This is an optimization exercise on Yosys and OpenROAD, whose aim is small area, a short achievable clock period and few clock cycles, not a production implementation. At most, simulation tests tie the RTL to the original design; equivalence was not proved. Some runs may be left out. An edit can pass the tests and still lose a function that they never use. No functional check of the RTL was part of run 6.

==> design.v <==
`timescale 1ns/100ps
`default_nettype none
module M1 (
   input  logic         Clock,
   input  logic         Resetn,
   input  logic         start,
   output logic         done,
   input  logic  [15:0] SRAM_read_data,
   output logic  [17:0] SRAM_address,
   output logic  [15:0] SRAM_write_data,
   output logic         SRAM_we_n
);
localparam [17:0] BASE_U   = 18'd13824;
localparam [17:0] BASE_V   = 18'd20736;
localparam [17:0] BASE_RGB = 18'd220672;
localparam [1:0] S_IDLE = 2'd0, S_FILL = 2'd1, S_RUN = 2'd2;
logic [1:0]  state;
logic [2:0]  ph;         
logic [6:0]  mc;         
logic [13:0] YP;         
logic [12:0] CP;         
logic [15:0] WP;         
logic [7:0]  win [0:19];
logic [7:0]  UB;
logic [7:0]  VBh, VBl;    
logic [7:0]  Yrh, Yrl;    
logic [7:0]  Vp, B0h;
logic [8:0]  ps0, ps1, ps2, ps3, ps4;
logic [9:0]  ps24;
logic [8:0]  fs0, fs1, fs3, fs4;
logic [9:0]  fs24;
logic [12:0] Flo;
logic [9:0]  FhA, FhB, FqA, FqB, Fs;
logic        Fq12;
logic [7:0]  Fc;
m1_rca #(8) u_ps0 (.a(win[1]), .b(win[19]), .ci(1'b0), .s(ps0[7:0]), .co(ps0[8]));
m1_rca #(8) u_ps1 (.a(win[3]), .b(win[17]), .ci(1'b0), .s(ps1[7:0]), .co(ps1[8]));
assign ps2 = {1'b0, win[5]} + {1'b0, win[15]};
m1_rca #(8) u_ps3 (.a(win[7]), .b(win[13]), .ci(1'b0), .s(ps3[7:0]), .co(ps3[8]));
assign ps4 = {1'b0, win[9]} + {1'b0, win[11]};
assign ps24 = {1'b0, ps2} + {1'b0, ps4};
always_ff @(posedge Clock) begin
   fs0 <= ps0;
   fs1 <= ps1;
   fs3 <= ps3;
   fs4 <= ps4;
   fs24 <= ps24;
end
logic [8:0]  nfs0, nfs1, nfs3, nfs4;
logic [9:0]  nfs24;
assign nfs0 = ~fs0;
assign nfs1 = ~fs1;
assign nfs3 = ~fs3;
assign nfs4 = ~fs4;
assign nfs24 = ~fs24;
logic fl1, fl2, fl3, fl4, fl5, fl6, fl7, fl8, fl9, fl10, fl11, fl12, fl13, fl14, fl15, fl16;
logic fl17, fl18, fl19, fl20, fl21, fl22, fl23, fl24, fl25, fl26, fl27, fl28, fl29, fl30, fl31, fl32;
logic fl33, fl34, fl35, fl36, fl37, fl38, fl39, fl40, fl41, fl42, fl43, fl44, fl45, fl46, fl47, fl48;
logic fl49, fl50, fl51, fl52, fl53, fl54, fl55, fl56, fl57, fl58, fl59, fl60, fl61, fl62, fl63, fl64;
logic fl65, fl66, fl67, fl68, fl69, fl70, fl71, fl72, fl73, fl74, fl75, fl76, fl77, fl78, fl79, fl80;
logic fl81, fl82, fl83, fl84, fl85, fl86, fl87, fl88, fl89, fl90, fl91, fl92, fl93, fl94, fl95, fl96;
logic fl97, fl98, fl99, fl100, fl101, fl102, fl103, fl104, fl105, fl106, fl107, fl108, fl109, fl110, fl111, fl112;
logic fl113, fl114, fl115, fl116, fl117, fl118, fl119, fl120, fl121, fl122, fl123, fl124, fl125, fl126, fl127, fl128;
logic fl129, fl130, fl131, fl132, fl133, fl134, fl135, fl136, fl137, fl138, fl139, fl140, fl141, fl142, fl143, fl144;
logic fl145, fl146, fl147, fl148, fl149, fl150, fl151, fl152, fl153, fl154, fl155, fl156, fl157, fl158, fl159, fl160;
logic fl161, fl162, fl163, fl164, fl165, fl166, fl167, fl168, fl169, fl170, fl171, fl172, fl173, fl174, fl175, fl176;
logic fl177, fl178, fl179, fl180, fl181, fl182, fl183, fl184, fl185, fl186, fl187, fl188, fl189, fl190;
m1_ha u_fl1 (.a(fs0[4]), .b(fs0[1]), .s(fl1), .co(fl2));
m1_ha u_fl3 (.a(fs0[5]), .b(fs0[2]), .s(fl3), .co(fl4));
m1_fa u_fl5 (.a(fs0[6]), .b(fs0[3]), .c(nfs1[7]), .s(fl5), .co(fl6));
m1_ha u_fl7 (.a(nfs1[3]), .b(nfs1[2]), .s(fl7), .co(fl8));
m1_fa u_fl9 (.a(fs0[7]), .b(fs0[4]), .c(nfs1[8]), .s(fl9), .co(fl10));
m1_fa u_fl11 (.a(nfs1[4]), .b(nfs1[3]), .c(nfs24[9]), .s(fl11), .co(fl12));
m1_fa u_fl13 (.a(fs0[8]), .b(fs0[5]), .c(nfs1[5]), .s(fl13), .co(fl14));
m1_ha u_fl15 (.a(fs0[6]), .b(nfs1[6]), .s(fl15), .co(fl16));
m1_ha u_fl17 (.a(fs0[7]), .b(nfs1[7]), .s(fl17), .co(fl18));
m1_fa u_fl19 (.a(fs0[3]), .b(fs0[0]), .c(nfs1[4]), .s(fl19), .co(fl20));
m1_ha u_fl21 (.a(nfs1[0]), .b(nfs24[5]), .s(fl21), .co(fl22));
m1_fa u_fl23 (.a(fl1), .b(nfs1[5]), .c(nfs1[1]), .s(fl23), .co(fl24));
m1_fa u_fl25 (.a(nfs1[0]), .b(nfs24[6]), .c(nfs24[3]), .s(fl25), .co(fl26));
m1_ha u_fl27 (.a(fs24[1]), .b(fs3[2]), .s(fl27), .co(fl28));
m1_fa u_fl29 (.a(fl3), .b(nfs1[6]), .c(nfs1[2]), .s(fl29), .co(fl30));
m1_fa u_fl31 (.a(nfs1[1]), .b(nfs24[7]), .c(nfs24[4]), .s(fl31), .co(fl32));
m1_fa u_fl33 (.a(fs24[2]), .b(fs3[3]), .c(fl2), .s(fl33), .co(fl34));
m1_fa u_fl35 (.a(fl5), .b(fl7), .c(nfs24[8]), .s(fl35), .co(fl36));
m1_fa u_fl37 (.a(nfs24[5]), .b(fs24[3]), .c(nfs24[0]), .s(fl37), .co(fl38));
assign fl39 = ~(fs3[4] ^ fl4);
assign fl40 = fs3[4] | fl4;
m1_fa u_fl41 (.a(fl9), .b(fl11), .c(nfs24[6]), .s(fl41), .co(fl42));
m1_fa u_fl43 (.a(fs24[4]), .b(nfs24[1]), .c(fs3[5]), .s(fl43), .co(fl44));
m1_fa u_fl45 (.a(fs3[0]), .b(fl6), .c(fl8), .s(fl45), .co(fl46));
m1_fa u_fl47 (.a(fl13), .b(nfs1[4]), .c(nfs24[7]), .s(fl47), .co(fl48));
m1_fa u_fl49 (.a(fs24[5]), .b(nfs24[2]), .c(fs3[6]), .s(fl49), .co(fl50));
m1_fa u_fl51 (.a(fs3[1]), .b(fl10), .c(fl12), .s(fl51), .co(fl52));
m1_fa u_fl53 (.a(fl15), .b(nfs1[5]), .c(nfs24[8]), .s(fl53), .co(fl54));
m1_fa u_fl55 (.a(fs24[6]), .b(nfs24[3]), .c(fs3[7]), .s(fl55), .co(fl56));
m1_fa u_fl57 (.a(fs3[2]), .b(fs4[0]), .c(fl14), .s(fl57), .co(fl58));
m1_fa u_fl59 (.a(fl17), .b(nfs1[6]), .c(nfs24[9]), .s(fl59), .co(fl60));
m1_fa u_fl61 (.a(fs24[7]), .b(nfs24[4]), .c(fs3[8]), .s(fl61), .co(fl62));
m1_fa u_fl63 (.a(fs3[3]), .b(fs4[1]), .c(fl16), .s(fl63), .co(fl64));
m1_fa u_fl65 (.a(fs0[8]), .b(nfs1[8]), .c(nfs1[7]), .s(fl65), .co(fl66));
m1_fa u_fl67 (.a(fs24[8]), .b(nfs24[5]), .c(fs3[4]), .s(fl67), .co(fl68));
assign fl69 = ~(fs4[2] ^ fl18);
assign fl70 = fs4[2] | fl18;
m1_fa u_fl71 (.a(nfs1[8]), .b(fs24[9]), .c(nfs24[6]), .s(fl71), .co(fl72));
m1_ha u_fl73 (.a(fs0[1]), .b(nfs1[2]), .s(fl73), .co(fl74));
m1_fa u_fl75 (.a(fs0[2]), .b(nfs1[3]), .c(nfs24[4]), .s(fl75), .co(fl76));
m1_fa u_fl77 (.a(fl19), .b(fl21), .c(nfs24[2]), .s(fl77), .co(fl78));
m1_ha u_fl79 (.a(fs24[0]), .b(fs3[1]), .s(fl79), .co(fl80));
m1_fa u_fl81 (.a(fl23), .b(fl25), .c(fl27), .s(fl81), .co(fl82));
assign fl83 = ~(fl20 ^ fl22);
assign fl84 = fl20 | fl22;
m1_fa u_fl85 (.a(fl29), .b(fl31), .c(fl33), .s(fl85), .co(fl86));
m1_fa u_fl87 (.a(fl24), .b(fl26), .c(fl28), .s(fl87), .co(fl88));
m1_fa u_fl89 (.a(fl35), .b(fl37), .c(fl39), .s(fl89), .co(fl90));
m1_fa u_fl91 (.a(fl30), .b(fl32), .c(fl34), .s(fl91), .co(fl92));
m1_fa u_fl93 (.a(fl41), .b(fl43), .c(fl45), .s(fl93), .co(fl94));
m1_fa u_fl95 (.a(fl36), .b(fl38), .c(fl40), .s(fl95), .co(fl96));
m1_fa u_fl97 (.a(fl47), .b(fl49), .c(fl51), .s(fl97), .co(fl98));
m1_fa u_fl99 (.a(fl42), .b(fl44), .c(fl46), .s(fl99), .co(fl100));
m1_fa u_fl101 (.a(fl53), .b(fl55), .c(fl57), .s(fl101), .co(fl102));
m1_fa u_fl103 (.a(fl48), .b(fl50), .c(fl52), .s(fl103), .co(fl104));
m1_fa u_fl105 (.a(fl59), .b(fl61), .c(fl63), .s(fl105), .co(fl106));
m1_fa u_fl107 (.a(fl54), .b(fl56), .c(fl58), .s(fl107), .co(fl108));
m1_fa u_fl109 (.a(fl65), .b(fl67), .c(fl69), .s(fl109), .co(fl110));
m1_fa u_fl111 (.a(fl60), .b(fl62), .c(fl64), .s(fl111), .co(fl112));
m1_fa u_fl113 (.a(fl71), .b(fs3[5]), .c(fs4[3]), .s(fl113), .co(fl114));
m1_fa u_fl115 (.a(fl66), .b(fl68), .c(fl70), .s(fl115), .co(fl116));
m1_fa u_fl117 (.a(nfs24[7]), .b(fs3[6]), .c(fs4[4]), .s(fl117), .co(fl118));
m1_ha u_fl119 (.a(nfs24[8]), .b(fs3[7]), .s(fl119), .co(fl120));
m1_ha u_fl121 (.a(nfs24[9]), .b(fs3[8]), .s(fl121), .co(fl122));
m1_ha u_fl123 (.a(fl73), .b(nfs24[3]), .s(fl123), .co(fl124));
m1_fa u_fl125 (.a(fl75), .b(nfs24[1]), .c(fs3[0]), .s(fl125), .co(fl126));
m1_fa u_fl127 (.a(fl77), .b(fl79), .c(fl76), .s(fl127), .co(fl128));
m1_fa u_fl129 (.a(fl81), .b(fl83), .c(fl78), .s(fl129), .co(fl130));
m1_fa u_fl131 (.a(fl85), .b(fl87), .c(fl82), .s(fl131), .co(fl132));
m1_fa u_fl133 (.a(fl89), .b(fl91), .c(fl86), .s(fl133), .co(fl134));
m1_fa u_fl135 (.a(fl93), .b(fl95), .c(fl90), .s(fl135), .co(fl136));
m1_fa u_fl137 (.a(fl97), .b(fl99), .c(fl94), .s(fl137), .co(fl138));
m1_fa u_fl139 (.a(fl101), .b(fl103), .c(fl98), .s(fl139), .co(fl140));
m1_fa u_fl141 (.a(fl105), .b(fl107), .c(fl102), .s(fl141), .co(fl142));
m1_fa u_fl143 (.a(fl109), .b(fl111), .c(fl106), .s(fl143), .co(fl144));
m1_fa u_fl145 (.a(fl113), .b(fl115), .c(fl110), .s(fl145), .co(fl146));
m1_fa u_fl147 (.a(fl117), .b(fl72), .c(fl114), .s(fl147), .co(fl148));
m1_fa u_fl149 (.a(fl119), .b(fs4[5]), .c(fl118), .s(fl149), .co(fl150));
m1_fa u_fl151 (.a(fl121), .b(fs4[6]), .c(fl120), .s(fl151), .co(fl152));
m1_ha u_fl153 (.a(nfs1[0]), .b(nfs24[1]), .s(fl153), .co(fl154));
m1_fa u_fl155 (.a(fs0[0]), .b(nfs1[1]), .c(nfs24[2]), .s(fl155), .co(fl156));
assign fl157 = ~(fl123 ^ nfs24[0]);
assign fl158 = fl123 | nfs24[0];
m1_fa u_fl159 (.a(fl125), .b(fl74), .c(fl124), .s(fl159), .co(fl160));
assign fl161 = ~(fl127 ^ fl126);
assign fl162 = fl127 | fl126;
m1_fa u_fl163 (.a(fl129), .b(fl80), .c(fl128), .s(fl163), .co(fl164));
m1_fa u_fl165 (.a(fl131), .b(fl84), .c(fl130), .s(fl165), .co(fl166));
m1_fa u_fl167 (.a(fl133), .b(fl88), .c(fl132), .s(fl167), .co(fl168));
m1_fa u_fl169 (.a(fl135), .b(fl92), .c(fl134), .s(fl169), .co(fl170));
m1_fa u_fl171 (.a(fl137), .b(fl96), .c(fl136), .s(fl171), .co(fl172));
m1_fa u_fl173 (.a(fl139), .b(fl100), .c(fl138), .s(fl173), .co(fl174));
m1_fa u_fl175 (.a(fl141), .b(fl104), .c(fl140), .s(fl175), .co(fl176));
m1_fa u_fl177 (.a(fl143), .b(fl108), .c(fl142), .s(fl177), .co(fl178));
m1_fa u_fl179 (.a(fl145), .b(fl112), .c(fl144), .s(fl179), .co(fl180));
m1_fa u_fl181 (.a(fl147), .b(fl116), .c(fl146), .s(fl181), .co(fl182));
assign fl183 = ~(fl149 ^ fl148);
assign fl184 = fl149 | fl148;
assign fl185 = ~(fl151 ^ fl150);
assign fl186 = fl151 | fl150;
m1_fa u_fl187 (.a(fs4[7]), .b(fl122), .c(fl152), .s(fl187), .co(fl188));
assign fl189 = ~fs4[8];
assign fl190 = fs4[8];
assign Flo = {1'b0, {fl173, fl171, fl169, fl167, fl165, fl163, fl161, fl159, fl157, fl155, fl153, nfs24[0]}} + {1'b0, {fl172, fl170, fl168, fl166, fl164, fl162, fl160, fl158, fl156, fl154, 1'b1, 1'b1}};
assign FhA = {1'b1, 1'b1, fl189, fl187, fl185, fl183, fl181, fl179, fl177, fl175};
assign FhB = {1'b0, fl190, fl188, fl186, fl184, fl182, fl180, fl178, fl176, fl174};
always_ff @(posedge Clock) begin
   FqA <= FhA;
   FqB <= FhB;
   Fq12 <= Flo[12];
end
assign Fs = FqA + FqB + {9'd0, Fq12};
assign Fc = Fs[9] ? 8'h00 : Fs[8] ? 8'hFF : Fs[7:0];
logic [7:0]  Yi, Ci, GU, GV;
logic        selB, selR;
logic [15:0] RBlo, Glo;
logic [10:0] RBhA, RBhB, RBqA, RBqB, RBr;
logic [9:0]  GhA, GhB, GqA, GqB, Gr;
logic        RBq15, Gq15;
logic [7:0]  RBc, Gc;
always_ff @(posedge Clock) begin
   case (ph)
      3'd3: begin                       
         Yi <= SRAM_read_data[15:8];
         Ci <= win[9];
         selB <= 1'b1;
      end
      3'd4: begin                       
         Yi <= Yrh;
         Ci <= win[7];
         selB <= 1'b0;
         GU <= win[8];
         GV <= win[7];
      end
      3'd0: begin                       
         Yi <= Yrl;
         Ci <= Vp;
         selB <= 1'b0;
         GU <= Fc;
      end
      default: begin                    
         Yi <= Yrl;
         Ci <= GU;
         selB <= 1'b1;
         GV <= Vp;
      end
   endcase
end
assign selR = ~selB;
logic [7:0]  nYi, CR, nCR, CB, nCB, nGU, nGV;
assign nYi = ~Yi;
assign CR  = Ci & {8{selR}};
assign nCR = ~Ci & {8{selR}};
assign CB  = Ci & {8{selB}};
assign nCB = ~Ci & {8{selB}};
assign nGU = ~GU;
assign nGV = ~GV;
logic px1, px2, px3, px4, px5, px6, px7, px8, px9, px10, px11, px12, px13, px14, px15, px16;
logic px17, px18, px19, px20, px21, px22, px23, px24, px25, px26, px27, px28, px29, px30, px31, px32;
logic px33, px34, px35, px36, px37, px38, px39, px40, px41, px42, px43, px44, px45, px46, px47, px48;
logic px49, px50, px51, px52, px53, px54, px55, px56, px57, px58, px59, px60, px61, px62, px63, px64;
logic px65, px66, px67, px68, px69, px70, px71, px72, px73, px74, px75, px76, px77, px78, px79, px80;
logic px81, px82, px83, px84, px85, px86, px87, px88, px89, px90, px91, px92, px93, px94, px95, px96;
logic px97, px98, px99, px100, px101, px102, px103, px104, px105, px106, px107, px108, px109, px110, px111, px112;
logic px113, px114, px115, px116, px117, px118, px119, px120, px121, px122, px123, px124, px125, px126, px127, px128;
logic px129, px130, px131, px132, px133, px134, px135, px136, px137, px138, px139, px140, px141, px142, px143, px144;
logic px145, px146, px147, px148, px149, px150, px151, px152, px153, px154, px155, px156, px157, px158, px159, px160;
logic px161, px162, px163, px164, px165, px166, px167, px168, px169, px170, px171, px172, px173, px174, px175, px176;
logic px177, px178, px179, px180, px181, px182, px183, px184, px185, px186, px187, px188, px189, px190, px191, px192;
logic px193, px194, px195, px196, px197, px198, px199, px200, px201, px202, px203, px204, px205, px206, px207, px208;
logic px209, px210, px211, px212, px213, px214, px215, px216, px217, px218, px219, px220, px221, px222, px223, px224;
logic px225, px226, px227, px228, px229, px230, px231, px232, px233, px234, px235, px236, px237, px238, px239, px240;
logic px241, px242, px243, px244, px245, px246, px247, px248, px249, px250, px251, px252, px253, px254, px255, px256;
logic px257, px258, px259, px260, px261, px262, px263, px264, px265, px266, px267, px268, px269, px270, px271, px272;
logic px273, px274, px275, px276, px277, px278, px279, px280, px281, px282, px283, px284, px285, px286, px287, px288;
logic px289, px290, px291, px292, px293, px294, px295, px296, px297, px298, px299, px300, px301, px302, px303, px304;
logic px305, px306, px307, px308, px309, px310, px311, px312, px313, px314, px315, px316, px317, px318, px319, px320;
logic px321, px322, px323, px324, px325, px326, px327, px328, px329, px330, px331, px332, px333, px334, px335, px336;
logic px337, px338, px339, px340, px341, px342, px343, px344, px345, px346, px347, px348, px349, px350, px351, px352;
logic px353, px354, px355, px356, px357, px358, px359, px360, px361, px362, px363, px364, px365, px366, px367, px368;
logic px369, px370, px371, px372, px373, px374, px375, px376, px377, px378, px379, px380, px381, px382, px383, px384;
logic px385, px386, px387, px388, px389, px390, px391, px392, px393, px394, px395, px396, px397, px398, px399, px400;
logic px401, px402, px403, px404, px405, px406, px407, px408, px409, px410, px411, px412, px413, px414, px415, px416;
logic px417, px418, px419, px420, px421, px422, px423, px424, px425, px426, px427, px428, px429, px430, px431, px432;
logic px433, px434, px435, px436, px437, px438;
m1_ha u_px1 (.a(nYi[3]), .b(CR[3]), .s(px1), .co(px2));
m1_fa u_px3 (.a(nYi[4]), .b(CR[4]), .c(CR[2]), .s(px3), .co(px4));
m1_fa u_px5 (.a(nYi[5]), .b(Ci[0]), .c(CR[5]), .s(px5), .co(px6));
m1_fa u_px7 (.a(nYi[6]), .b(Ci[1]), .c(CR[6]), .s(px7), .co(px8));
m1_ha u_px9 (.a(CR[4]), .b(CB[7]), .s(px9), .co(px10));
m1_fa u_px11 (.a(nYi[7]), .b(Yi[0]), .c(Ci[2]), .s(px11), .co(px12));
m1_fa u_px13 (.a(CR[7]), .b(CR[5]), .c(nCB[6]), .s(px13), .co(px14));
m1_fa u_px15 (.a(Yi[1]), .b(Ci[3]), .c(CR[6]), .s(px15), .co(px16));
m1_ha u_px17 (.a(nCB[7]), .b(nCB[5]), .s(px17), .co(px18));
m1_fa u_px19 (.a(Yi[2]), .b(Yi[0]), .c(Ci[4]), .s(px19), .co(px20));
m1_fa u_px21 (.a(CR[7]), .b(nCR[0]), .c(nCB[6]), .s(px21), .co(px22));
m1_fa u_px23 (.a(Yi[3]), .b(Yi[1]), .c(Ci[5]), .s(px23), .co(px24));
m1_ha u_px25 (.a(nCR[1]), .b(nCB[7]), .s(px25), .co(px26));
m1_fa u_px27 (.a(Yi[4]), .b(Yi[2]), .c(Yi[0]), .s(px27), .co(px28));
m1_ha u_px29 (.a(Ci[6]), .b(nCR[2]), .s(px29), .co(px30));
m1_fa u_px31 (.a(Yi[5]), .b(Yi[3]), .c(Yi[1]), .s(px31), .co(px32));
m1_ha u_px33 (.a(Ci[7]), .b(nCR[3]), .s(px33), .co(px34));
m1_fa u_px35 (.a(Yi[6]), .b(Yi[4]), .c(Yi[2]), .s(px35), .co(px36));
m1_fa u_px37 (.a(nCR[4]), .b(CR[2]), .c(nCR[0]), .s(px37), .co(px38));
m1_fa u_px39 (.a(Yi[7]), .b(Yi[5]), .c(Yi[3]), .s(px39), .co(px40));
m1_fa u_px41 (.a(Yi[0]), .b(nCR[5]), .c(CR[3]), .s(px41), .co(px42));
m1_ha u_px43 (.a(nCR[1]), .b(CB[6]), .s(px43), .co(px44));
m1_fa u_px45 (.a(Yi[6]), .b(Yi[4]), .c(Yi[1]), .s(px45), .co(px46));
m1_fa u_px47 (.a(Ci[0]), .b(nCR[6]), .c(CR[4]), .s(px47), .co(px48));
assign px49 = ~(nCR[2] ^ CB[7]);
assign px50 = nCR[2] | CB[7];
m1_fa u_px51 (.a(Yi[7]), .b(Yi[5]), .c(Yi[2]), .s(px51), .co(px52));
m1_fa u_px53 (.a(Ci[1]), .b(nCR[7]), .c(CR[5]), .s(px53), .co(px54));
m1_fa u_px55 (.a(Yi[6]), .b(Yi[3]), .c(Ci[2]), .s(px55), .co(px56));
m1_ha u_px57 (.a(Yi[7]), .b(Yi[4]), .s(px57), .co(px58));
m1_ha u_px59 (.a(nYi[1]), .b(CR[1]), .s(px59), .co(px60));
m1_fa u_px61 (.a(nYi[2]), .b(CR[2]), .c(CR[0]), .s(px61), .co(px62));
m1_fa u_px63 (.a(px1), .b(CR[1]), .c(CB[4]), .s(px63), .co(px64));
m1_ha u_px65 (.a(nCB[2]), .b(nCB[0]), .s(px65), .co(px66));
m1_fa u_px67 (.a(px3), .b(CB[5]), .c(nCB[3]), .s(px67), .co(px68));
assign px69 = ~(nCB[1] ^ px2);
assign px70 = nCB[1] | px2;
m1_fa u_px71 (.a(px5), .b(CR[3]), .c(CB[6]), .s(px71), .co(px72));
m1_fa u_px73 (.a(nCB[4]), .b(nCB[2]), .c(px4), .s(px73), .co(px74));
m1_fa u_px75 (.a(px7), .b(px9), .c(nCB[5]), .s(px75), .co(px76));
m1_fa u_px77 (.a(nCB[3]), .b(selB), .c(px6), .s(px77), .co(px78));
m1_fa u_px79 (.a(px11), .b(px13), .c(nCB[4]), .s(px79), .co(px80));
assign px81 = ~(px8 ^ px10);
assign px82 = px8 | px10;
m1_fa u_px83 (.a(px15), .b(px17), .c(CB[0]), .s(px83), .co(px84));
m1_fa u_px85 (.a(selB), .b(px12), .c(px14), .s(px85), .co(px86));
m1_fa u_px87 (.a(px19), .b(px21), .c(CB[1]), .s(px87), .co(px88));
m1_fa u_px89 (.a(selR), .b(px16), .c(px18), .s(px89), .co(px90));
m1_fa u_px91 (.a(px23), .b(px25), .c(CB[2]), .s(px91), .co(px92));
m1_fa u_px93 (.a(selR), .b(px20), .c(px22), .s(px93), .co(px94));
m1_fa u_px95 (.a(px27), .b(px29), .c(CR[0]), .s(px95), .co(px96));
m1_fa u_px97 (.a(CB[3]), .b(px24), .c(px26), .s(px97), .co(px98));
m1_fa u_px99 (.a(px31), .b(px33), .c(CR[1]), .s(px99), .co(px100));
m1_fa u_px101 (.a(CB[4]), .b(px28), .c(px30), .s(px101), .co(px102));
m1_fa u_px103 (.a(px35), .b(px37), .c(CB[5]), .s(px103), .co(px104));
m1_fa u_px105 (.a(selB), .b(px32), .c(px34), .s(px105), .co(px106));
m1_fa u_px107 (.a(px39), .b(px41), .c(px43), .s(px107), .co(px108));
m1_fa u_px109 (.a(selB), .b(px36), .c(px38), .s(px109), .co(px110));
m1_fa u_px111 (.a(px45), .b(px47), .c(px49), .s(px111), .co(px112));
m1_fa u_px113 (.a(px40), .b(px42), .c(px44), .s(px113), .co(px114));
m1_fa u_px115 (.a(px51), .b(px53), .c(nCR[3]), .s(px115), .co(px116));
m1_fa u_px117 (.a(px46), .b(px48), .c(px50), .s(px117), .co(px118));
m1_fa u_px119 (.a(px55), .b(CR[6]), .c(nCR[4]), .s(px119), .co(px120));
assign px121 = ~(px52 ^ px54);
assign px122 = px52 | px54;
m1_fa u_px123 (.a(px57), .b(Ci[3]), .c(CR[7]), .s(px123), .co(px124));
m1_fa u_px125 (.a(nCR[5]), .b(selR), .c(px56), .s(px125), .co(px126));
m1_fa u_px127 (.a(Yi[5]), .b(Ci[4]), .c(nCR[6]), .s(px127), .co(px128));
m1_ha u_px129 (.a(selB), .b(px58), .s(px129), .co(px130));
m1_fa u_px131 (.a(Yi[6]), .b(Ci[5]), .c(nCR[7]), .s(px131), .co(px132));
m1_ha u_px133 (.a(nYi[0]), .b(CR[0]), .s(px133), .co(px134));
m1_fa u_px135 (.a(px59), .b(CB[2]), .c(nCB[0]), .s(px135), .co(px136));
m1_fa u_px137 (.a(px61), .b(CB[3]), .c(nCB[1]), .s(px137), .co(px138));
m1_fa u_px139 (.a(px63), .b(px65), .c(selB), .s(px139), .co(px140));
m1_fa u_px141 (.a(px67), .b(px69), .c(px64), .s(px141), .co(px142));
m1_fa u_px143 (.a(px71), .b(px73), .c(px68), .s(px143), .co(px144));
m1_fa u_px145 (.a(px75), .b(px77), .c(px72), .s(px145), .co(px146));
m1_fa u_px147 (.a(px79), .b(px81), .c(px76), .s(px147), .co(px148));
m1_fa u_px149 (.a(px83), .b(px85), .c(px80), .s(px149), .co(px150));
m1_fa u_px151 (.a(px87), .b(px89), .c(px84), .s(px151), .co(px152));
m1_fa u_px153 (.a(px91), .b(px93), .c(px88), .s(px153), .co(px154));
m1_fa u_px155 (.a(px95), .b(px97), .c(px92), .s(px155), .co(px156));
m1_fa u_px157 (.a(px99), .b(px101), .c(px96), .s(px157), .co(px158));
m1_fa u_px159 (.a(px103), .b(px105), .c(px100), .s(px159), .co(px160));
m1_fa u_px161 (.a(px107), .b(px109), .c(px104), .s(px161), .co(px162));
m1_fa u_px163 (.a(px111), .b(px113), .c(px108), .s(px163), .co(px164));
m1_fa u_px165 (.a(px115), .b(px117), .c(px112), .s(px165), .co(px166));
m1_fa u_px167 (.a(px119), .b(px121), .c(px116), .s(px167), .co(px168));
m1_fa u_px169 (.a(px123), .b(px125), .c(px120), .s(px169), .co(px170));
m1_fa u_px171 (.a(px127), .b(px129), .c(px124), .s(px171), .co(px172));
m1_fa u_px173 (.a(px131), .b(selB), .c(px128), .s(px173), .co(px174));
m1_fa u_px175 (.a(Yi[7]), .b(Ci[6]), .c(px132), .s(px175), .co(px176));
m1_ha u_px177 (.a(px133), .b(CB[1]), .s(px177), .co(px178));
m1_fa u_px179 (.a(px135), .b(selB), .c(px134), .s(px179), .co(px180));
m1_fa u_px181 (.a(px137), .b(px60), .c(px136), .s(px181), .co(px182));
m1_fa u_px183 (.a(px139), .b(px62), .c(px138), .s(px183), .co(px184));
m1_fa u_px185 (.a(px141), .b(px66), .c(px140), .s(px185), .co(px186));
m1_fa u_px187 (.a(px143), .b(px70), .c(px142), .s(px187), .co(px188));
m1_fa u_px189 (.a(px145), .b(px74), .c(px144), .s(px189), .co(px190));
m1_fa u_px191 (.a(px147), .b(px78), .c(px146), .s(px191), .co(px192));
m1_fa u_px193 (.a(px149), .b(px82), .c(px148), .s(px193), .co(px194));
m1_fa u_px195 (.a(px151), .b(px86), .c(px150), .s(px195), .co(px196));
m1_fa u_px197 (.a(px153), .b(px90), .c(px152), .s(px197), .co(px198));
m1_fa u_px199 (.a(px155), .b(px94), .c(px154), .s(px199), .co(px200));
m1_fa u_px201 (.a(px157), .b(px98), .c(px156), .s(px201), .co(px202));
m1_fa u_px203 (.a(px159), .b(px102), .c(px158), .s(px203), .co(px204));
m1_fa u_px205 (.a(px161), .b(px106), .c(px160), .s(px205), .co(px206));
m1_fa u_px207 (.a(px163), .b(px110), .c(px162), .s(px207), .co(px208));
m1_fa u_px209 (.a(px165), .b(px114), .c(px164), .s(px209), .co(px210));
m1_fa u_px211 (.a(px167), .b(px118), .c(px166), .s(px211), .co(px212));
m1_fa u_px213 (.a(px169), .b(px122), .c(px168), .s(px213), .co(px214));
m1_fa u_px215 (.a(px171), .b(px126), .c(px170), .s(px215), .co(px216));
m1_fa u_px217 (.a(px173), .b(px130), .c(px172), .s(px217), .co(px218));
assign px219 = ~(px175 ^ px174);
assign px220 = px175 | px174;
m1_ha u_px221 (.a(Ci[7]), .b(px176), .s(px221), .co(px222));
m1_ha u_px223 (.a(Yi[6]), .b(Yi[4]), .s(px223), .co(px224));
m1_fa u_px225 (.a(Yi[7]), .b(Yi[5]), .c(Yi[3]), .s(px225), .co(px226));
m1_ha u_px227 (.a(Yi[6]), .b(Yi[4]), .s(px227), .co(px228));
m1_ha u_px229 (.a(Yi[7]), .b(Yi[5]), .s(px229), .co(px230));
m1_ha u_px231 (.a(nYi[5]), .b(nGU[6]), .s(px231), .co(px232));
m1_fa u_px233 (.a(nYi[6]), .b(nGU[7]), .c(nGU[5]), .s(px233), .co(px234));
m1_fa u_px235 (.a(nYi[7]), .b(Yi[0]), .c(nGU[6]), .s(px235), .co(px236));
m1_ha u_px237 (.a(Yi[1]), .b(nGU[7]), .s(px237), .co(px238));
m1_ha u_px239 (.a(Yi[2]), .b(Yi[0]), .s(px239), .co(px240));
m1_fa u_px241 (.a(Yi[3]), .b(Yi[1]), .c(nGU[6]), .s(px241), .co(px242));
m1_fa u_px243 (.a(Yi[4]), .b(Yi[2]), .c(Yi[0]), .s(px243), .co(px244));
m1_fa u_px245 (.a(Yi[5]), .b(Yi[3]), .c(Yi[1]), .s(px245), .co(px246));
m1_fa u_px247 (.a(nGU[4]), .b(nGU[1]), .c(nGU[0]), .s(px247), .co(px248));
m1_fa u_px249 (.a(px223), .b(Yi[2]), .c(nGU[5]), .s(px249), .co(px250));
m1_fa u_px251 (.a(nGU[2]), .b(nGU[1]), .c(nGV[3]), .s(px251), .co(px252));
m1_ha u_px253 (.a(nGV[1]), .b(nGV[0]), .s(px253), .co(px254));
m1_fa u_px255 (.a(px225), .b(Yi[0]), .c(nGU[6]), .s(px255), .co(px256));
m1_fa u_px257 (.a(nGU[3]), .b(nGU[2]), .c(nGV[4]), .s(px257), .co(px258));
m1_fa u_px259 (.a(nGV[2]), .b(nGV[1]), .c(px224), .s(px259), .co(px260));
m1_fa u_px261 (.a(px227), .b(Yi[1]), .c(nGU[7]), .s(px261), .co(px262));
m1_fa u_px263 (.a(nGU[4]), .b(nGU[3]), .c(nGV[5]), .s(px263), .co(px264));
m1_fa u_px265 (.a(nGV[3]), .b(nGV[2]), .c(px226), .s(px265), .co(px266));
m1_fa u_px267 (.a(px229), .b(Yi[2]), .c(nGU[5]), .s(px267), .co(px268));
m1_fa u_px269 (.a(nGU[4]), .b(nGV[6]), .c(nGV[4]), .s(px269), .co(px270));
assign px271 = ~(nGV[3] ^ px228);
assign px272 = nGV[3] | px228;
m1_fa u_px273 (.a(Yi[6]), .b(Yi[3]), .c(nGU[6]), .s(px273), .co(px274));
m1_fa u_px275 (.a(nGU[5]), .b(nGV[7]), .c(nGV[5]), .s(px275), .co(px276));
m1_ha u_px277 (.a(nGV[4]), .b(px230), .s(px277), .co(px278));
m1_fa u_px279 (.a(Yi[7]), .b(Yi[4]), .c(nGU[7]), .s(px279), .co(px280));
m1_fa u_px281 (.a(nGU[6]), .b(nGV[6]), .c(nGV[5]), .s(px281), .co(px282));
m1_ha u_px283 (.a(nYi[2]), .b(nGU[3]), .s(px283), .co(px284));
m1_fa u_px285 (.a(nYi[3]), .b(nGU[4]), .c(nGU[2]), .s(px285), .co(px286));
m1_ha u_px287 (.a(nGU[1]), .b(nGV[0]), .s(px287), .co(px288));
m1_fa u_px289 (.a(nYi[4]), .b(nGU[5]), .c(nGU[3]), .s(px289), .co(px290));
m1_fa u_px291 (.a(nGU[2]), .b(nGU[0]), .c(nGV[1]), .s(px291), .co(px292));
m1_fa u_px293 (.a(px231), .b(nGU[4]), .c(nGU[3]), .s(px293), .co(px294));
assign px295 = ~(nGU[1] ^ nGV[2]);
assign px296 = nGU[1] | nGV[2];
m1_fa u_px297 (.a(px233), .b(nGU[4]), .c(nGU[2]), .s(px297), .co(px298));
assign px299 = ~(nGV[3] ^ px232);
assign px300 = nGV[3] | px232;
m1_fa u_px301 (.a(px235), .b(nGU[5]), .c(nGU[3]), .s(px301), .co(px302));
assign px303 = ~(nGV[4] ^ px234);
assign px304 = nGV[4] | px234;
m1_fa u_px305 (.a(px237), .b(nGU[6]), .c(nGU[4]), .s(px305), .co(px306));
m1_fa u_px307 (.a(nGU[0]), .b(nGV[5]), .c(px236), .s(px307), .co(px308));
m1_fa u_px309 (.a(px239), .b(nGU[7]), .c(nGU[5]), .s(px309), .co(px310));
m1_fa u_px311 (.a(nGU[1]), .b(nGV[6]), .c(px238), .s(px311), .co(px312));
m1_fa u_px313 (.a(px241), .b(nGU[2]), .c(nGV[7]), .s(px313), .co(px314));
assign px315 = ~(nGV[0] ^ px240);
assign px316 = nGV[0] | px240;
m1_fa u_px317 (.a(px243), .b(nGU[7]), .c(nGU[3]), .s(px317), .co(px318));
m1_fa u_px319 (.a(nGU[0]), .b(nGV[1]), .c(px242), .s(px319), .co(px320));
m1_fa u_px321 (.a(px245), .b(px247), .c(nGV[2]), .s(px321), .co(px322));
assign px323 = ~(nGV[0] ^ px244);
assign px324 = nGV[0] | px244;
m1_fa u_px325 (.a(px249), .b(px251), .c(px253), .s(px325), .co(px326));
assign px327 = ~(px246 ^ px248);
assign px328 = px246 | px248;
m1_fa u_px329 (.a(px255), .b(px257), .c(px259), .s(px329), .co(px330));
m1_fa u_px331 (.a(px250), .b(px252), .c(px254), .s(px331), .co(px332));
m1_fa u_px333 (.a(px261), .b(px263), .c(px265), .s(px333), .co(px334));
m1_fa u_px335 (.a(px256), .b(px258), .c(px260), .s(px335), .co(px336));
m1_fa u_px337 (.a(px267), .b(px269), .c(px271), .s(px337), .co(px338));
m1_fa u_px339 (.a(px262), .b(px264), .c(px266), .s(px339), .co(px340));
m1_fa u_px341 (.a(px273), .b(px275), .c(px277), .s(px341), .co(px342));
m1_fa u_px343 (.a(px268), .b(px270), .c(px272), .s(px343), .co(px344));
m1_fa u_px345 (.a(px279), .b(px281), .c(px274), .s(px345), .co(px346));
assign px347 = ~(px276 ^ px278);
assign px348 = px276 | px278;
m1_fa u_px349 (.a(Yi[5]), .b(nGU[7]), .c(nGV[7]), .s(px349), .co(px350));
m1_fa u_px351 (.a(nGV[6]), .b(px280), .c(px282), .s(px351), .co(px352));
m1_ha u_px353 (.a(Yi[6]), .b(nGV[7]), .s(px353), .co(px354));
m1_ha u_px355 (.a(nYi[1]), .b(nGU[2]), .s(px355), .co(px356));
m1_fa u_px357 (.a(px283), .b(nGU[1]), .c(nGU[0]), .s(px357), .co(px358));
m1_fa u_px359 (.a(px285), .b(px287), .c(px284), .s(px359), .co(px360));
m1_fa u_px361 (.a(px289), .b(px291), .c(px286), .s(px361), .co(px362));
m1_fa u_px363 (.a(px293), .b(px295), .c(px290), .s(px363), .co(px364));
m1_fa u_px365 (.a(px297), .b(px299), .c(px294), .s(px365), .co(px366));
m1_fa u_px367 (.a(px301), .b(px303), .c(px298), .s(px367), .co(px368));
m1_fa u_px369 (.a(px305), .b(px307), .c(px302), .s(px369), .co(px370));
m1_fa u_px371 (.a(px309), .b(px311), .c(px306), .s(px371), .co(px372));
m1_fa u_px373 (.a(px313), .b(px315), .c(px310), .s(px373), .co(px374));
m1_fa u_px375 (.a(px317), .b(px319), .c(px314), .s(px375), .co(px376));
m1_fa u_px377 (.a(px321), .b(px323), .c(px318), .s(px377), .co(px378));
m1_fa u_px379 (.a(px325), .b(px327), .c(px322), .s(px379), .co(px380));
m1_fa u_px381 (.a(px329), .b(px331), .c(px326), .s(px381), .co(px382));
m1_fa u_px383 (.a(px333), .b(px335), .c(px330), .s(px383), .co(px384));
m1_fa u_px385 (.a(px337), .b(px339), .c(px334), .s(px385), .co(px386));
m1_fa u_px387 (.a(px341), .b(px343), .c(px338), .s(px387), .co(px388));
m1_fa u_px389 (.a(px345), .b(px347), .c(px342), .s(px389), .co(px390));
m1_fa u_px391 (.a(px349), .b(px351), .c(px346), .s(px391), .co(px392));
m1_fa u_px393 (.a(px353), .b(px350), .c(px352), .s(px393), .co(px394));
m1_ha u_px395 (.a(nYi[0]), .b(nGU[1]), .s(px395), .co(px396));
assign px397 = ~(px355 ^ nGU[0]);
assign px398 = px355 | nGU[0];
assign px399 = ~(px357 ^ px356);
assign px400 = px357 | px356;
assign px401 = ~(px359 ^ px358);
assign px402 = px359 | px358;
m1_fa u_px403 (.a(px361), .b(px288), .c(px360), .s(px403), .co(px404));
m1_fa u_px405 (.a(px363), .b(px292), .c(px362), .s(px405), .co(px406));
m1_fa u_px407 (.a(px365), .b(px296), .c(px364), .s(px407), .co(px408));
m1_fa u_px409 (.a(px367), .b(px300), .c(px366), .s(px409), .co(px410));
m1_fa u_px411 (.a(px369), .b(px304), .c(px368), .s(px411), .co(px412));
m1_fa u_px413 (.a(px371), .b(px308), .c(px370), .s(px413), .co(px414));
m1_fa u_px415 (.a(px373), .b(px312), .c(px372), .s(px415), .co(px416));
m1_fa u_px417 (.a(px375), .b(px316), .c(px374), .s(px417), .co(px418));
m1_fa u_px419 (.a(px377), .b(px320), .c(px376), .s(px419), .co(px420));
m1_fa u_px421 (.a(px379), .b(px324), .c(px378), .s(px421), .co(px422));
m1_fa u_px423 (.a(px381), .b(px328), .c(px380), .s(px423), .co(px424));
m1_fa u_px425 (.a(px383), .b(px332), .c(px382), .s(px425), .co(px426));
m1_fa u_px427 (.a(px385), .b(px336), .c(px384), .s(px427), .co(px428));
m1_fa u_px429 (.a(px387), .b(px340), .c(px386), .s(px429), .co(px430));
m1_fa u_px431 (.a(px389), .b(px344), .c(px388), .s(px431), .co(px432));
m1_fa u_px433 (.a(px391), .b(px348), .c(px390), .s(px433), .co(px434));
assign px435 = ~(px393 ^ px392);
assign px436 = px393 | px392;
m1_fa u_px437 (.a(Yi[7]), .b(px354), .c(px394), .s(px437), .co(px438));
assign RBlo = {1'b0, {px203, px201, px199, px197, px195, px193, px191, px189, px187, px185, px183, px181, px179, px177, CB[0]}} + {1'b0, {px202, px200, px198, px196, px194, px192, px190, px188, px186, px184, px182, px180, px178, 1'b1, 1'b0}};
assign RBhA = {1'b1, 1'b1, px221, px219, px217, px215, px213, px211, px209, px207, px205};
assign RBhB = {1'b0, px222, px220, px218, px216, px214, px212, px210, px208, px206, px204};
assign Glo = {1'b0, {px421, px419, px417, px415, px413, px411, px409, px407, px405, px403, px401, px399, px397, px395, nGU[0]}} + {1'b0, {px420, px418, px416, px414, px412, px410, px408, px406, px404, px402, px400, px398, px396, 1'b1, 1'b1}};
assign GhA = {1'b1, 1'b1, px437, px435, px433, px431, px429, px427, px425, px423};
assign GhB = {1'b0, px438, px436, px434, px432, px430, px428, px426, px424, px422};
always_ff @(posedge Clock) begin
   RBqA <= RBhA; RBqB <= RBhB; RBq15 <= RBlo[15];
   GqA <= GhA; GqB <= GhB; Gq15 <= Glo[15];
end
assign RBr = RBqA + RBqB + {10'd0, RBq15};
assign Gr = GqA + GqB + {9'd0, Gq15};
assign RBc = RBr[10] ? 8'h00 : (RBr[9] | RBr[8]) ? 8'hFF : RBr[7:0];
assign Gc = Gr[9] ? 8'h00 : Gr[8] ? 8'hFF : Gr[7:0];
logic run, fill;
logic last_row;
assign run   = (state == S_RUN);
assign fill  = (state == S_FILL);
assign last_row = CP[12] & CP[11] & CP[9] & CP[8];    
logic f_last, f_neg, f_odd, f_ubus, f_uub, f_vbh, f_vbl;
logic [6:0] mc_new, m_new;
logic upd_flags;
assign mc_new = (state == S_FILL) ? 7'd0 : mc + 7'd1;
assign m_new  = mc_new - 7'd1;
assign upd_flags = (state == S_FILL) || (state == S_RUN && ph == 3'd4);
always_ff @(posedge Clock) begin
   if (upd_flags) begin
      f_last <= (mc_new == 7'd96);
      f_neg  <= (mc_new == 7'd0);
      f_odd  <= ~mc_new[0];
      f_ubus <= mc_new[0] && mc_new != 7'd0 && m_new <= 7'd88;
      f_uub  <= ~mc_new[0] && (mc_new == 7'd0 || m_new <= 7'd89);
      f_vbh  <= ~mc_new[0] && (mc_new == 7'd0 || m_new <= 7'd87);
      f_vbl  <= mc_new[0] && mc_new != 7'd0 && m_new <= 7'd88;
   end
end
localparam [2:0] SH_NONE = 3'd0, SH_BUS = 3'd1, SH_VBH = 3'd2, SH_VBL = 3'd3,
                 SH_UB = 3'd4, SH_CLAMP = 3'd5;
logic [2:0] sh;
logic ub_ld, vb_ld, y_ld, vp_ld;
always_comb begin
   sh = SH_NONE;
   ub_ld = 1'b0; vb_ld = 1'b0; y_ld = 1'b0; vp_ld = 1'b0;
   if (run) begin
      case (ph)
         3'd0: if (f_neg) begin sh = SH_BUS; ub_ld = 1'b1; end   
         3'd1: if (f_neg) sh = SH_VBL;                       
         3'd2: begin
            if (f_last) begin                    
               sh = SH_BUS; vb_ld = 1'b1;
            end else if (f_ubus) begin
               sh = SH_BUS; ub_ld = 1'b1;
            end else if (f_uub) begin
               sh = SH_UB;
            end else
               sh = SH_CLAMP;
            if (f_vbh) vb_ld = 1'b1;
         end
         3'd3: begin
            y_ld = 1'b1;
            if (f_last) begin                    
               sh = SH_BUS; ub_ld = 1'b1;
            end else if (f_vbh)
               sh = SH_VBH;
            else if (f_vbl)
               sh = SH_VBL;
            else
               sh = SH_CLAMP;
         end
         default: begin  
            vp_ld = 1'b1;
            if (f_last) sh = SH_CLAMP;           
         end
      endcase
   end else if (fill) begin
      case (mc[4:0])
         5'd2:  begin sh = SH_BUS; vb_ld = 1'b1; end    
         5'd3:  begin sh = SH_BUS; ub_ld = 1'b1; end    
         5'd12: sh = SH_VBL;                            
         5'd13: sh = SH_UB;                             
         5'd14: begin sh = SH_BUS; vb_ld = 1'b1; end    
         5'd15: begin sh = SH_BUS; ub_ld = 1'b1; end    
         5'd16: sh = SH_VBL;                            
         5'd17: sh = SH_UB;                             
         5'd18: begin sh = SH_BUS; vb_ld = 1'b1; end    
         default: if (mc >= 7'd4) sh = SH_CLAMP;
      endcase
   end
end
logic [7:0] sh_in;
always_comb begin
   case (sh)
      SH_BUS:  sh_in = SRAM_read_data[15:8];
      SH_VBH:  sh_in = VBh;
      SH_VBL:  sh_in = VBl;
      SH_UB:   sh_in = UB;
      default: sh_in = win[18];
   endcase
end
always_ff @(posedge Clock) begin
   if (sh != SH_NONE) begin
      for (int i = 0; i < 19; i++) win[i] <= win[i+1];
      win[19] <= sh_in;
   end
   if (ub_ld) UB <= SRAM_read_data[7:0];
   VBh <= SRAM_read_data[15:8];
   Yrh <= SRAM_read_data[15:8];
   if (vb_ld) VBl <= SRAM_read_data[7:0];
   if (y_ld)  Yrl <= SRAM_read_data[7:0];
   if (vp_ld) Vp <= Fc;
   if (ph == 3'd0) B0h <= RBc;
   case (ph)
      3'd1:    SRAM_write_data <= {RBc, Gc};     
      3'd2:    SRAM_write_data <= {B0h, RBc};    
      default: SRAM_write_data <= {Gc, RBc};     
   endcase
end
logic we_q;
assign SRAM_we_n = ~we_q;
always_ff @(posedge Clock or negedge Resetn) begin
   if (~Resetn) begin
      state <= S_IDLE;
      done <= 1'b0;
      we_q <= 1'b0;
   end else begin
      we_q <= 1'b0;
      case (state)
         S_IDLE: if (start) begin
            done <= 1'b0;
            state <= S_FILL;
         end
         S_FILL: if (mc == 7'd18) state <= S_RUN;
         default: begin  
            if ((ph == 3'd1 || ph == 3'd2 || ph == 3'd3) && !f_neg) we_q <= 1'b1;
            if (ph == 3'd4 && f_last) begin
               if (last_row) begin
                  state <= S_IDLE;
                  done <= 1'b1;
               end else
                  state <= S_FILL;
            end
         end
      endcase
   end
end
always_ff @(posedge Clock) begin
   SRAM_address <= {2'b11, WP};        
   case (state)
      S_IDLE: begin
         if (start) begin
            mc <= 7'd0;
            YP <= 14'd0;
            CP <= 13'd0;
            WP <= BASE_RGB[15:0];
            SRAM_address <= BASE_V;               
         end
      end
      S_FILL: begin
         mc <= (mc == 7'd18) ? 7'd0 : mc + 7'd1;
         case (mc[4:0])
            5'd0:  begin SRAM_address <= BASE_U + CP; CP <= CP + 13'd1; end
            5'd11: SRAM_address <= BASE_V + CP;
            5'd12: begin SRAM_address <= BASE_U + CP; CP <= CP + 13'd1; end
            5'd15: SRAM_address <= BASE_V + CP;
            5'd16: begin SRAM_address <= BASE_U + CP; CP <= CP + 13'd1; end
            5'd18: SRAM_address <= BASE_V + CP;   
            default: ;
         endcase
         ph <= 3'd0;
      end
      default: begin  
         ph <= (ph == 3'd4) ? 3'd0 : ph + 3'd1;
         case (ph)
            3'd0: begin
               if (!f_last) begin
                  SRAM_address <= {4'd0, YP};
                  YP <= YP + 14'd1;
               end else if (!last_row) begin
                  SRAM_address <= BASE_U + CP;
                  CP <= CP + 13'd1;
               end
            end
            3'd1, 3'd2, 3'd3: begin
               if (!f_neg) begin
                  SRAM_address <= {2'b11, WP};
                  WP <= WP + 16'd1;
               end
            end
            default: begin  
               if (f_last) begin
                  mc <= 7'd5;
               end else begin
                  mc <= mc + 7'd1;
                  if (mc == 7'd95) begin
                     if (!last_row) SRAM_address <= BASE_V + CP;    
                  end else if (mc[0] && mc <= 7'd87) begin
                     SRAM_address <= BASE_V + CP;                   
                  end else if (!mc[0] && mc <= 7'd88) begin
                     SRAM_address <= BASE_U + CP;                   
                     CP <= CP + 13'd1;
                  end
               end
            end
         endcase
      end
   endcase
end
endmodule
module m1_rca #(parameter int N = 8) (
   input  logic [N-1:0] a,
   input  logic [N-1:0] b,
   input  logic         ci,
   output logic [N-1:0] s,
   output logic         co
);
logic [N:0] c;
assign c[0] = ci;
for (genvar i = 0; i < N; i++) begin : g_bit
   m1_fa u_fa (.a(a[i]), .b(b[i]), .c(c[i]), .s(s[i]), .co(c[i+1]));
end
assign co = c[N];
endmodule
module m1_fa (input logic a, input logic b, input logic c, output logic s, output logic co);
assign s = a ^ b ^ c;
assign co = (a & b) | (c & (a ^ b));
endmodule
module m1_ha (input logic a, input logic b, output logic s, output logic co);
assign s = a ^ b;
assign co = a & b;
endmodule
==> flow/run.sh <==
#!/bin/bash
set -euo pipefail
bash standard.sh SETUP_SLACK_MARGIN=10 finish > standard_make.log 2>&1
==> standard.sh <==
#!/bin/bash
# synth_recipe.tcl (not shown) runs the flow's synth.tcl, then flattens the netlist and writes it again
# the make line also repeats each setting of config.mk as NAME=value (left out here)
make -C /OpenROAD-flow-scripts/flow DESIGN_CONFIG=/design/flow/config.mk WORK_HOME=/design/flow/orfs CLKGATE_MAP_FILE= SYNTH_SCRIPT=/design/flow/synth_recipe.tcl "${@:-finish}"
==> config.mk <==
export PLATFORM = sky130hd
export DESIGN_NAME = M1
export DESIGN_NICKNAME = M1
export VERILOG_FILES = /design/flow/design.v
export SDC_FILE = /design/flow/constraint.sdc
export NUM_CORES = 4
export LEC_CHECK = 0
export ABC_CLOCK_PERIOD_IN_PS = 4000
export CAP_MARGIN = 20
export CORE_MARGIN = 2
export CORE_UTILIZATION = 65
export CTS_CLUSTER_DIAMETER = 60
export CTS_CLUSTER_SIZE = 25
export SETUP_SLACK_MARGIN = 5
export SLEW_MARGIN = 20
export SYNTH_HIERARCHICAL = 1
export TNS_END_PERCENT = 20
==> constraint.sdc <==
create_clock -name core_clock -period 14.0 [get_ports {Clock}]
set_input_delay 2.8000 -clock core_clock [delete_from_list [all_inputs] [get_ports {Clock}]]
set_output_delay 2.8000 -clock core_clock [all_outputs]
set_load 0.01 [all_outputs]
run_1/final_placement.png
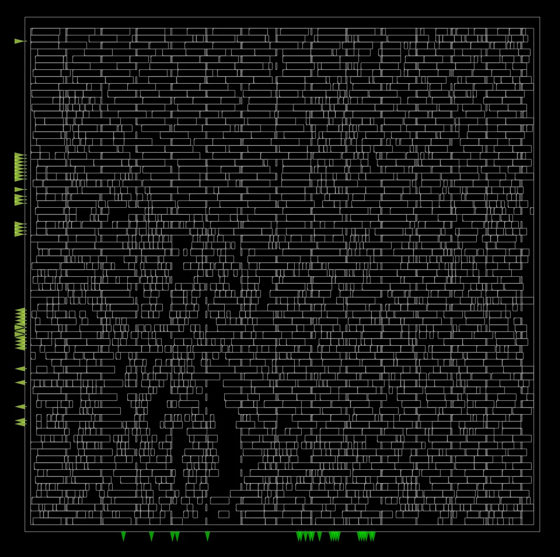
FFs & Latches: 430
Site Rows: 72
Seq area share: 39.9%

run_1/gate_families.png
Drawn at 3 px/um.
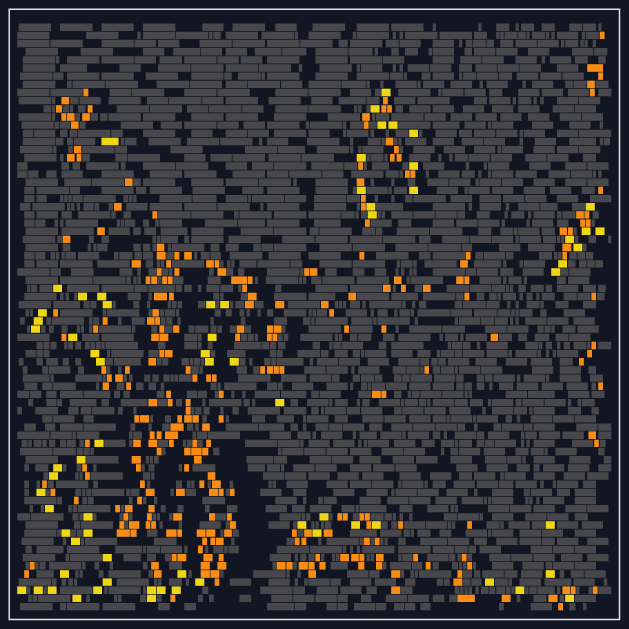
Key: yellow = XOR/XNOR gates [cells 70, most used xnor2_1, where widely spread]; orange = inverting AOI/OAI gates [cells 257, most used o21ai_0, where widely spread]
commonest non-fill, non-tap cell in the layout: fa_1
multi-input gate share of the layout cell area: 47.4%

run_1/clock_map.png
Drawn at 2 px/um.
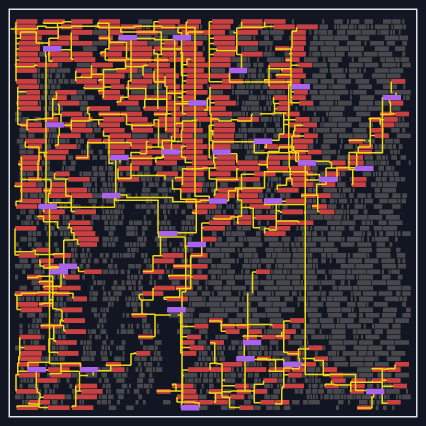
Key: purple = cells driving clock nets [count 31]; yellow = clock wires [length 4550 um]; red = flip-flops [count 430]
There are 32 routed clock nets.

==> summary.txt, run 1 <==
* Max Fclk at 251 MHz
* Io pins at 55
* Fin area at 28400 um2
* Post-layout util at 73.1%
* Vias at 16200
* Critical Path End Type: primary output
* Slowest cell on the critical path: dfxtp_2
* Worst R2R Path Depth at 10
* Pin slew with the least headroom to its limit at 0.985 ns
* Ys Warns at 9
* Tcrit/Tclk final at 28.4%
* Met3 Wirelength at 3.88 mm
* Max Transition Viols Final at 0
* RePlAce Congestion at 0.967
* CTS tree: done
* First-pass detailed-route iteration total at 6
* Top Layer Used: met5
* Hold Crit Depth at 0
* HPWL after detailed placement at 44.4 mm
* Die Height at 203 um
* Largest registers: win x152, SRAM_address x17
* Cts repair resizes at 143
* Synth area leaders: edfxtp_1, fa_1, dfxtp_1, ha_1, inv_1
* Overflow after GRT at 0
* Non-clk invs at 219
* Final setup violation count at 0
* Crit Path Max Fanout at 1
* PnR worst setup slack at 10.02 ns
* Port buffer count at 54
* Drt drc at 0
* Met1 Usage GRT at 42.6%
* Via/cell ratio at 6.02
* Final Non-Filler Cells at 2699
* Crit path to: SRAM_address[5]
* Grt met2 use at 46.3%
* Post-Syn Area at 25700 um2
* DRT Wirelength at 58.5 mm
* Non-clock buffer count at 107
* Htree depth at 1
* Pre-CTS setup slack at 9.18 ns
* Busiest grt layer: met2
* Ant diodes at 0
* Clk Tree Root Cell: clkbuf_16
* FF-to-FF Start: fs1[7]
* Antenna violations before repair at 2
* Post-route ant nets at 0
* Largest net degree at the start of global routing at 77
* Met3 GRT Util at 3.96%
* Synth Area in XOR/XNOR at 2.41%
* Fillers at 2599
* Sequential cell area fraction in the yosys report at 43.9%
* Max-cap violation count at 0
* Worst skew pair latency at 0.63 ns
* Vias in the first global route at 16500
* Max reg flops at 152
* Status: no timing/DRC/antenna violations
* Primary FF master, synth: edfxtp_1
* Fin. Hold Viols at 0
* Layout cell share with drive strength beyond 1 at 10.0%
* Min Tclk post-route at 3.98 ns
* Worst EP required at 11.20 ns
* Synth top cells by count: fa_1, edfxtp_1, inv_1
* Drt initial violations at 1587
* Post-synth top area share at 31.0%
* Routed wire per std cell at 21.7 um
* Crit path from: SRAM_address[5]
* WL met1 at 25.5 mm
* Asr flop ratio synth at 0.930%
* Most frequent cells in the layout: fa_1, edfxtp_1, inv_1
* Compound-Gate Fraction of Synth Area at 9.19%
* Crit path launch type: flip-flop
Testbench counts for the RTL of run 1, summed over its fixed seeds: cycles 431,172.
==> run 2: changes to the inputs <==
--- a/config.mk
+++ b/config.mk
@@ -15,3 +15,2 @@
 export SLEW_MARGIN = 20
 export SYNTH_HIERARCHICAL = 1
-export TNS_END_PERCENT = 20
run_2/final_worst_path.png
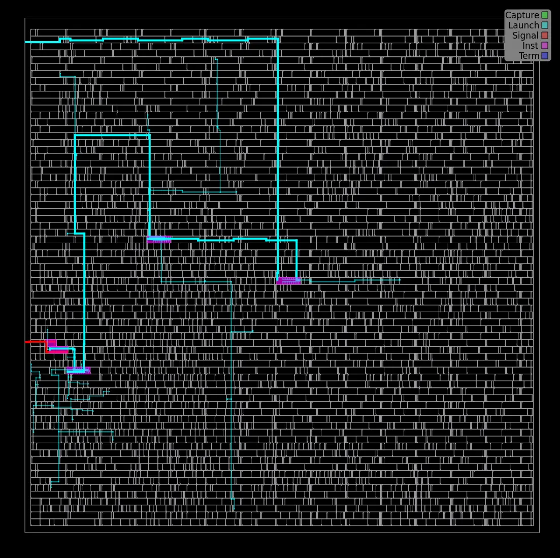
min Tclk post-route: 3.97 ns
post-layout util: 73.0%

run_2/pdn.png
Drawn at 2 px/um. Pins as bars on the die edge. Tap cells in gray.
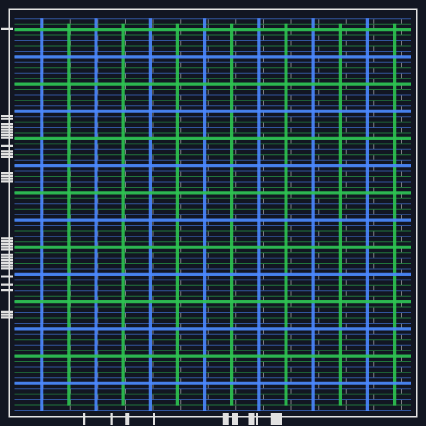
Key: green = VDD; blue = VSS
The core has 72 rows. 14 straps on met5. 518 tap cells. 14 straps on met4. 73 met1 rails follow the rows.
Die W: 203 um
Die Height: 203 um

run_2/registers.png
Drawn at 2 px/um. Other sequential cells in the stronger gray, the rest of the logic in the fainter gray.
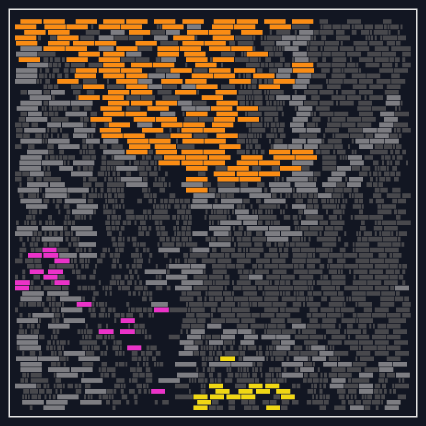
Key: yellow = SRAM_write_data [flops 16, where south]; magenta = SRAM_address [flops 17]; orange = win [flops 152]
Another 245 sequential cells are not colored.
Seq area share: 40.0%

run_2/final_placement.png
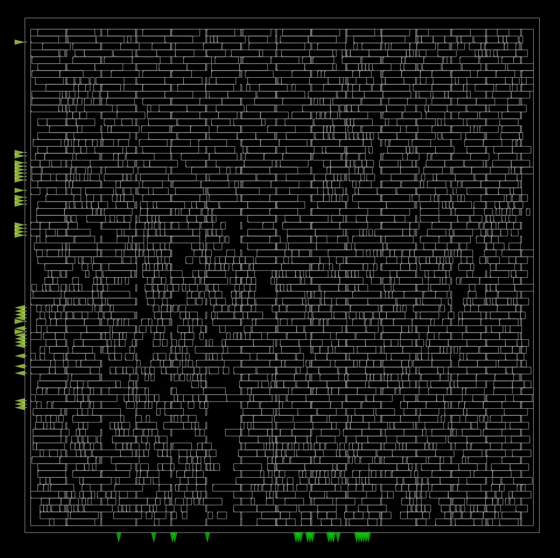
fillers: 2604
core region area: 38800 um2
Tap Count: 518

==> run 2 against run 1 <==
  * Non-clock buffer count rose by 4
  * Clock-buffer cell count rose by 1
  * Final cell count rose by 0.15%
  * Wire length rose by 0.75%
  * Critical path type unchanged
  * Critical endpoint is now SRAM_address[4]
==> summary.txt, run 2 <==
* Status: no timing/DRC/antenna violations (unchanged)
* HPWL after detailed placement at 44.5 mm (was 44.4 mm)
* Pre-CTS setup slack at 8.95 ns (was 9.18 ns)
* PnR worst setup slack at 10.03 ns (was 10.02 ns)
* Critical Path End Type: primary output (unchanged)
* Sequential cell area fraction in the yosys report at 43.9% (unchanged)
* CTS tree: done (unchanged)
* Vias in the first global route at 16700 (was 16500)
* Site Rows at 72 (unchanged)
* Port buffer count at 54 (unchanged)
* Overflow after GRT at 0 (unchanged)
* Htree depth at 1 (unchanged)
* Cts repair resizes at 141 (was 143)
* Synth Area in XOR/XNOR at 2.41% (unchanged)
* Crit path from: SRAM_address[4] (was SRAM_address[5])
* Ant diodes at 0 (unchanged)
* Non-clk invs at 219 (unchanged)
* Io pins at 55 (unchanged)
* Met1 Usage GRT at 40.9% (was 42.6%)
* RePlAce Congestion at 0.930 (was 0.967)
* Post-synth top area share at 31.0% (unchanged)
* Most frequent cells in the layout: fa_1, edfxtp_1, inv_1 (unchanged)
* Worst R2R Path Depth at 11 (was 10)
* Hold_sp: fs4[8] (unchanged)
* Crit Path Max Fanout at 1 (unchanged)
* Top Layer Used: met5 (unchanged)
* Vias at 16300 (was 16200)
* Fin. Hold Viols at 0 (unchanged)
* Mux contribution to synthesized area at 1.05% (unchanged)
* Fin area at 28300 um2 (was 28400 um2)
* Hold Crit Depth at 0 (unchanged)
* Multi-input gate share of the layout cell area at 47.4% (about the same)
* Met3 Wirelength at 4.57 mm (was 3.88 mm)
* Crit path to: SRAM_address[4] (was SRAM_address[5])
* Post-synth EDFFs at 266 (unchanged)
* Synth area leaders: edfxtp_1, fa_1, dfxtp_1, ha_1, inv_1 (unchanged)
* Crit path launch type: flip-flop (unchanged)
* Max Fclk at 252 MHz (was 251 MHz)
* Layout cell share with drive strength beyond 1 at 10.2% (was 10.0%)
* Antenna violations before repair at 1 (was 2)
* Max-cap violation count at 0 (unchanged)
* Register area at 11300 um2 (about the same)
* Routed wire per std cell at 21.8 um (was 21.7 um)
* Worst skew pair latency at 0.62 ns (was 0.63 ns)
* Final Non-Filler Cells at 2703 (was 2699)
* Ys Warns at 9 (unchanged)
* Post-Syn Area at 25700 um2 (unchanged)
* Max Transition Viols Final at 0 (unchanged)
* Max reg flops at 152 (unchanged)
* Drt drc at 0 (unchanged)
* First-pass detailed-route iteration total at 6 (unchanged)
* Worst EP required at 11.20 ns (about the same)
* Asr flop ratio synth at 0.930% (unchanged)
* Die area at 41200 um2 (unchanged)
* Largest registers: win x152, SRAM_address x17 (unchanged)
* Tcrit/Tclk final at 28.3% (was 28.4%)
* Commonest non-fill, non-tap cell in the layout: fa_1 (unchanged)
* Primary FF master, synth: edfxtp_1 (unchanged)
* Top delay family on crit path: flip-flops (unchanged)
* Largest net degree at the start of global routing at 77 (unchanged)
* Busiest grt layer: met2 (unchanged)
* Clk Tree Root Cell: clkbuf_16 (unchanged)
* Met3 GRT Util at 5.81% (was 3.96%)
* Compound-Gate Fraction of Synth Area at 9.19% (unchanged)
* FFs & Latches at 430 (unchanged)
* Grt met2 use at 46.3% (about the same)
* Post-route ant nets at 0 (unchanged)
* Drt initial violations at 1450 (was 1587)
* DRT Wirelength at 58.9 mm (was 58.5 mm)
* Final setup violation count at 0 (unchanged)
* CTS Buffer Depth at 3 (unchanged)
* WL met1 at 25.0 mm (was 25.5 mm)
* Initial core utilization at 66.3% (unchanged)
* Clkbuf count at 34 (was 33)
* Synth top cells by count: fa_1, edfxtp_1, inv_1 (unchanged)
* Pin slew with the least headroom to its limit at 1.00 ns (was 0.985 ns)
* FF-to-FF Start: selB (was fs1[7])
* Non-clock buffer count at 111 (was 107)
* Slowest cell on the critical path: dfxtp_1 (was dfxtp_2)
* Via/cell ratio at 6.02 (about the same)
==> run 3: changes to the inputs <==
--- a/config.mk
+++ b/config.mk
@@ -15,2 +15,3 @@
 export SLEW_MARGIN = 20
 export SYNTH_HIERARCHICAL = 1
+export TNS_END_PERCENT = 50
run_3/registers.png
Drawn at 2 px/um. Other sequential cells in the stronger gray, the rest of the logic in the fainter gray.
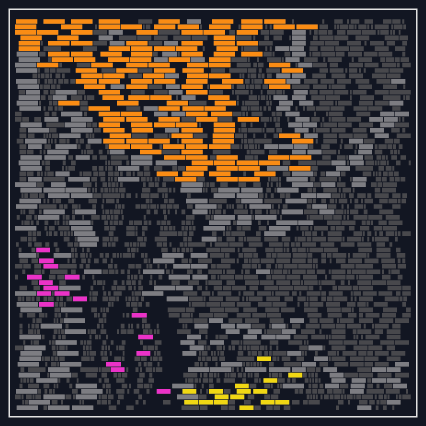
Key: orange = win [flops 152]; magenta = SRAM_address [flops 17]; yellow = SRAM_write_data [flops 16, where south]
Seq area share: 39.9%

run_3/final_worst_path.png
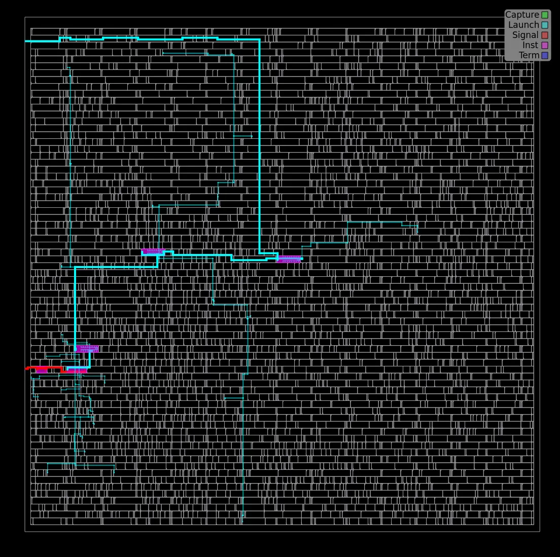
post-layout util: 73.1%
setup TNS: 0 ns

run_3/pdn.png
Drawn at 2 px/um. Pins as bars on the die edge. Tap cells in gray.
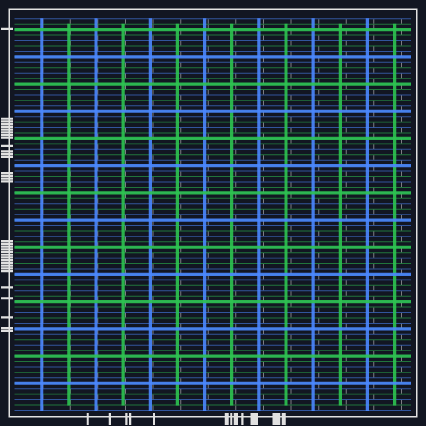
Key: green = VDD; blue = VSS
518 tap cells. 14 straps on met4.

==> run 3 against run 2 <==
  * Largest cell class unchanged
  * Maximum frequency decreased by 0.34%
  * Wire length fell by 0.74%
  * Final cell count down 0.15%
  * Synthesized area unchanged
  * Via count down 0.12%
  * Flip-flop and latch count stayed put
  * Sequential share of layout area decreased by 0.11 points
==> summary.txt, run 3 <==
* Clk Tree Root Cell: clkbuf_16 (unchanged)
* Drt drc at 0 (unchanged)
* Synth area leaders: edfxtp_1, fa_1, dfxtp_1, ha_1, inv_1 (unchanged)
* Vias in the first global route at 16500 (was 16700)
* Post-synth top area share at 31.0% (unchanged)
* Fin area at 28400 um2 (was 28300 um2)
* Clkbuf count at 33 (was 34)
* Max Fclk at 251 MHz (was 252 MHz)
* FFs & Latches at 430 (unchanged)
* HPWL after detailed placement at 44.4 mm (was 44.5 mm)
* Synth Area in XOR/XNOR at 2.41% (unchanged)
* Crit path from: SRAM_address[5] (was SRAM_address[4])
* Overflow after GRT at 0 (unchanged)
* Non-clock buffer count at 107 (was 111)
* Htree depth at 1 (unchanged)
* Sequential cell area fraction in the yosys report at 43.9% (unchanged)
* Fillers at 2599 (was 2604)
* Drt initial violations at 1587 (was 1450)
* Met3 GRT Util at 3.96% (was 5.81%)
* Initial core utilization at 66.3% (unchanged)
* CTS tree: done (unchanged)
* Max reg flops at 152 (unchanged)
* CTS Buffer Depth at 3 (unchanged)
* Tcrit/Tclk final at 28.4% (was 28.3%)
* WL met1 at 25.5 mm (was 25.0 mm)
* Post-synth EDFFs at 266 (unchanged)
* Asr flop ratio synth at 0.930% (unchanged)
* Busiest grt layer: met2 (unchanged)
* Non-clk invs at 219 (unchanged)
* Max Transition Viols Final at 0 (unchanged)
* Antenna violations before repair at 2 (was 1)
* PnR worst setup slack at 10.02 ns (was 10.03 ns)
* Crit path to: SRAM_address[5] (was SRAM_address[4])
* Routed wire per std cell at 21.7 um (was 21.8 um)
* Pre-CTS setup slack at 9.18 ns (was 8.95 ns)
* Ys Warns at 9 (unchanged)
* Top delay family on crit path: flip-flops (unchanged)
* Crit path launch type: flip-flop (unchanged)
* Final Non-Filler Cells at 2699 (was 2703)
* Hold Crit Depth at 0 (unchanged)
* Hold_sp: fs4[8] (unchanged)
* Most frequent cells in the layout: fa_1, edfxtp_1, inv_1 (unchanged)
* Commonest non-fill, non-tap cell in the layout: fa_1 (unchanged)
* Die W at 203 um (unchanged)
* Via/cell ratio at 6.02 (about the same)
* DRT Wirelength at 58.5 mm (was 58.9 mm)
* Cts repair resizes at 143 (was 141)
* Ant diodes at 0 (unchanged)
* Met3 Wirelength at 3.88 mm (was 4.57 mm)
* Largest registers: win x152, SRAM_address x17 (unchanged)
* Max-cap violation count at 0 (unchanged)
* RePlAce Congestion at 0.967 (was 0.930)
* FF-to-FF Start: fs1[7] (was selB)
* Compound-Gate Fraction of Synth Area at 9.19% (unchanged)
* Vias at 16200 (was 16300)
* Port buffer count at 54 (unchanged)
* Site Rows at 72 (unchanged)
* Status: no timing/DRC/antenna violations (unchanged)
* Worst EP required at 11.20 ns (about the same)
* Top Layer Used: met5 (unchanged)
* Register area at 11300 um2 (about the same)
==> run 4: changes to the inputs <==
==> flow/run.sh (replaced) <==
#!/bin/bash
set -euo pipefail
bash standard.sh SETUP_SLACK_MARGIN=10.15 finish > standard_make.log 2>&1
--- a/config.mk
+++ b/config.mk
@@ -15,3 +15,2 @@
 export SLEW_MARGIN = 20
 export SYNTH_HIERARCHICAL = 1
-export TNS_END_PERCENT = 50
run_4/gate_families.png
Drawn at 3 px/um.
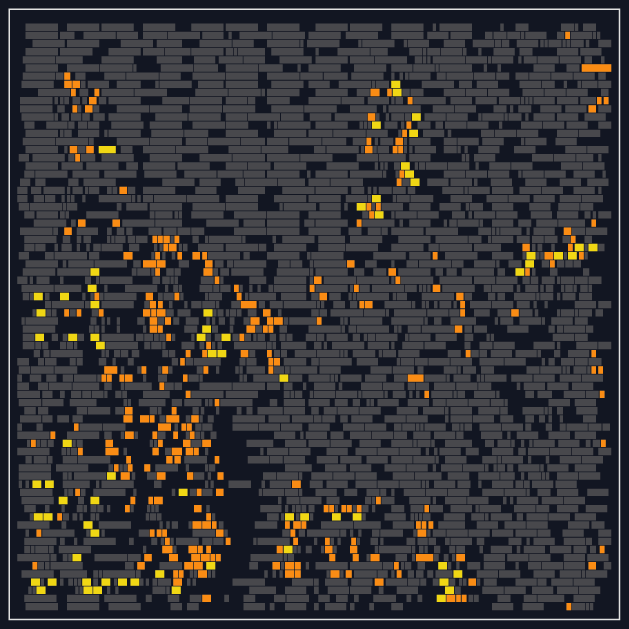
Key: yellow = XOR/XNOR gates [cells 70, most used xnor2_1, where widely spread]; orange = inverting AOI/OAI gates [cells 257, most used o21ai_0]
multi-input gate share of the layout cell area: 47.7%
Final Non-Filler Cells: 2694

run_4/pdn.png
Drawn at 2 px/um. Pins as bars on the die edge. Tap cells in gray.
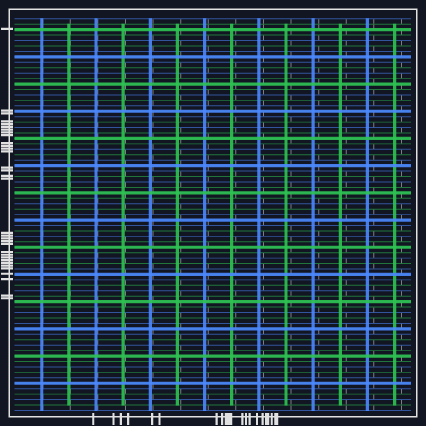
Key: green = VDD; blue = VSS
73 met1 rails follow the rows. 55 signal pins sit on the boundary. The core has 72 rows.

run_4/registers.png
Drawn at 2 px/um. Other sequential cells in the stronger gray, the rest of the logic in the fainter gray.
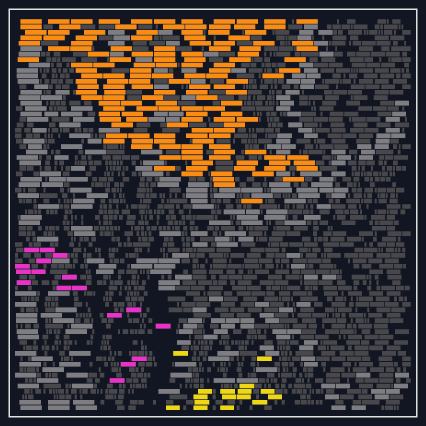
Key: yellow = SRAM_write_data [flops 16, where south]; magenta = SRAM_address [flops 17]; orange = win [flops 152]
Seq area share: 40.2%
post-layout util: 73.0%

run_4/final_placement.png
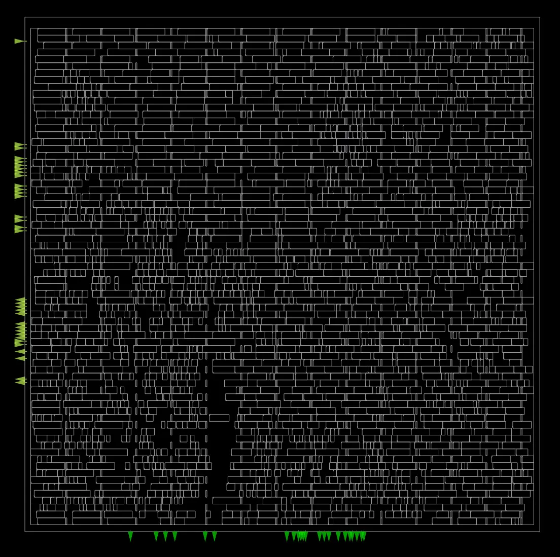
fillers: 2632

==> run 4 against run 3 <==
  * Still clean
  * First-iteration DRC count fell by 8.1%
  * Die area did not move
  * Final cell count shrank 0.19%
  * Critical path depth rose by 1
  * Synthesized cell count unchanged
  * Final area down 0.18%
  * Clock-buffer cell count grew 5
  * Non-clock buffer count decreased by 9
  * Register-to-register slack better by 0.07 ns
  * Global-route usage about the same
==> summary.txt, run 4 <==
* Die W at 203 um (unchanged)
* Non-clk invs at 219 (unchanged)
* Met3 Wirelength at 4.11 mm (was 3.88 mm)
* Max Transition Viols Final at 0 (unchanged)
* Max-cap violation count at 0 (unchanged)
* Die Height at 203 um (unchanged)
* Max reg flops at 152 (unchanged)
* Top Layer Used: met4 (was met5)
* WL met1 at 25.4 mm (was 25.5 mm)
* Clock slew at reported path FFs at 0.09 ns (about the same)
* Pre-CTS setup slack at 9.30 ns (was 9.18 ns)
* Ys Warns at 9 (unchanged)
* Fin. Hold Viols at 0 (unchanged)
* Min Tclk post-route at 4.02 ns (was 3.98 ns)
* Final Net Count at 2614 (was 2622)
* Largest net degree at the start of global routing at 77 (unchanged)
* FFs & Latches at 430 (unchanged)
* Status: no timing/DRC/antenna violations (unchanged)
* Site Rows at 72 (unchanged)
* Commonest non-fill, non-tap cell in the layout: fa_1 (unchanged)
* Die area at 41200 um2 (unchanged)
* Crit path to: SRAM_we_n (was SRAM_address[5])
* Initial core utilization at 66.3% (unchanged)
* Synth Area in XOR/XNOR at 2.41% (unchanged)
* FF-to-FF Start: selB (was fs1[7])
* Met3 GRT Util at 5.07% (was 3.96%)
* Largest Register: win (unchanged)
* Overflow after GRT at 0 (unchanged)
* Sequential cell area fraction in the yosys report at 43.9% (unchanged)
* Post-Syn Area at 25700 um2 (unchanged)
* Synth top cells by count: fa_1, edfxtp_1, inv_1 (unchanged)
* Synth area leaders: edfxtp_1, fa_1, dfxtp_1, ha_1, inv_1 (unchanged)
* Largest registers: win x152, SRAM_address x17 (unchanged)
* Hold Crit Depth at 0 (unchanged)
* Core region area at 38800 um2 (unchanged)
* Port buffer count at 54 (unchanged)
* Post-route ant nets at 0 (unchanged)
* RePlAce Congestion at 0.935 (was 0.967)
* Cell with the most instances after synthesis: fa_1 (unchanged)
* Ant diodes at 3 (was 0)
* Via/cell ratio at 5.99 (was 6.02)
* Max Fclk at 249 MHz (was 251 MHz)
* CTS Buffer Depth at 3 (unchanged)
* HPWL after detailed placement at 44.5 mm (was 44.4 mm)
* Met1 Usage GRT at 41.0% (was 42.6%)
* Layout cell share with drive strength beyond 1 at 11.7% (was 10.0%)
* DRT Wirelength at 58.6 mm (was 58.5 mm)
* Cts repair resizes at 226 (was 143)
* Clkbuf count at 38 (was 33)
* Tcrit/Tclk final at 28.7% (was 28.4%)
* Asr flop ratio synth at 0.930% (unchanged)
* Vias at 16200 (about the same)
* Compound-Gate Fraction of Synth Area at 9.19% (unchanged)
* Hold_sp: fs4[8] (unchanged)
* Post-synth EDFFs at 266 (unchanged)
* Routed wire per std cell at 21.8 um (was 21.7 um)
* Slowest cell on the critical path: dfrtp_1 (was dfxtp_2)
* PnR worst setup slack at 9.98 ns (was 10.02 ns)
* Clk Tree Root Cell: clkbuf_16 (unchanged)
* Crit Path Max Fanout at 1 (unchanged)
* Worst R2R Path Depth at 11 (was 10)
* Primary FF master, synth: edfxtp_1 (unchanged)
* Busiest grt layer: met2 (unchanged)
* Num CTS Buffers at 31 (unchanged)
* Tap Count at 518 (unchanged)
* CTS tree: done (unchanged)
* Drt drc at 0 (unchanged)
* Io pins at 55 (unchanged)
* Worst skew pair latency at 0.63 ns (about the same)
* Final setup violation count at 0 (unchanged)
* Htree depth at 1 (unchanged)
* Crit path from: we_q (was SRAM_address[5])
* Register area at 11400 um2 (was 11300 um2)
* Setup TNS at 0 ns (unchanged)
* Post-synth top area share at 31.0% (unchanged)
* Vias in the first global route at 16400 (was 16500)
* Drt initial violations at 1458 (was 1587)
* Worst EP required at 11.20 ns (about the same)
* Grt met2 use at 46.0% (was 46.3%)
* First-pass detailed-route iteration total at 5 (was 6)
* Crit path launch type: flip-flop (unchanged)
* Fin area at 28300 um2 (was 28400 um2)
* Critical Path End Type: primary output (unchanged)
* Antenna violations before repair at 3 (was 2)
* Top delay family on crit path: flip-flops (unchanged)
* Most frequent cells in the layout: fa_1, edfxtp_1, inv_1 (unchanged)
* Mux contribution to synthesized area at 1.05% (unchanged)
* Non-clock buffer count at 98 (was 107)
==> run 5: changes to the inputs <==
==> flow/run.sh (replaced) <==
#!/bin/bash
set -euo pipefail
bash standard.sh SETUP_SLACK_MARGIN=10.3 finish > standard_make.log 2>&1
run_5/clock_map.png
Drawn at 2 px/um.
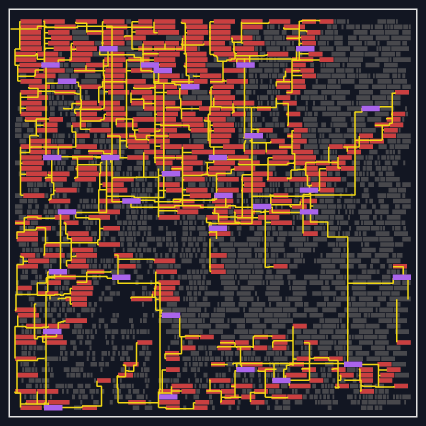
Key: red = flip-flops [count 430]; purple = cells driving clock nets [count 31]; yellow = clock wires [length 4570 um]
Position of the flops: widely spread. There are 32 routed clock nets.
worst skew pair latency: 0.62 ns
worst clock skew: 0.0229 ns

run_5/registers.png
Drawn at 2 px/um. Other sequential cells in the stronger gray, the rest of the logic in the fainter gray.
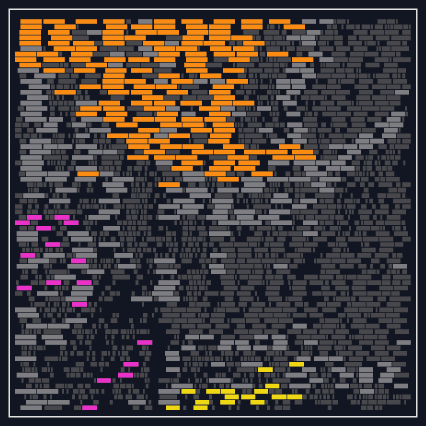
Key: orange = win [flops 152]; yellow = SRAM_write_data [flops 16, where south]; magenta = SRAM_address [flops 17]
post-layout util: 73.7%
register area: 11400 um2

run_5/pdn.png
Drawn at 2 px/um. Pins as bars on the die edge. Tap cells in gray.
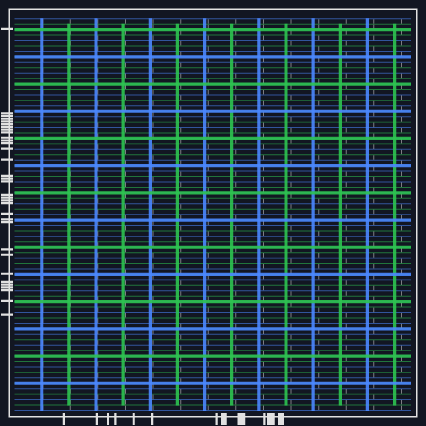
Key: blue = VSS; green = VDD
14 straps on met5. 55 signal pins sit on the boundary.

run_5/gate_families.png
Drawn at 3 px/um.
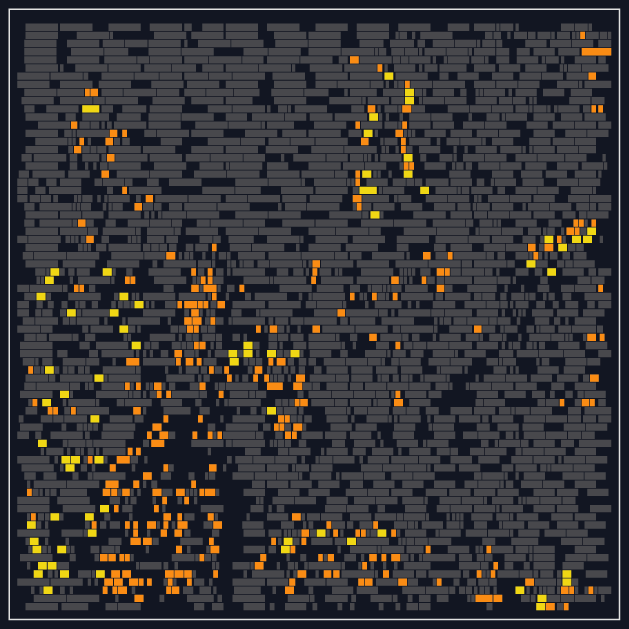
Key: orange = inverting AOI/OAI gates [cells 257, most used o21ai_0, where widely spread]; yellow = XOR/XNOR gates [cells 70, most used xnor2_1, where widely spread]
multi-input gate share of the layout cell area: 47.7%
Final Non-Filler Cells: 2705

==> run 5 against run 4 <==
  * Still clean on timing, DRC and antenna
  * Hold slack better by 0.020 ns
  * Sequential share of layout area shrank 0.44 points
  * Critical endpoint is now done
  * Register-to-register slack better by 0.13 ns
  * Final area rose by 1.1%
  * Worst setup slack gained 0.044 ns
  * Clock skew is 0.030 ns lower
  * Maximum frequency is 1.1% higher
  * Non-clock buffer count grew 13
==> summary.txt, run 5 <==
* Worst EP required at 11.20 ns (about the same)
* Cell with the most instances after synthesis: fa_1 (unchanged)
* Final Net Count at 2627 (was 2614)
* Post-Syn Area at 25700 um2 (unchanged)
* Fin. Hold Viols at 0 (unchanged)
* Vias in the first global route at 16800 (was 16400)
* Clkbuf count at 34 (was 38)
* Ant diodes at 1 (was 3)
* Met3 GRT Util at 3.60% (was 5.07%)
* Routed wire per std cell at 22.2 um (was 21.8 um)
* PnR worst setup slack at 10.02 ns (was 9.98 ns)
* Largest net degree at the start of global routing at 77 (unchanged)
* Status: no timing/DRC/antenna violations (unchanged)
* Non-clk invs at 219 (unchanged)
* Crit path from: done (was we_q)
* Worst R2R Path Depth at 10 (was 11)
* CTS tree: done (unchanged)
* First-pass detailed-route iteration total at 6 (was 5)
* Synth top cells by count: fa_1, edfxtp_1, inv_1 (unchanged)
* FFs & Latches at 430 (unchanged)
* Synth area leaders: edfxtp_1, fa_1, dfxtp_1, ha_1, inv_1 (unchanged)
* Post-synth top area share at 31.0% (unchanged)
* Non-clock buffer count at 111 (was 98)
* Asr flop ratio synth at 0.930% (unchanged)
* DRT Wirelength at 60.0 mm (was 58.6 mm)
* Critical Path End Type: primary output (unchanged)
* Die Height at 203 um (unchanged)
* Hold Crit Depth at 0 (unchanged)
* Met3 Wirelength at 4.12 mm (was 4.11 mm)
* Drt initial violations at 1264 (was 1458)
* Layout cell share with drive strength beyond 1 at 13.4% (was 11.7%)
* Pre-CTS setup slack at 9.39 ns (was 9.30 ns)
* Pin slew with the least headroom to its limit at 1.03 ns (was 1.05 ns)
* Port buffer count at 54 (unchanged)
* Die W at 203 um (unchanged)
* Tcrit/Tclk final at 28.4% (was 28.7%)
* Crit Path Max Fanout at 2 (was 1)
* Antenna violations before repair at 3 (unchanged)
* Num CTS Buffers at 31 (unchanged)
* HPWL after detailed placement at 44.7 mm (was 44.5 mm)
* Die area at 41200 um2 (unchanged)
* Seq area share at 39.7% (was 40.2%)
* Max reg flops at 152 (unchanged)
* CTS Buffer Depth at 3 (unchanged)
* Hold_sp: fs4[8] (unchanged)
* Compound-Gate Fraction of Synth Area at 9.19% (unchanged)
* Mux contribution to synthesized area at 1.05% (unchanged)
* Busiest grt layer: met2 (unchanged)
* Top Layer Used: met4 (unchanged)
* Clk Tree Root Cell: clkbuf_16 (unchanged)
* Clock slew at reported path FFs at 0.09 ns (about the same)
* Post-synth EDFFs at 266 (unchanged)
* Drt drc at 0 (unchanged)
* Io pins at 55 (unchanged)
* Initial core utilization at 66.3% (unchanged)
==> run 6: changes to the inputs <==
--- a/design.v
+++ b/design.v
@@ -177,5 +177,7 @@
    Fq12 <= Flo[12];
 end
-assign Fs = FqA + FqB + {9'd0, Fq12};
+logic Fc5;
+m1_rca #(5) u_fl (.a(FqA[4:0]), .b(FqB[4:0]), .ci(Fq12), .s(Fs[4:0]), .co(Fc5));
+assign Fs[9:5] = FqA[9:5] + FqB[9:5] + {4'd0, Fc5};
 assign Fc = Fs[9] ? 8'h00 : Fs[8] ? 8'hFF : Fs[7:0];
 logic [7:0]  Yi, Ci, GU, GV;
@@ -497,6 +499,9 @@
    GqA <= GhA; GqB <= GhB; Gq15 <= Glo[15];
 end
-assign RBr = RBqA + RBqB + {10'd0, RBq15};
-assign Gr = GqA + GqB + {9'd0, Gq15};
+logic RBc5, Gc5;
+m1_rca #(5) u_rbl (.a(RBqA[4:0]), .b(RBqB[4:0]), .ci(RBq15), .s(RBr[4:0]), .co(RBc5));
+assign RBr[10:5] = RBqA[10:5] + RBqB[10:5] + {5'd0, RBc5};
+m1_rca #(5) u_gl (.a(GqA[4:0]), .b(GqB[4:0]), .ci(Gq15), .s(Gr[4:0]), .co(Gc5));
+assign Gr[9:5] = GqA[9:5] + GqB[9:5] + {4'd0, Gc5};
 assign RBc = RBr[10] ? 8'h00 : (RBr[9] | RBr[8]) ? 8'hFF : RBr[7:0];
 assign Gc = Gr[9] ? 8'h00 : Gr[8] ? 8'hFF : Gr[7:0];
==> flow/run.sh (replaced) <==
#!/bin/bash
set -euo pipefail
bash standard.sh SETUP_SLACK_MARGIN=10 finish > standard_make.log 2>&1
run_6/final_worst_path.png
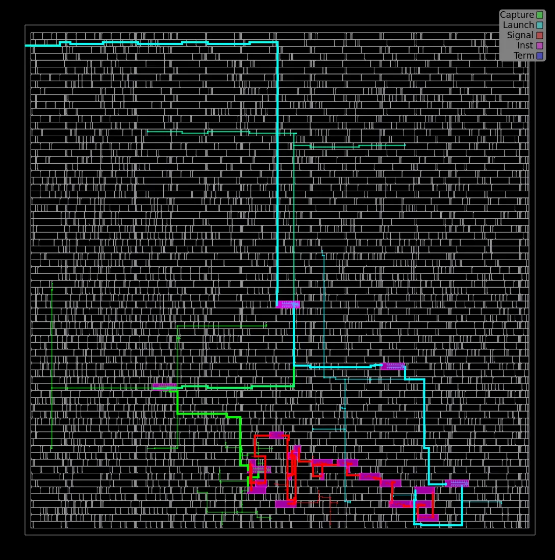
min Tclk post-route: 4.03 ns
PnR worst setup slack: 9.97 ns
Final Non-Filler Cells: 2619
post-layout util: 73.3%

run_6/clock_map.png
Drawn at 2 px/um.
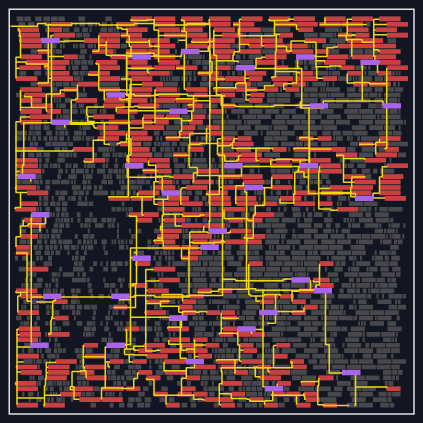
Key: yellow = clock wires [length 5060 um]; purple = cells driving clock nets [count 34]; red = flip-flops [count 430]
Position of the flops: widely spread. There are 35 routed clock nets.
worst clock skew: 0.0358 ns
worst skew pair latency: 0.57 ns

run_6/pdn.png
Drawn at 2 px/um. Pins as bars on the die edge. Tap cells in gray.
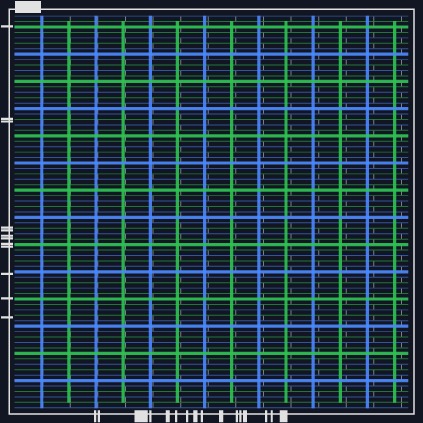
Key: blue = VSS; green = VDD
518 tap cells. 14 straps on met4.
core region area: 38600 um2
Die Height: 202 um

run_6/registers.png
Drawn at 2 px/um. Other sequential cells in the stronger gray, the rest of the logic in the fainter gray.
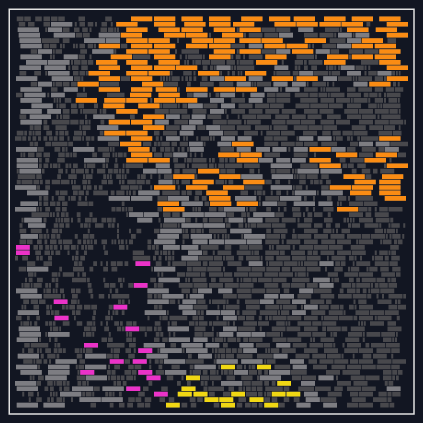
Key: magenta = SRAM_address [flops 17]; yellow = SRAM_write_data [flops 16, where south]; orange = win [flops 152]
register area: 11300 um2
Seq area share: 40.1%

==> run 6 against run 5 <==
  * Synthesized area is 1.3% lower
  * Hold slack lost 0.021 ns
  * Maximum frequency shrank 1.2%
  * First-iteration DRC count up 7.8%
  * Clock skew increased by 0.013 ns
  * Final cell count is 3.2% lower
  * Die area is 1.3% lower
  * Non-clock buffer count down 2
  * Sequential share of layout area grew 0.34 points
  * Critical path type is now flip-flop to flip-flop
  * Clock-buffer cell count grew 7
==> summary.txt, run 6 <==
* Initial core utilization at 65.8% (was 66.3%)
* Vias at 15600 (was 16400)
* Synth area leaders: edfxtp_1, fa_1, dfxtp_1, ha_1, inv_1 (unchanged)
* Hold_sp: fs4[8] (unchanged)
* Most frequent cells in the layout: fa_1, edfxtp_1, inv_1 (unchanged)
* Max-cap violation count at 0 (unchanged)
* Io pins at 55 (unchanged)
* Crit-path most repeated cell: fa_2
* Grt met2 use at 47.4% (was 47.3%)
* Tap Count at 518 (unchanged)
* Top Layer Used: met5 (was met4)
* Synth top cells by count: fa_1, edfxtp_1, inv_1 (unchanged)
* Layout cell share with drive strength beyond 1 at 10.8% (was 13.4%)
* Drt initial violations at 1363 (was 1264)
* Site Rows at 72 (unchanged)
* Hold_ws at 0.358 ns (was 0.379 ns)
* First-pass detailed-route iteration total at 7 (was 6)
* Worst R2R Path Depth at 16 (was 10)
* Crit path to: SRAM_write_data[15] (was done)
* Antenna violations before repair at 2 (was 3)
* Clock network area share at 4.16% (was 3.97%)
* Ys Warns at 9 (unchanged)
* Postcts setup bufs at 10 (was 33)
* Clkbuf count at 41 (was 34)
* Non-clock buffer count at 109 (was 111)
* Crit path from: RBqA[0] (was done)
* Largest registers: win x152, SRAM_address x17 (unchanged)
* Sequential cell area fraction in the yosys report at 44.5% (was 43.9%)
* Post-synth EDFFs at 266 (unchanged)
* Tcrit/Tclk final at 28.8% (was 28.4%)
* Primary FF master, synth: edfxtp_1 (unchanged)
* Pre-CTS setup slack at 9.27 ns (was 9.39 ns)
* Largest Register: win (unchanged)
* Non-clk invs at 242 (was 219)
* Cts repair resizes at 94 (was 249)
* Die W at 202 um (was 203 um)
* Multi-input gate share of the layout cell area at 46.8% (was 47.7%)
* Max reg flops at 152 (unchanged)
* Ant diodes at 1 (unchanged)
* Post-synth top area share at 31.5% (was 31.0%)
* Met1 Usage GRT at 42.5% (was 45.1%)
* Routed wire per std cell at 22.0 um (was 22.2 um)
* Drt drc at 0 (unchanged)
* Max Fclk at 248 MHz (was 251 MHz)
* Post-route ant nets at 0 (unchanged)
* Htree depth at 2 (was 1)
* Fin. Hold Viols at 0 (unchanged)
* Busiest grt layer: met2 (unchanged)
* RePlAce Congestion at 0.917 (was 0.933)
* Worst EP required at 14.41 ns (was 11.20 ns)
* Top delay family on crit path: adder cells (was flip-flops)
* Vias in the first global route at 16200 (was 16800)
* Cell with the most instances after synthesis: fa_1 (unchanged)
* Critical Path End Type: flip-flop (was primary output)
* Clk Tree Root Cell: clkbuf_16 (unchanged)
* Status: no timing/DRC/antenna violations (unchanged)
* Largest net degree at the start of global routing at 153 (was 77)
* Overflow after GRT at 0 (unchanged)
* Die area at 40600 um2 (was 41200 um2)
* Asr flop ratio synth at 0.930% (unchanged)
* RSZ-0062 raised after global routing: true (unchanged)
* Final Net Count at 2541 (was 2627)
* Setup TNS at 0 ns (unchanged)
* Synth Area in XOR/XNOR at 2.06% (was 2.41%)
* Worst rel slew slack at 25.4% (was 31.4%)
* DRT Wirelength at 57.7 mm (was 60.0 mm)
* Hold Crit Depth at 0 (unchanged)
* Num CTS Buffers at 34 (was 31)
* Mux contribution to synthesized area at 1.66% (was 1.05%)
* Compound-Gate Fraction of Synth Area at 9.30% (was 9.19%)
* Fin area at 28300 um2 (was 28600 um2)
* Final setup violation count at 0 (unchanged)
* Crit path launch type: flip-flop (unchanged)
* CTS Buffer Depth at 3 (unchanged)
* Port buffer count at 54 (unchanged)
* WL met1 at 24.6 mm (was 26.5 mm)
* Commonest non-fill, non-tap cell in the layout: fa_1 (unchanged)
* CTS tree: done (unchanged)
* Via/cell ratio at 5.97 (was 6.06)
* FF-to-FF Start: RBqA[0] (was fs1[7])
* Met3 GRT Util at 4.18% (was 3.60%)
* Slowest cell on the critical path: fa_2 (was dfrtp_1)
* Post-Syn Area at 25400 um2 (was 25700 um2)
* FFs & Latches at 430 (unchanged)
* Pin slew with the least headroom to its limit at 1.12 ns (was 1.03 ns)

==> what the ideal ports hide <==
No port has a modelled driver above. Below, the same layouts with a new extraction and two added sets of constraints.
Step 1 assumes that a clkbuf_16 drives the clock port and a buf_2 every other input.
Step 2, shift: input delay + t, output delay - t, t = (earliest + latest rising clock arrival at the registers) / 2. This alone moves slack from input paths to output paths.
Three values: ideal ports, drivers, drivers and shift; two values: the first two.
run	shift t [ns]	setup slack, ns	worst hold slack (ns)	clock arrival spread, ns
run 1	0.666	10.018 / 9.964 / 9.675	0.384 / 0.384 / 0.384	0.041 / 0.040
run 2	0.674	10.032 / 9.974 / 9.671	0.358 / 0.358 / 0.358	0.018 / 0.018
run 3	0.666	10.018 / 9.964 / 9.675	0.384 / 0.384 / 0.384	0.041 / 0.040
run 4	0.654	9.979 / 9.925 / 9.653	0.359 / 0.359 / 0.359	0.054 / 0.054
run 5	0.663	10.023 / 9.968 / 9.763	0.379 / 0.379 / 0.379	0.024 / 0.024
run 6	0.613	9.974 / 9.974 / 9.443	0.358 / 0.358 / 0.358	0.038 / 0.038
After both steps every run listed still meets setup and hold. For run 6, which loses most, drivers alone change the setup slack by 0.000 ns; drivers and shift together by -0.531 ns.
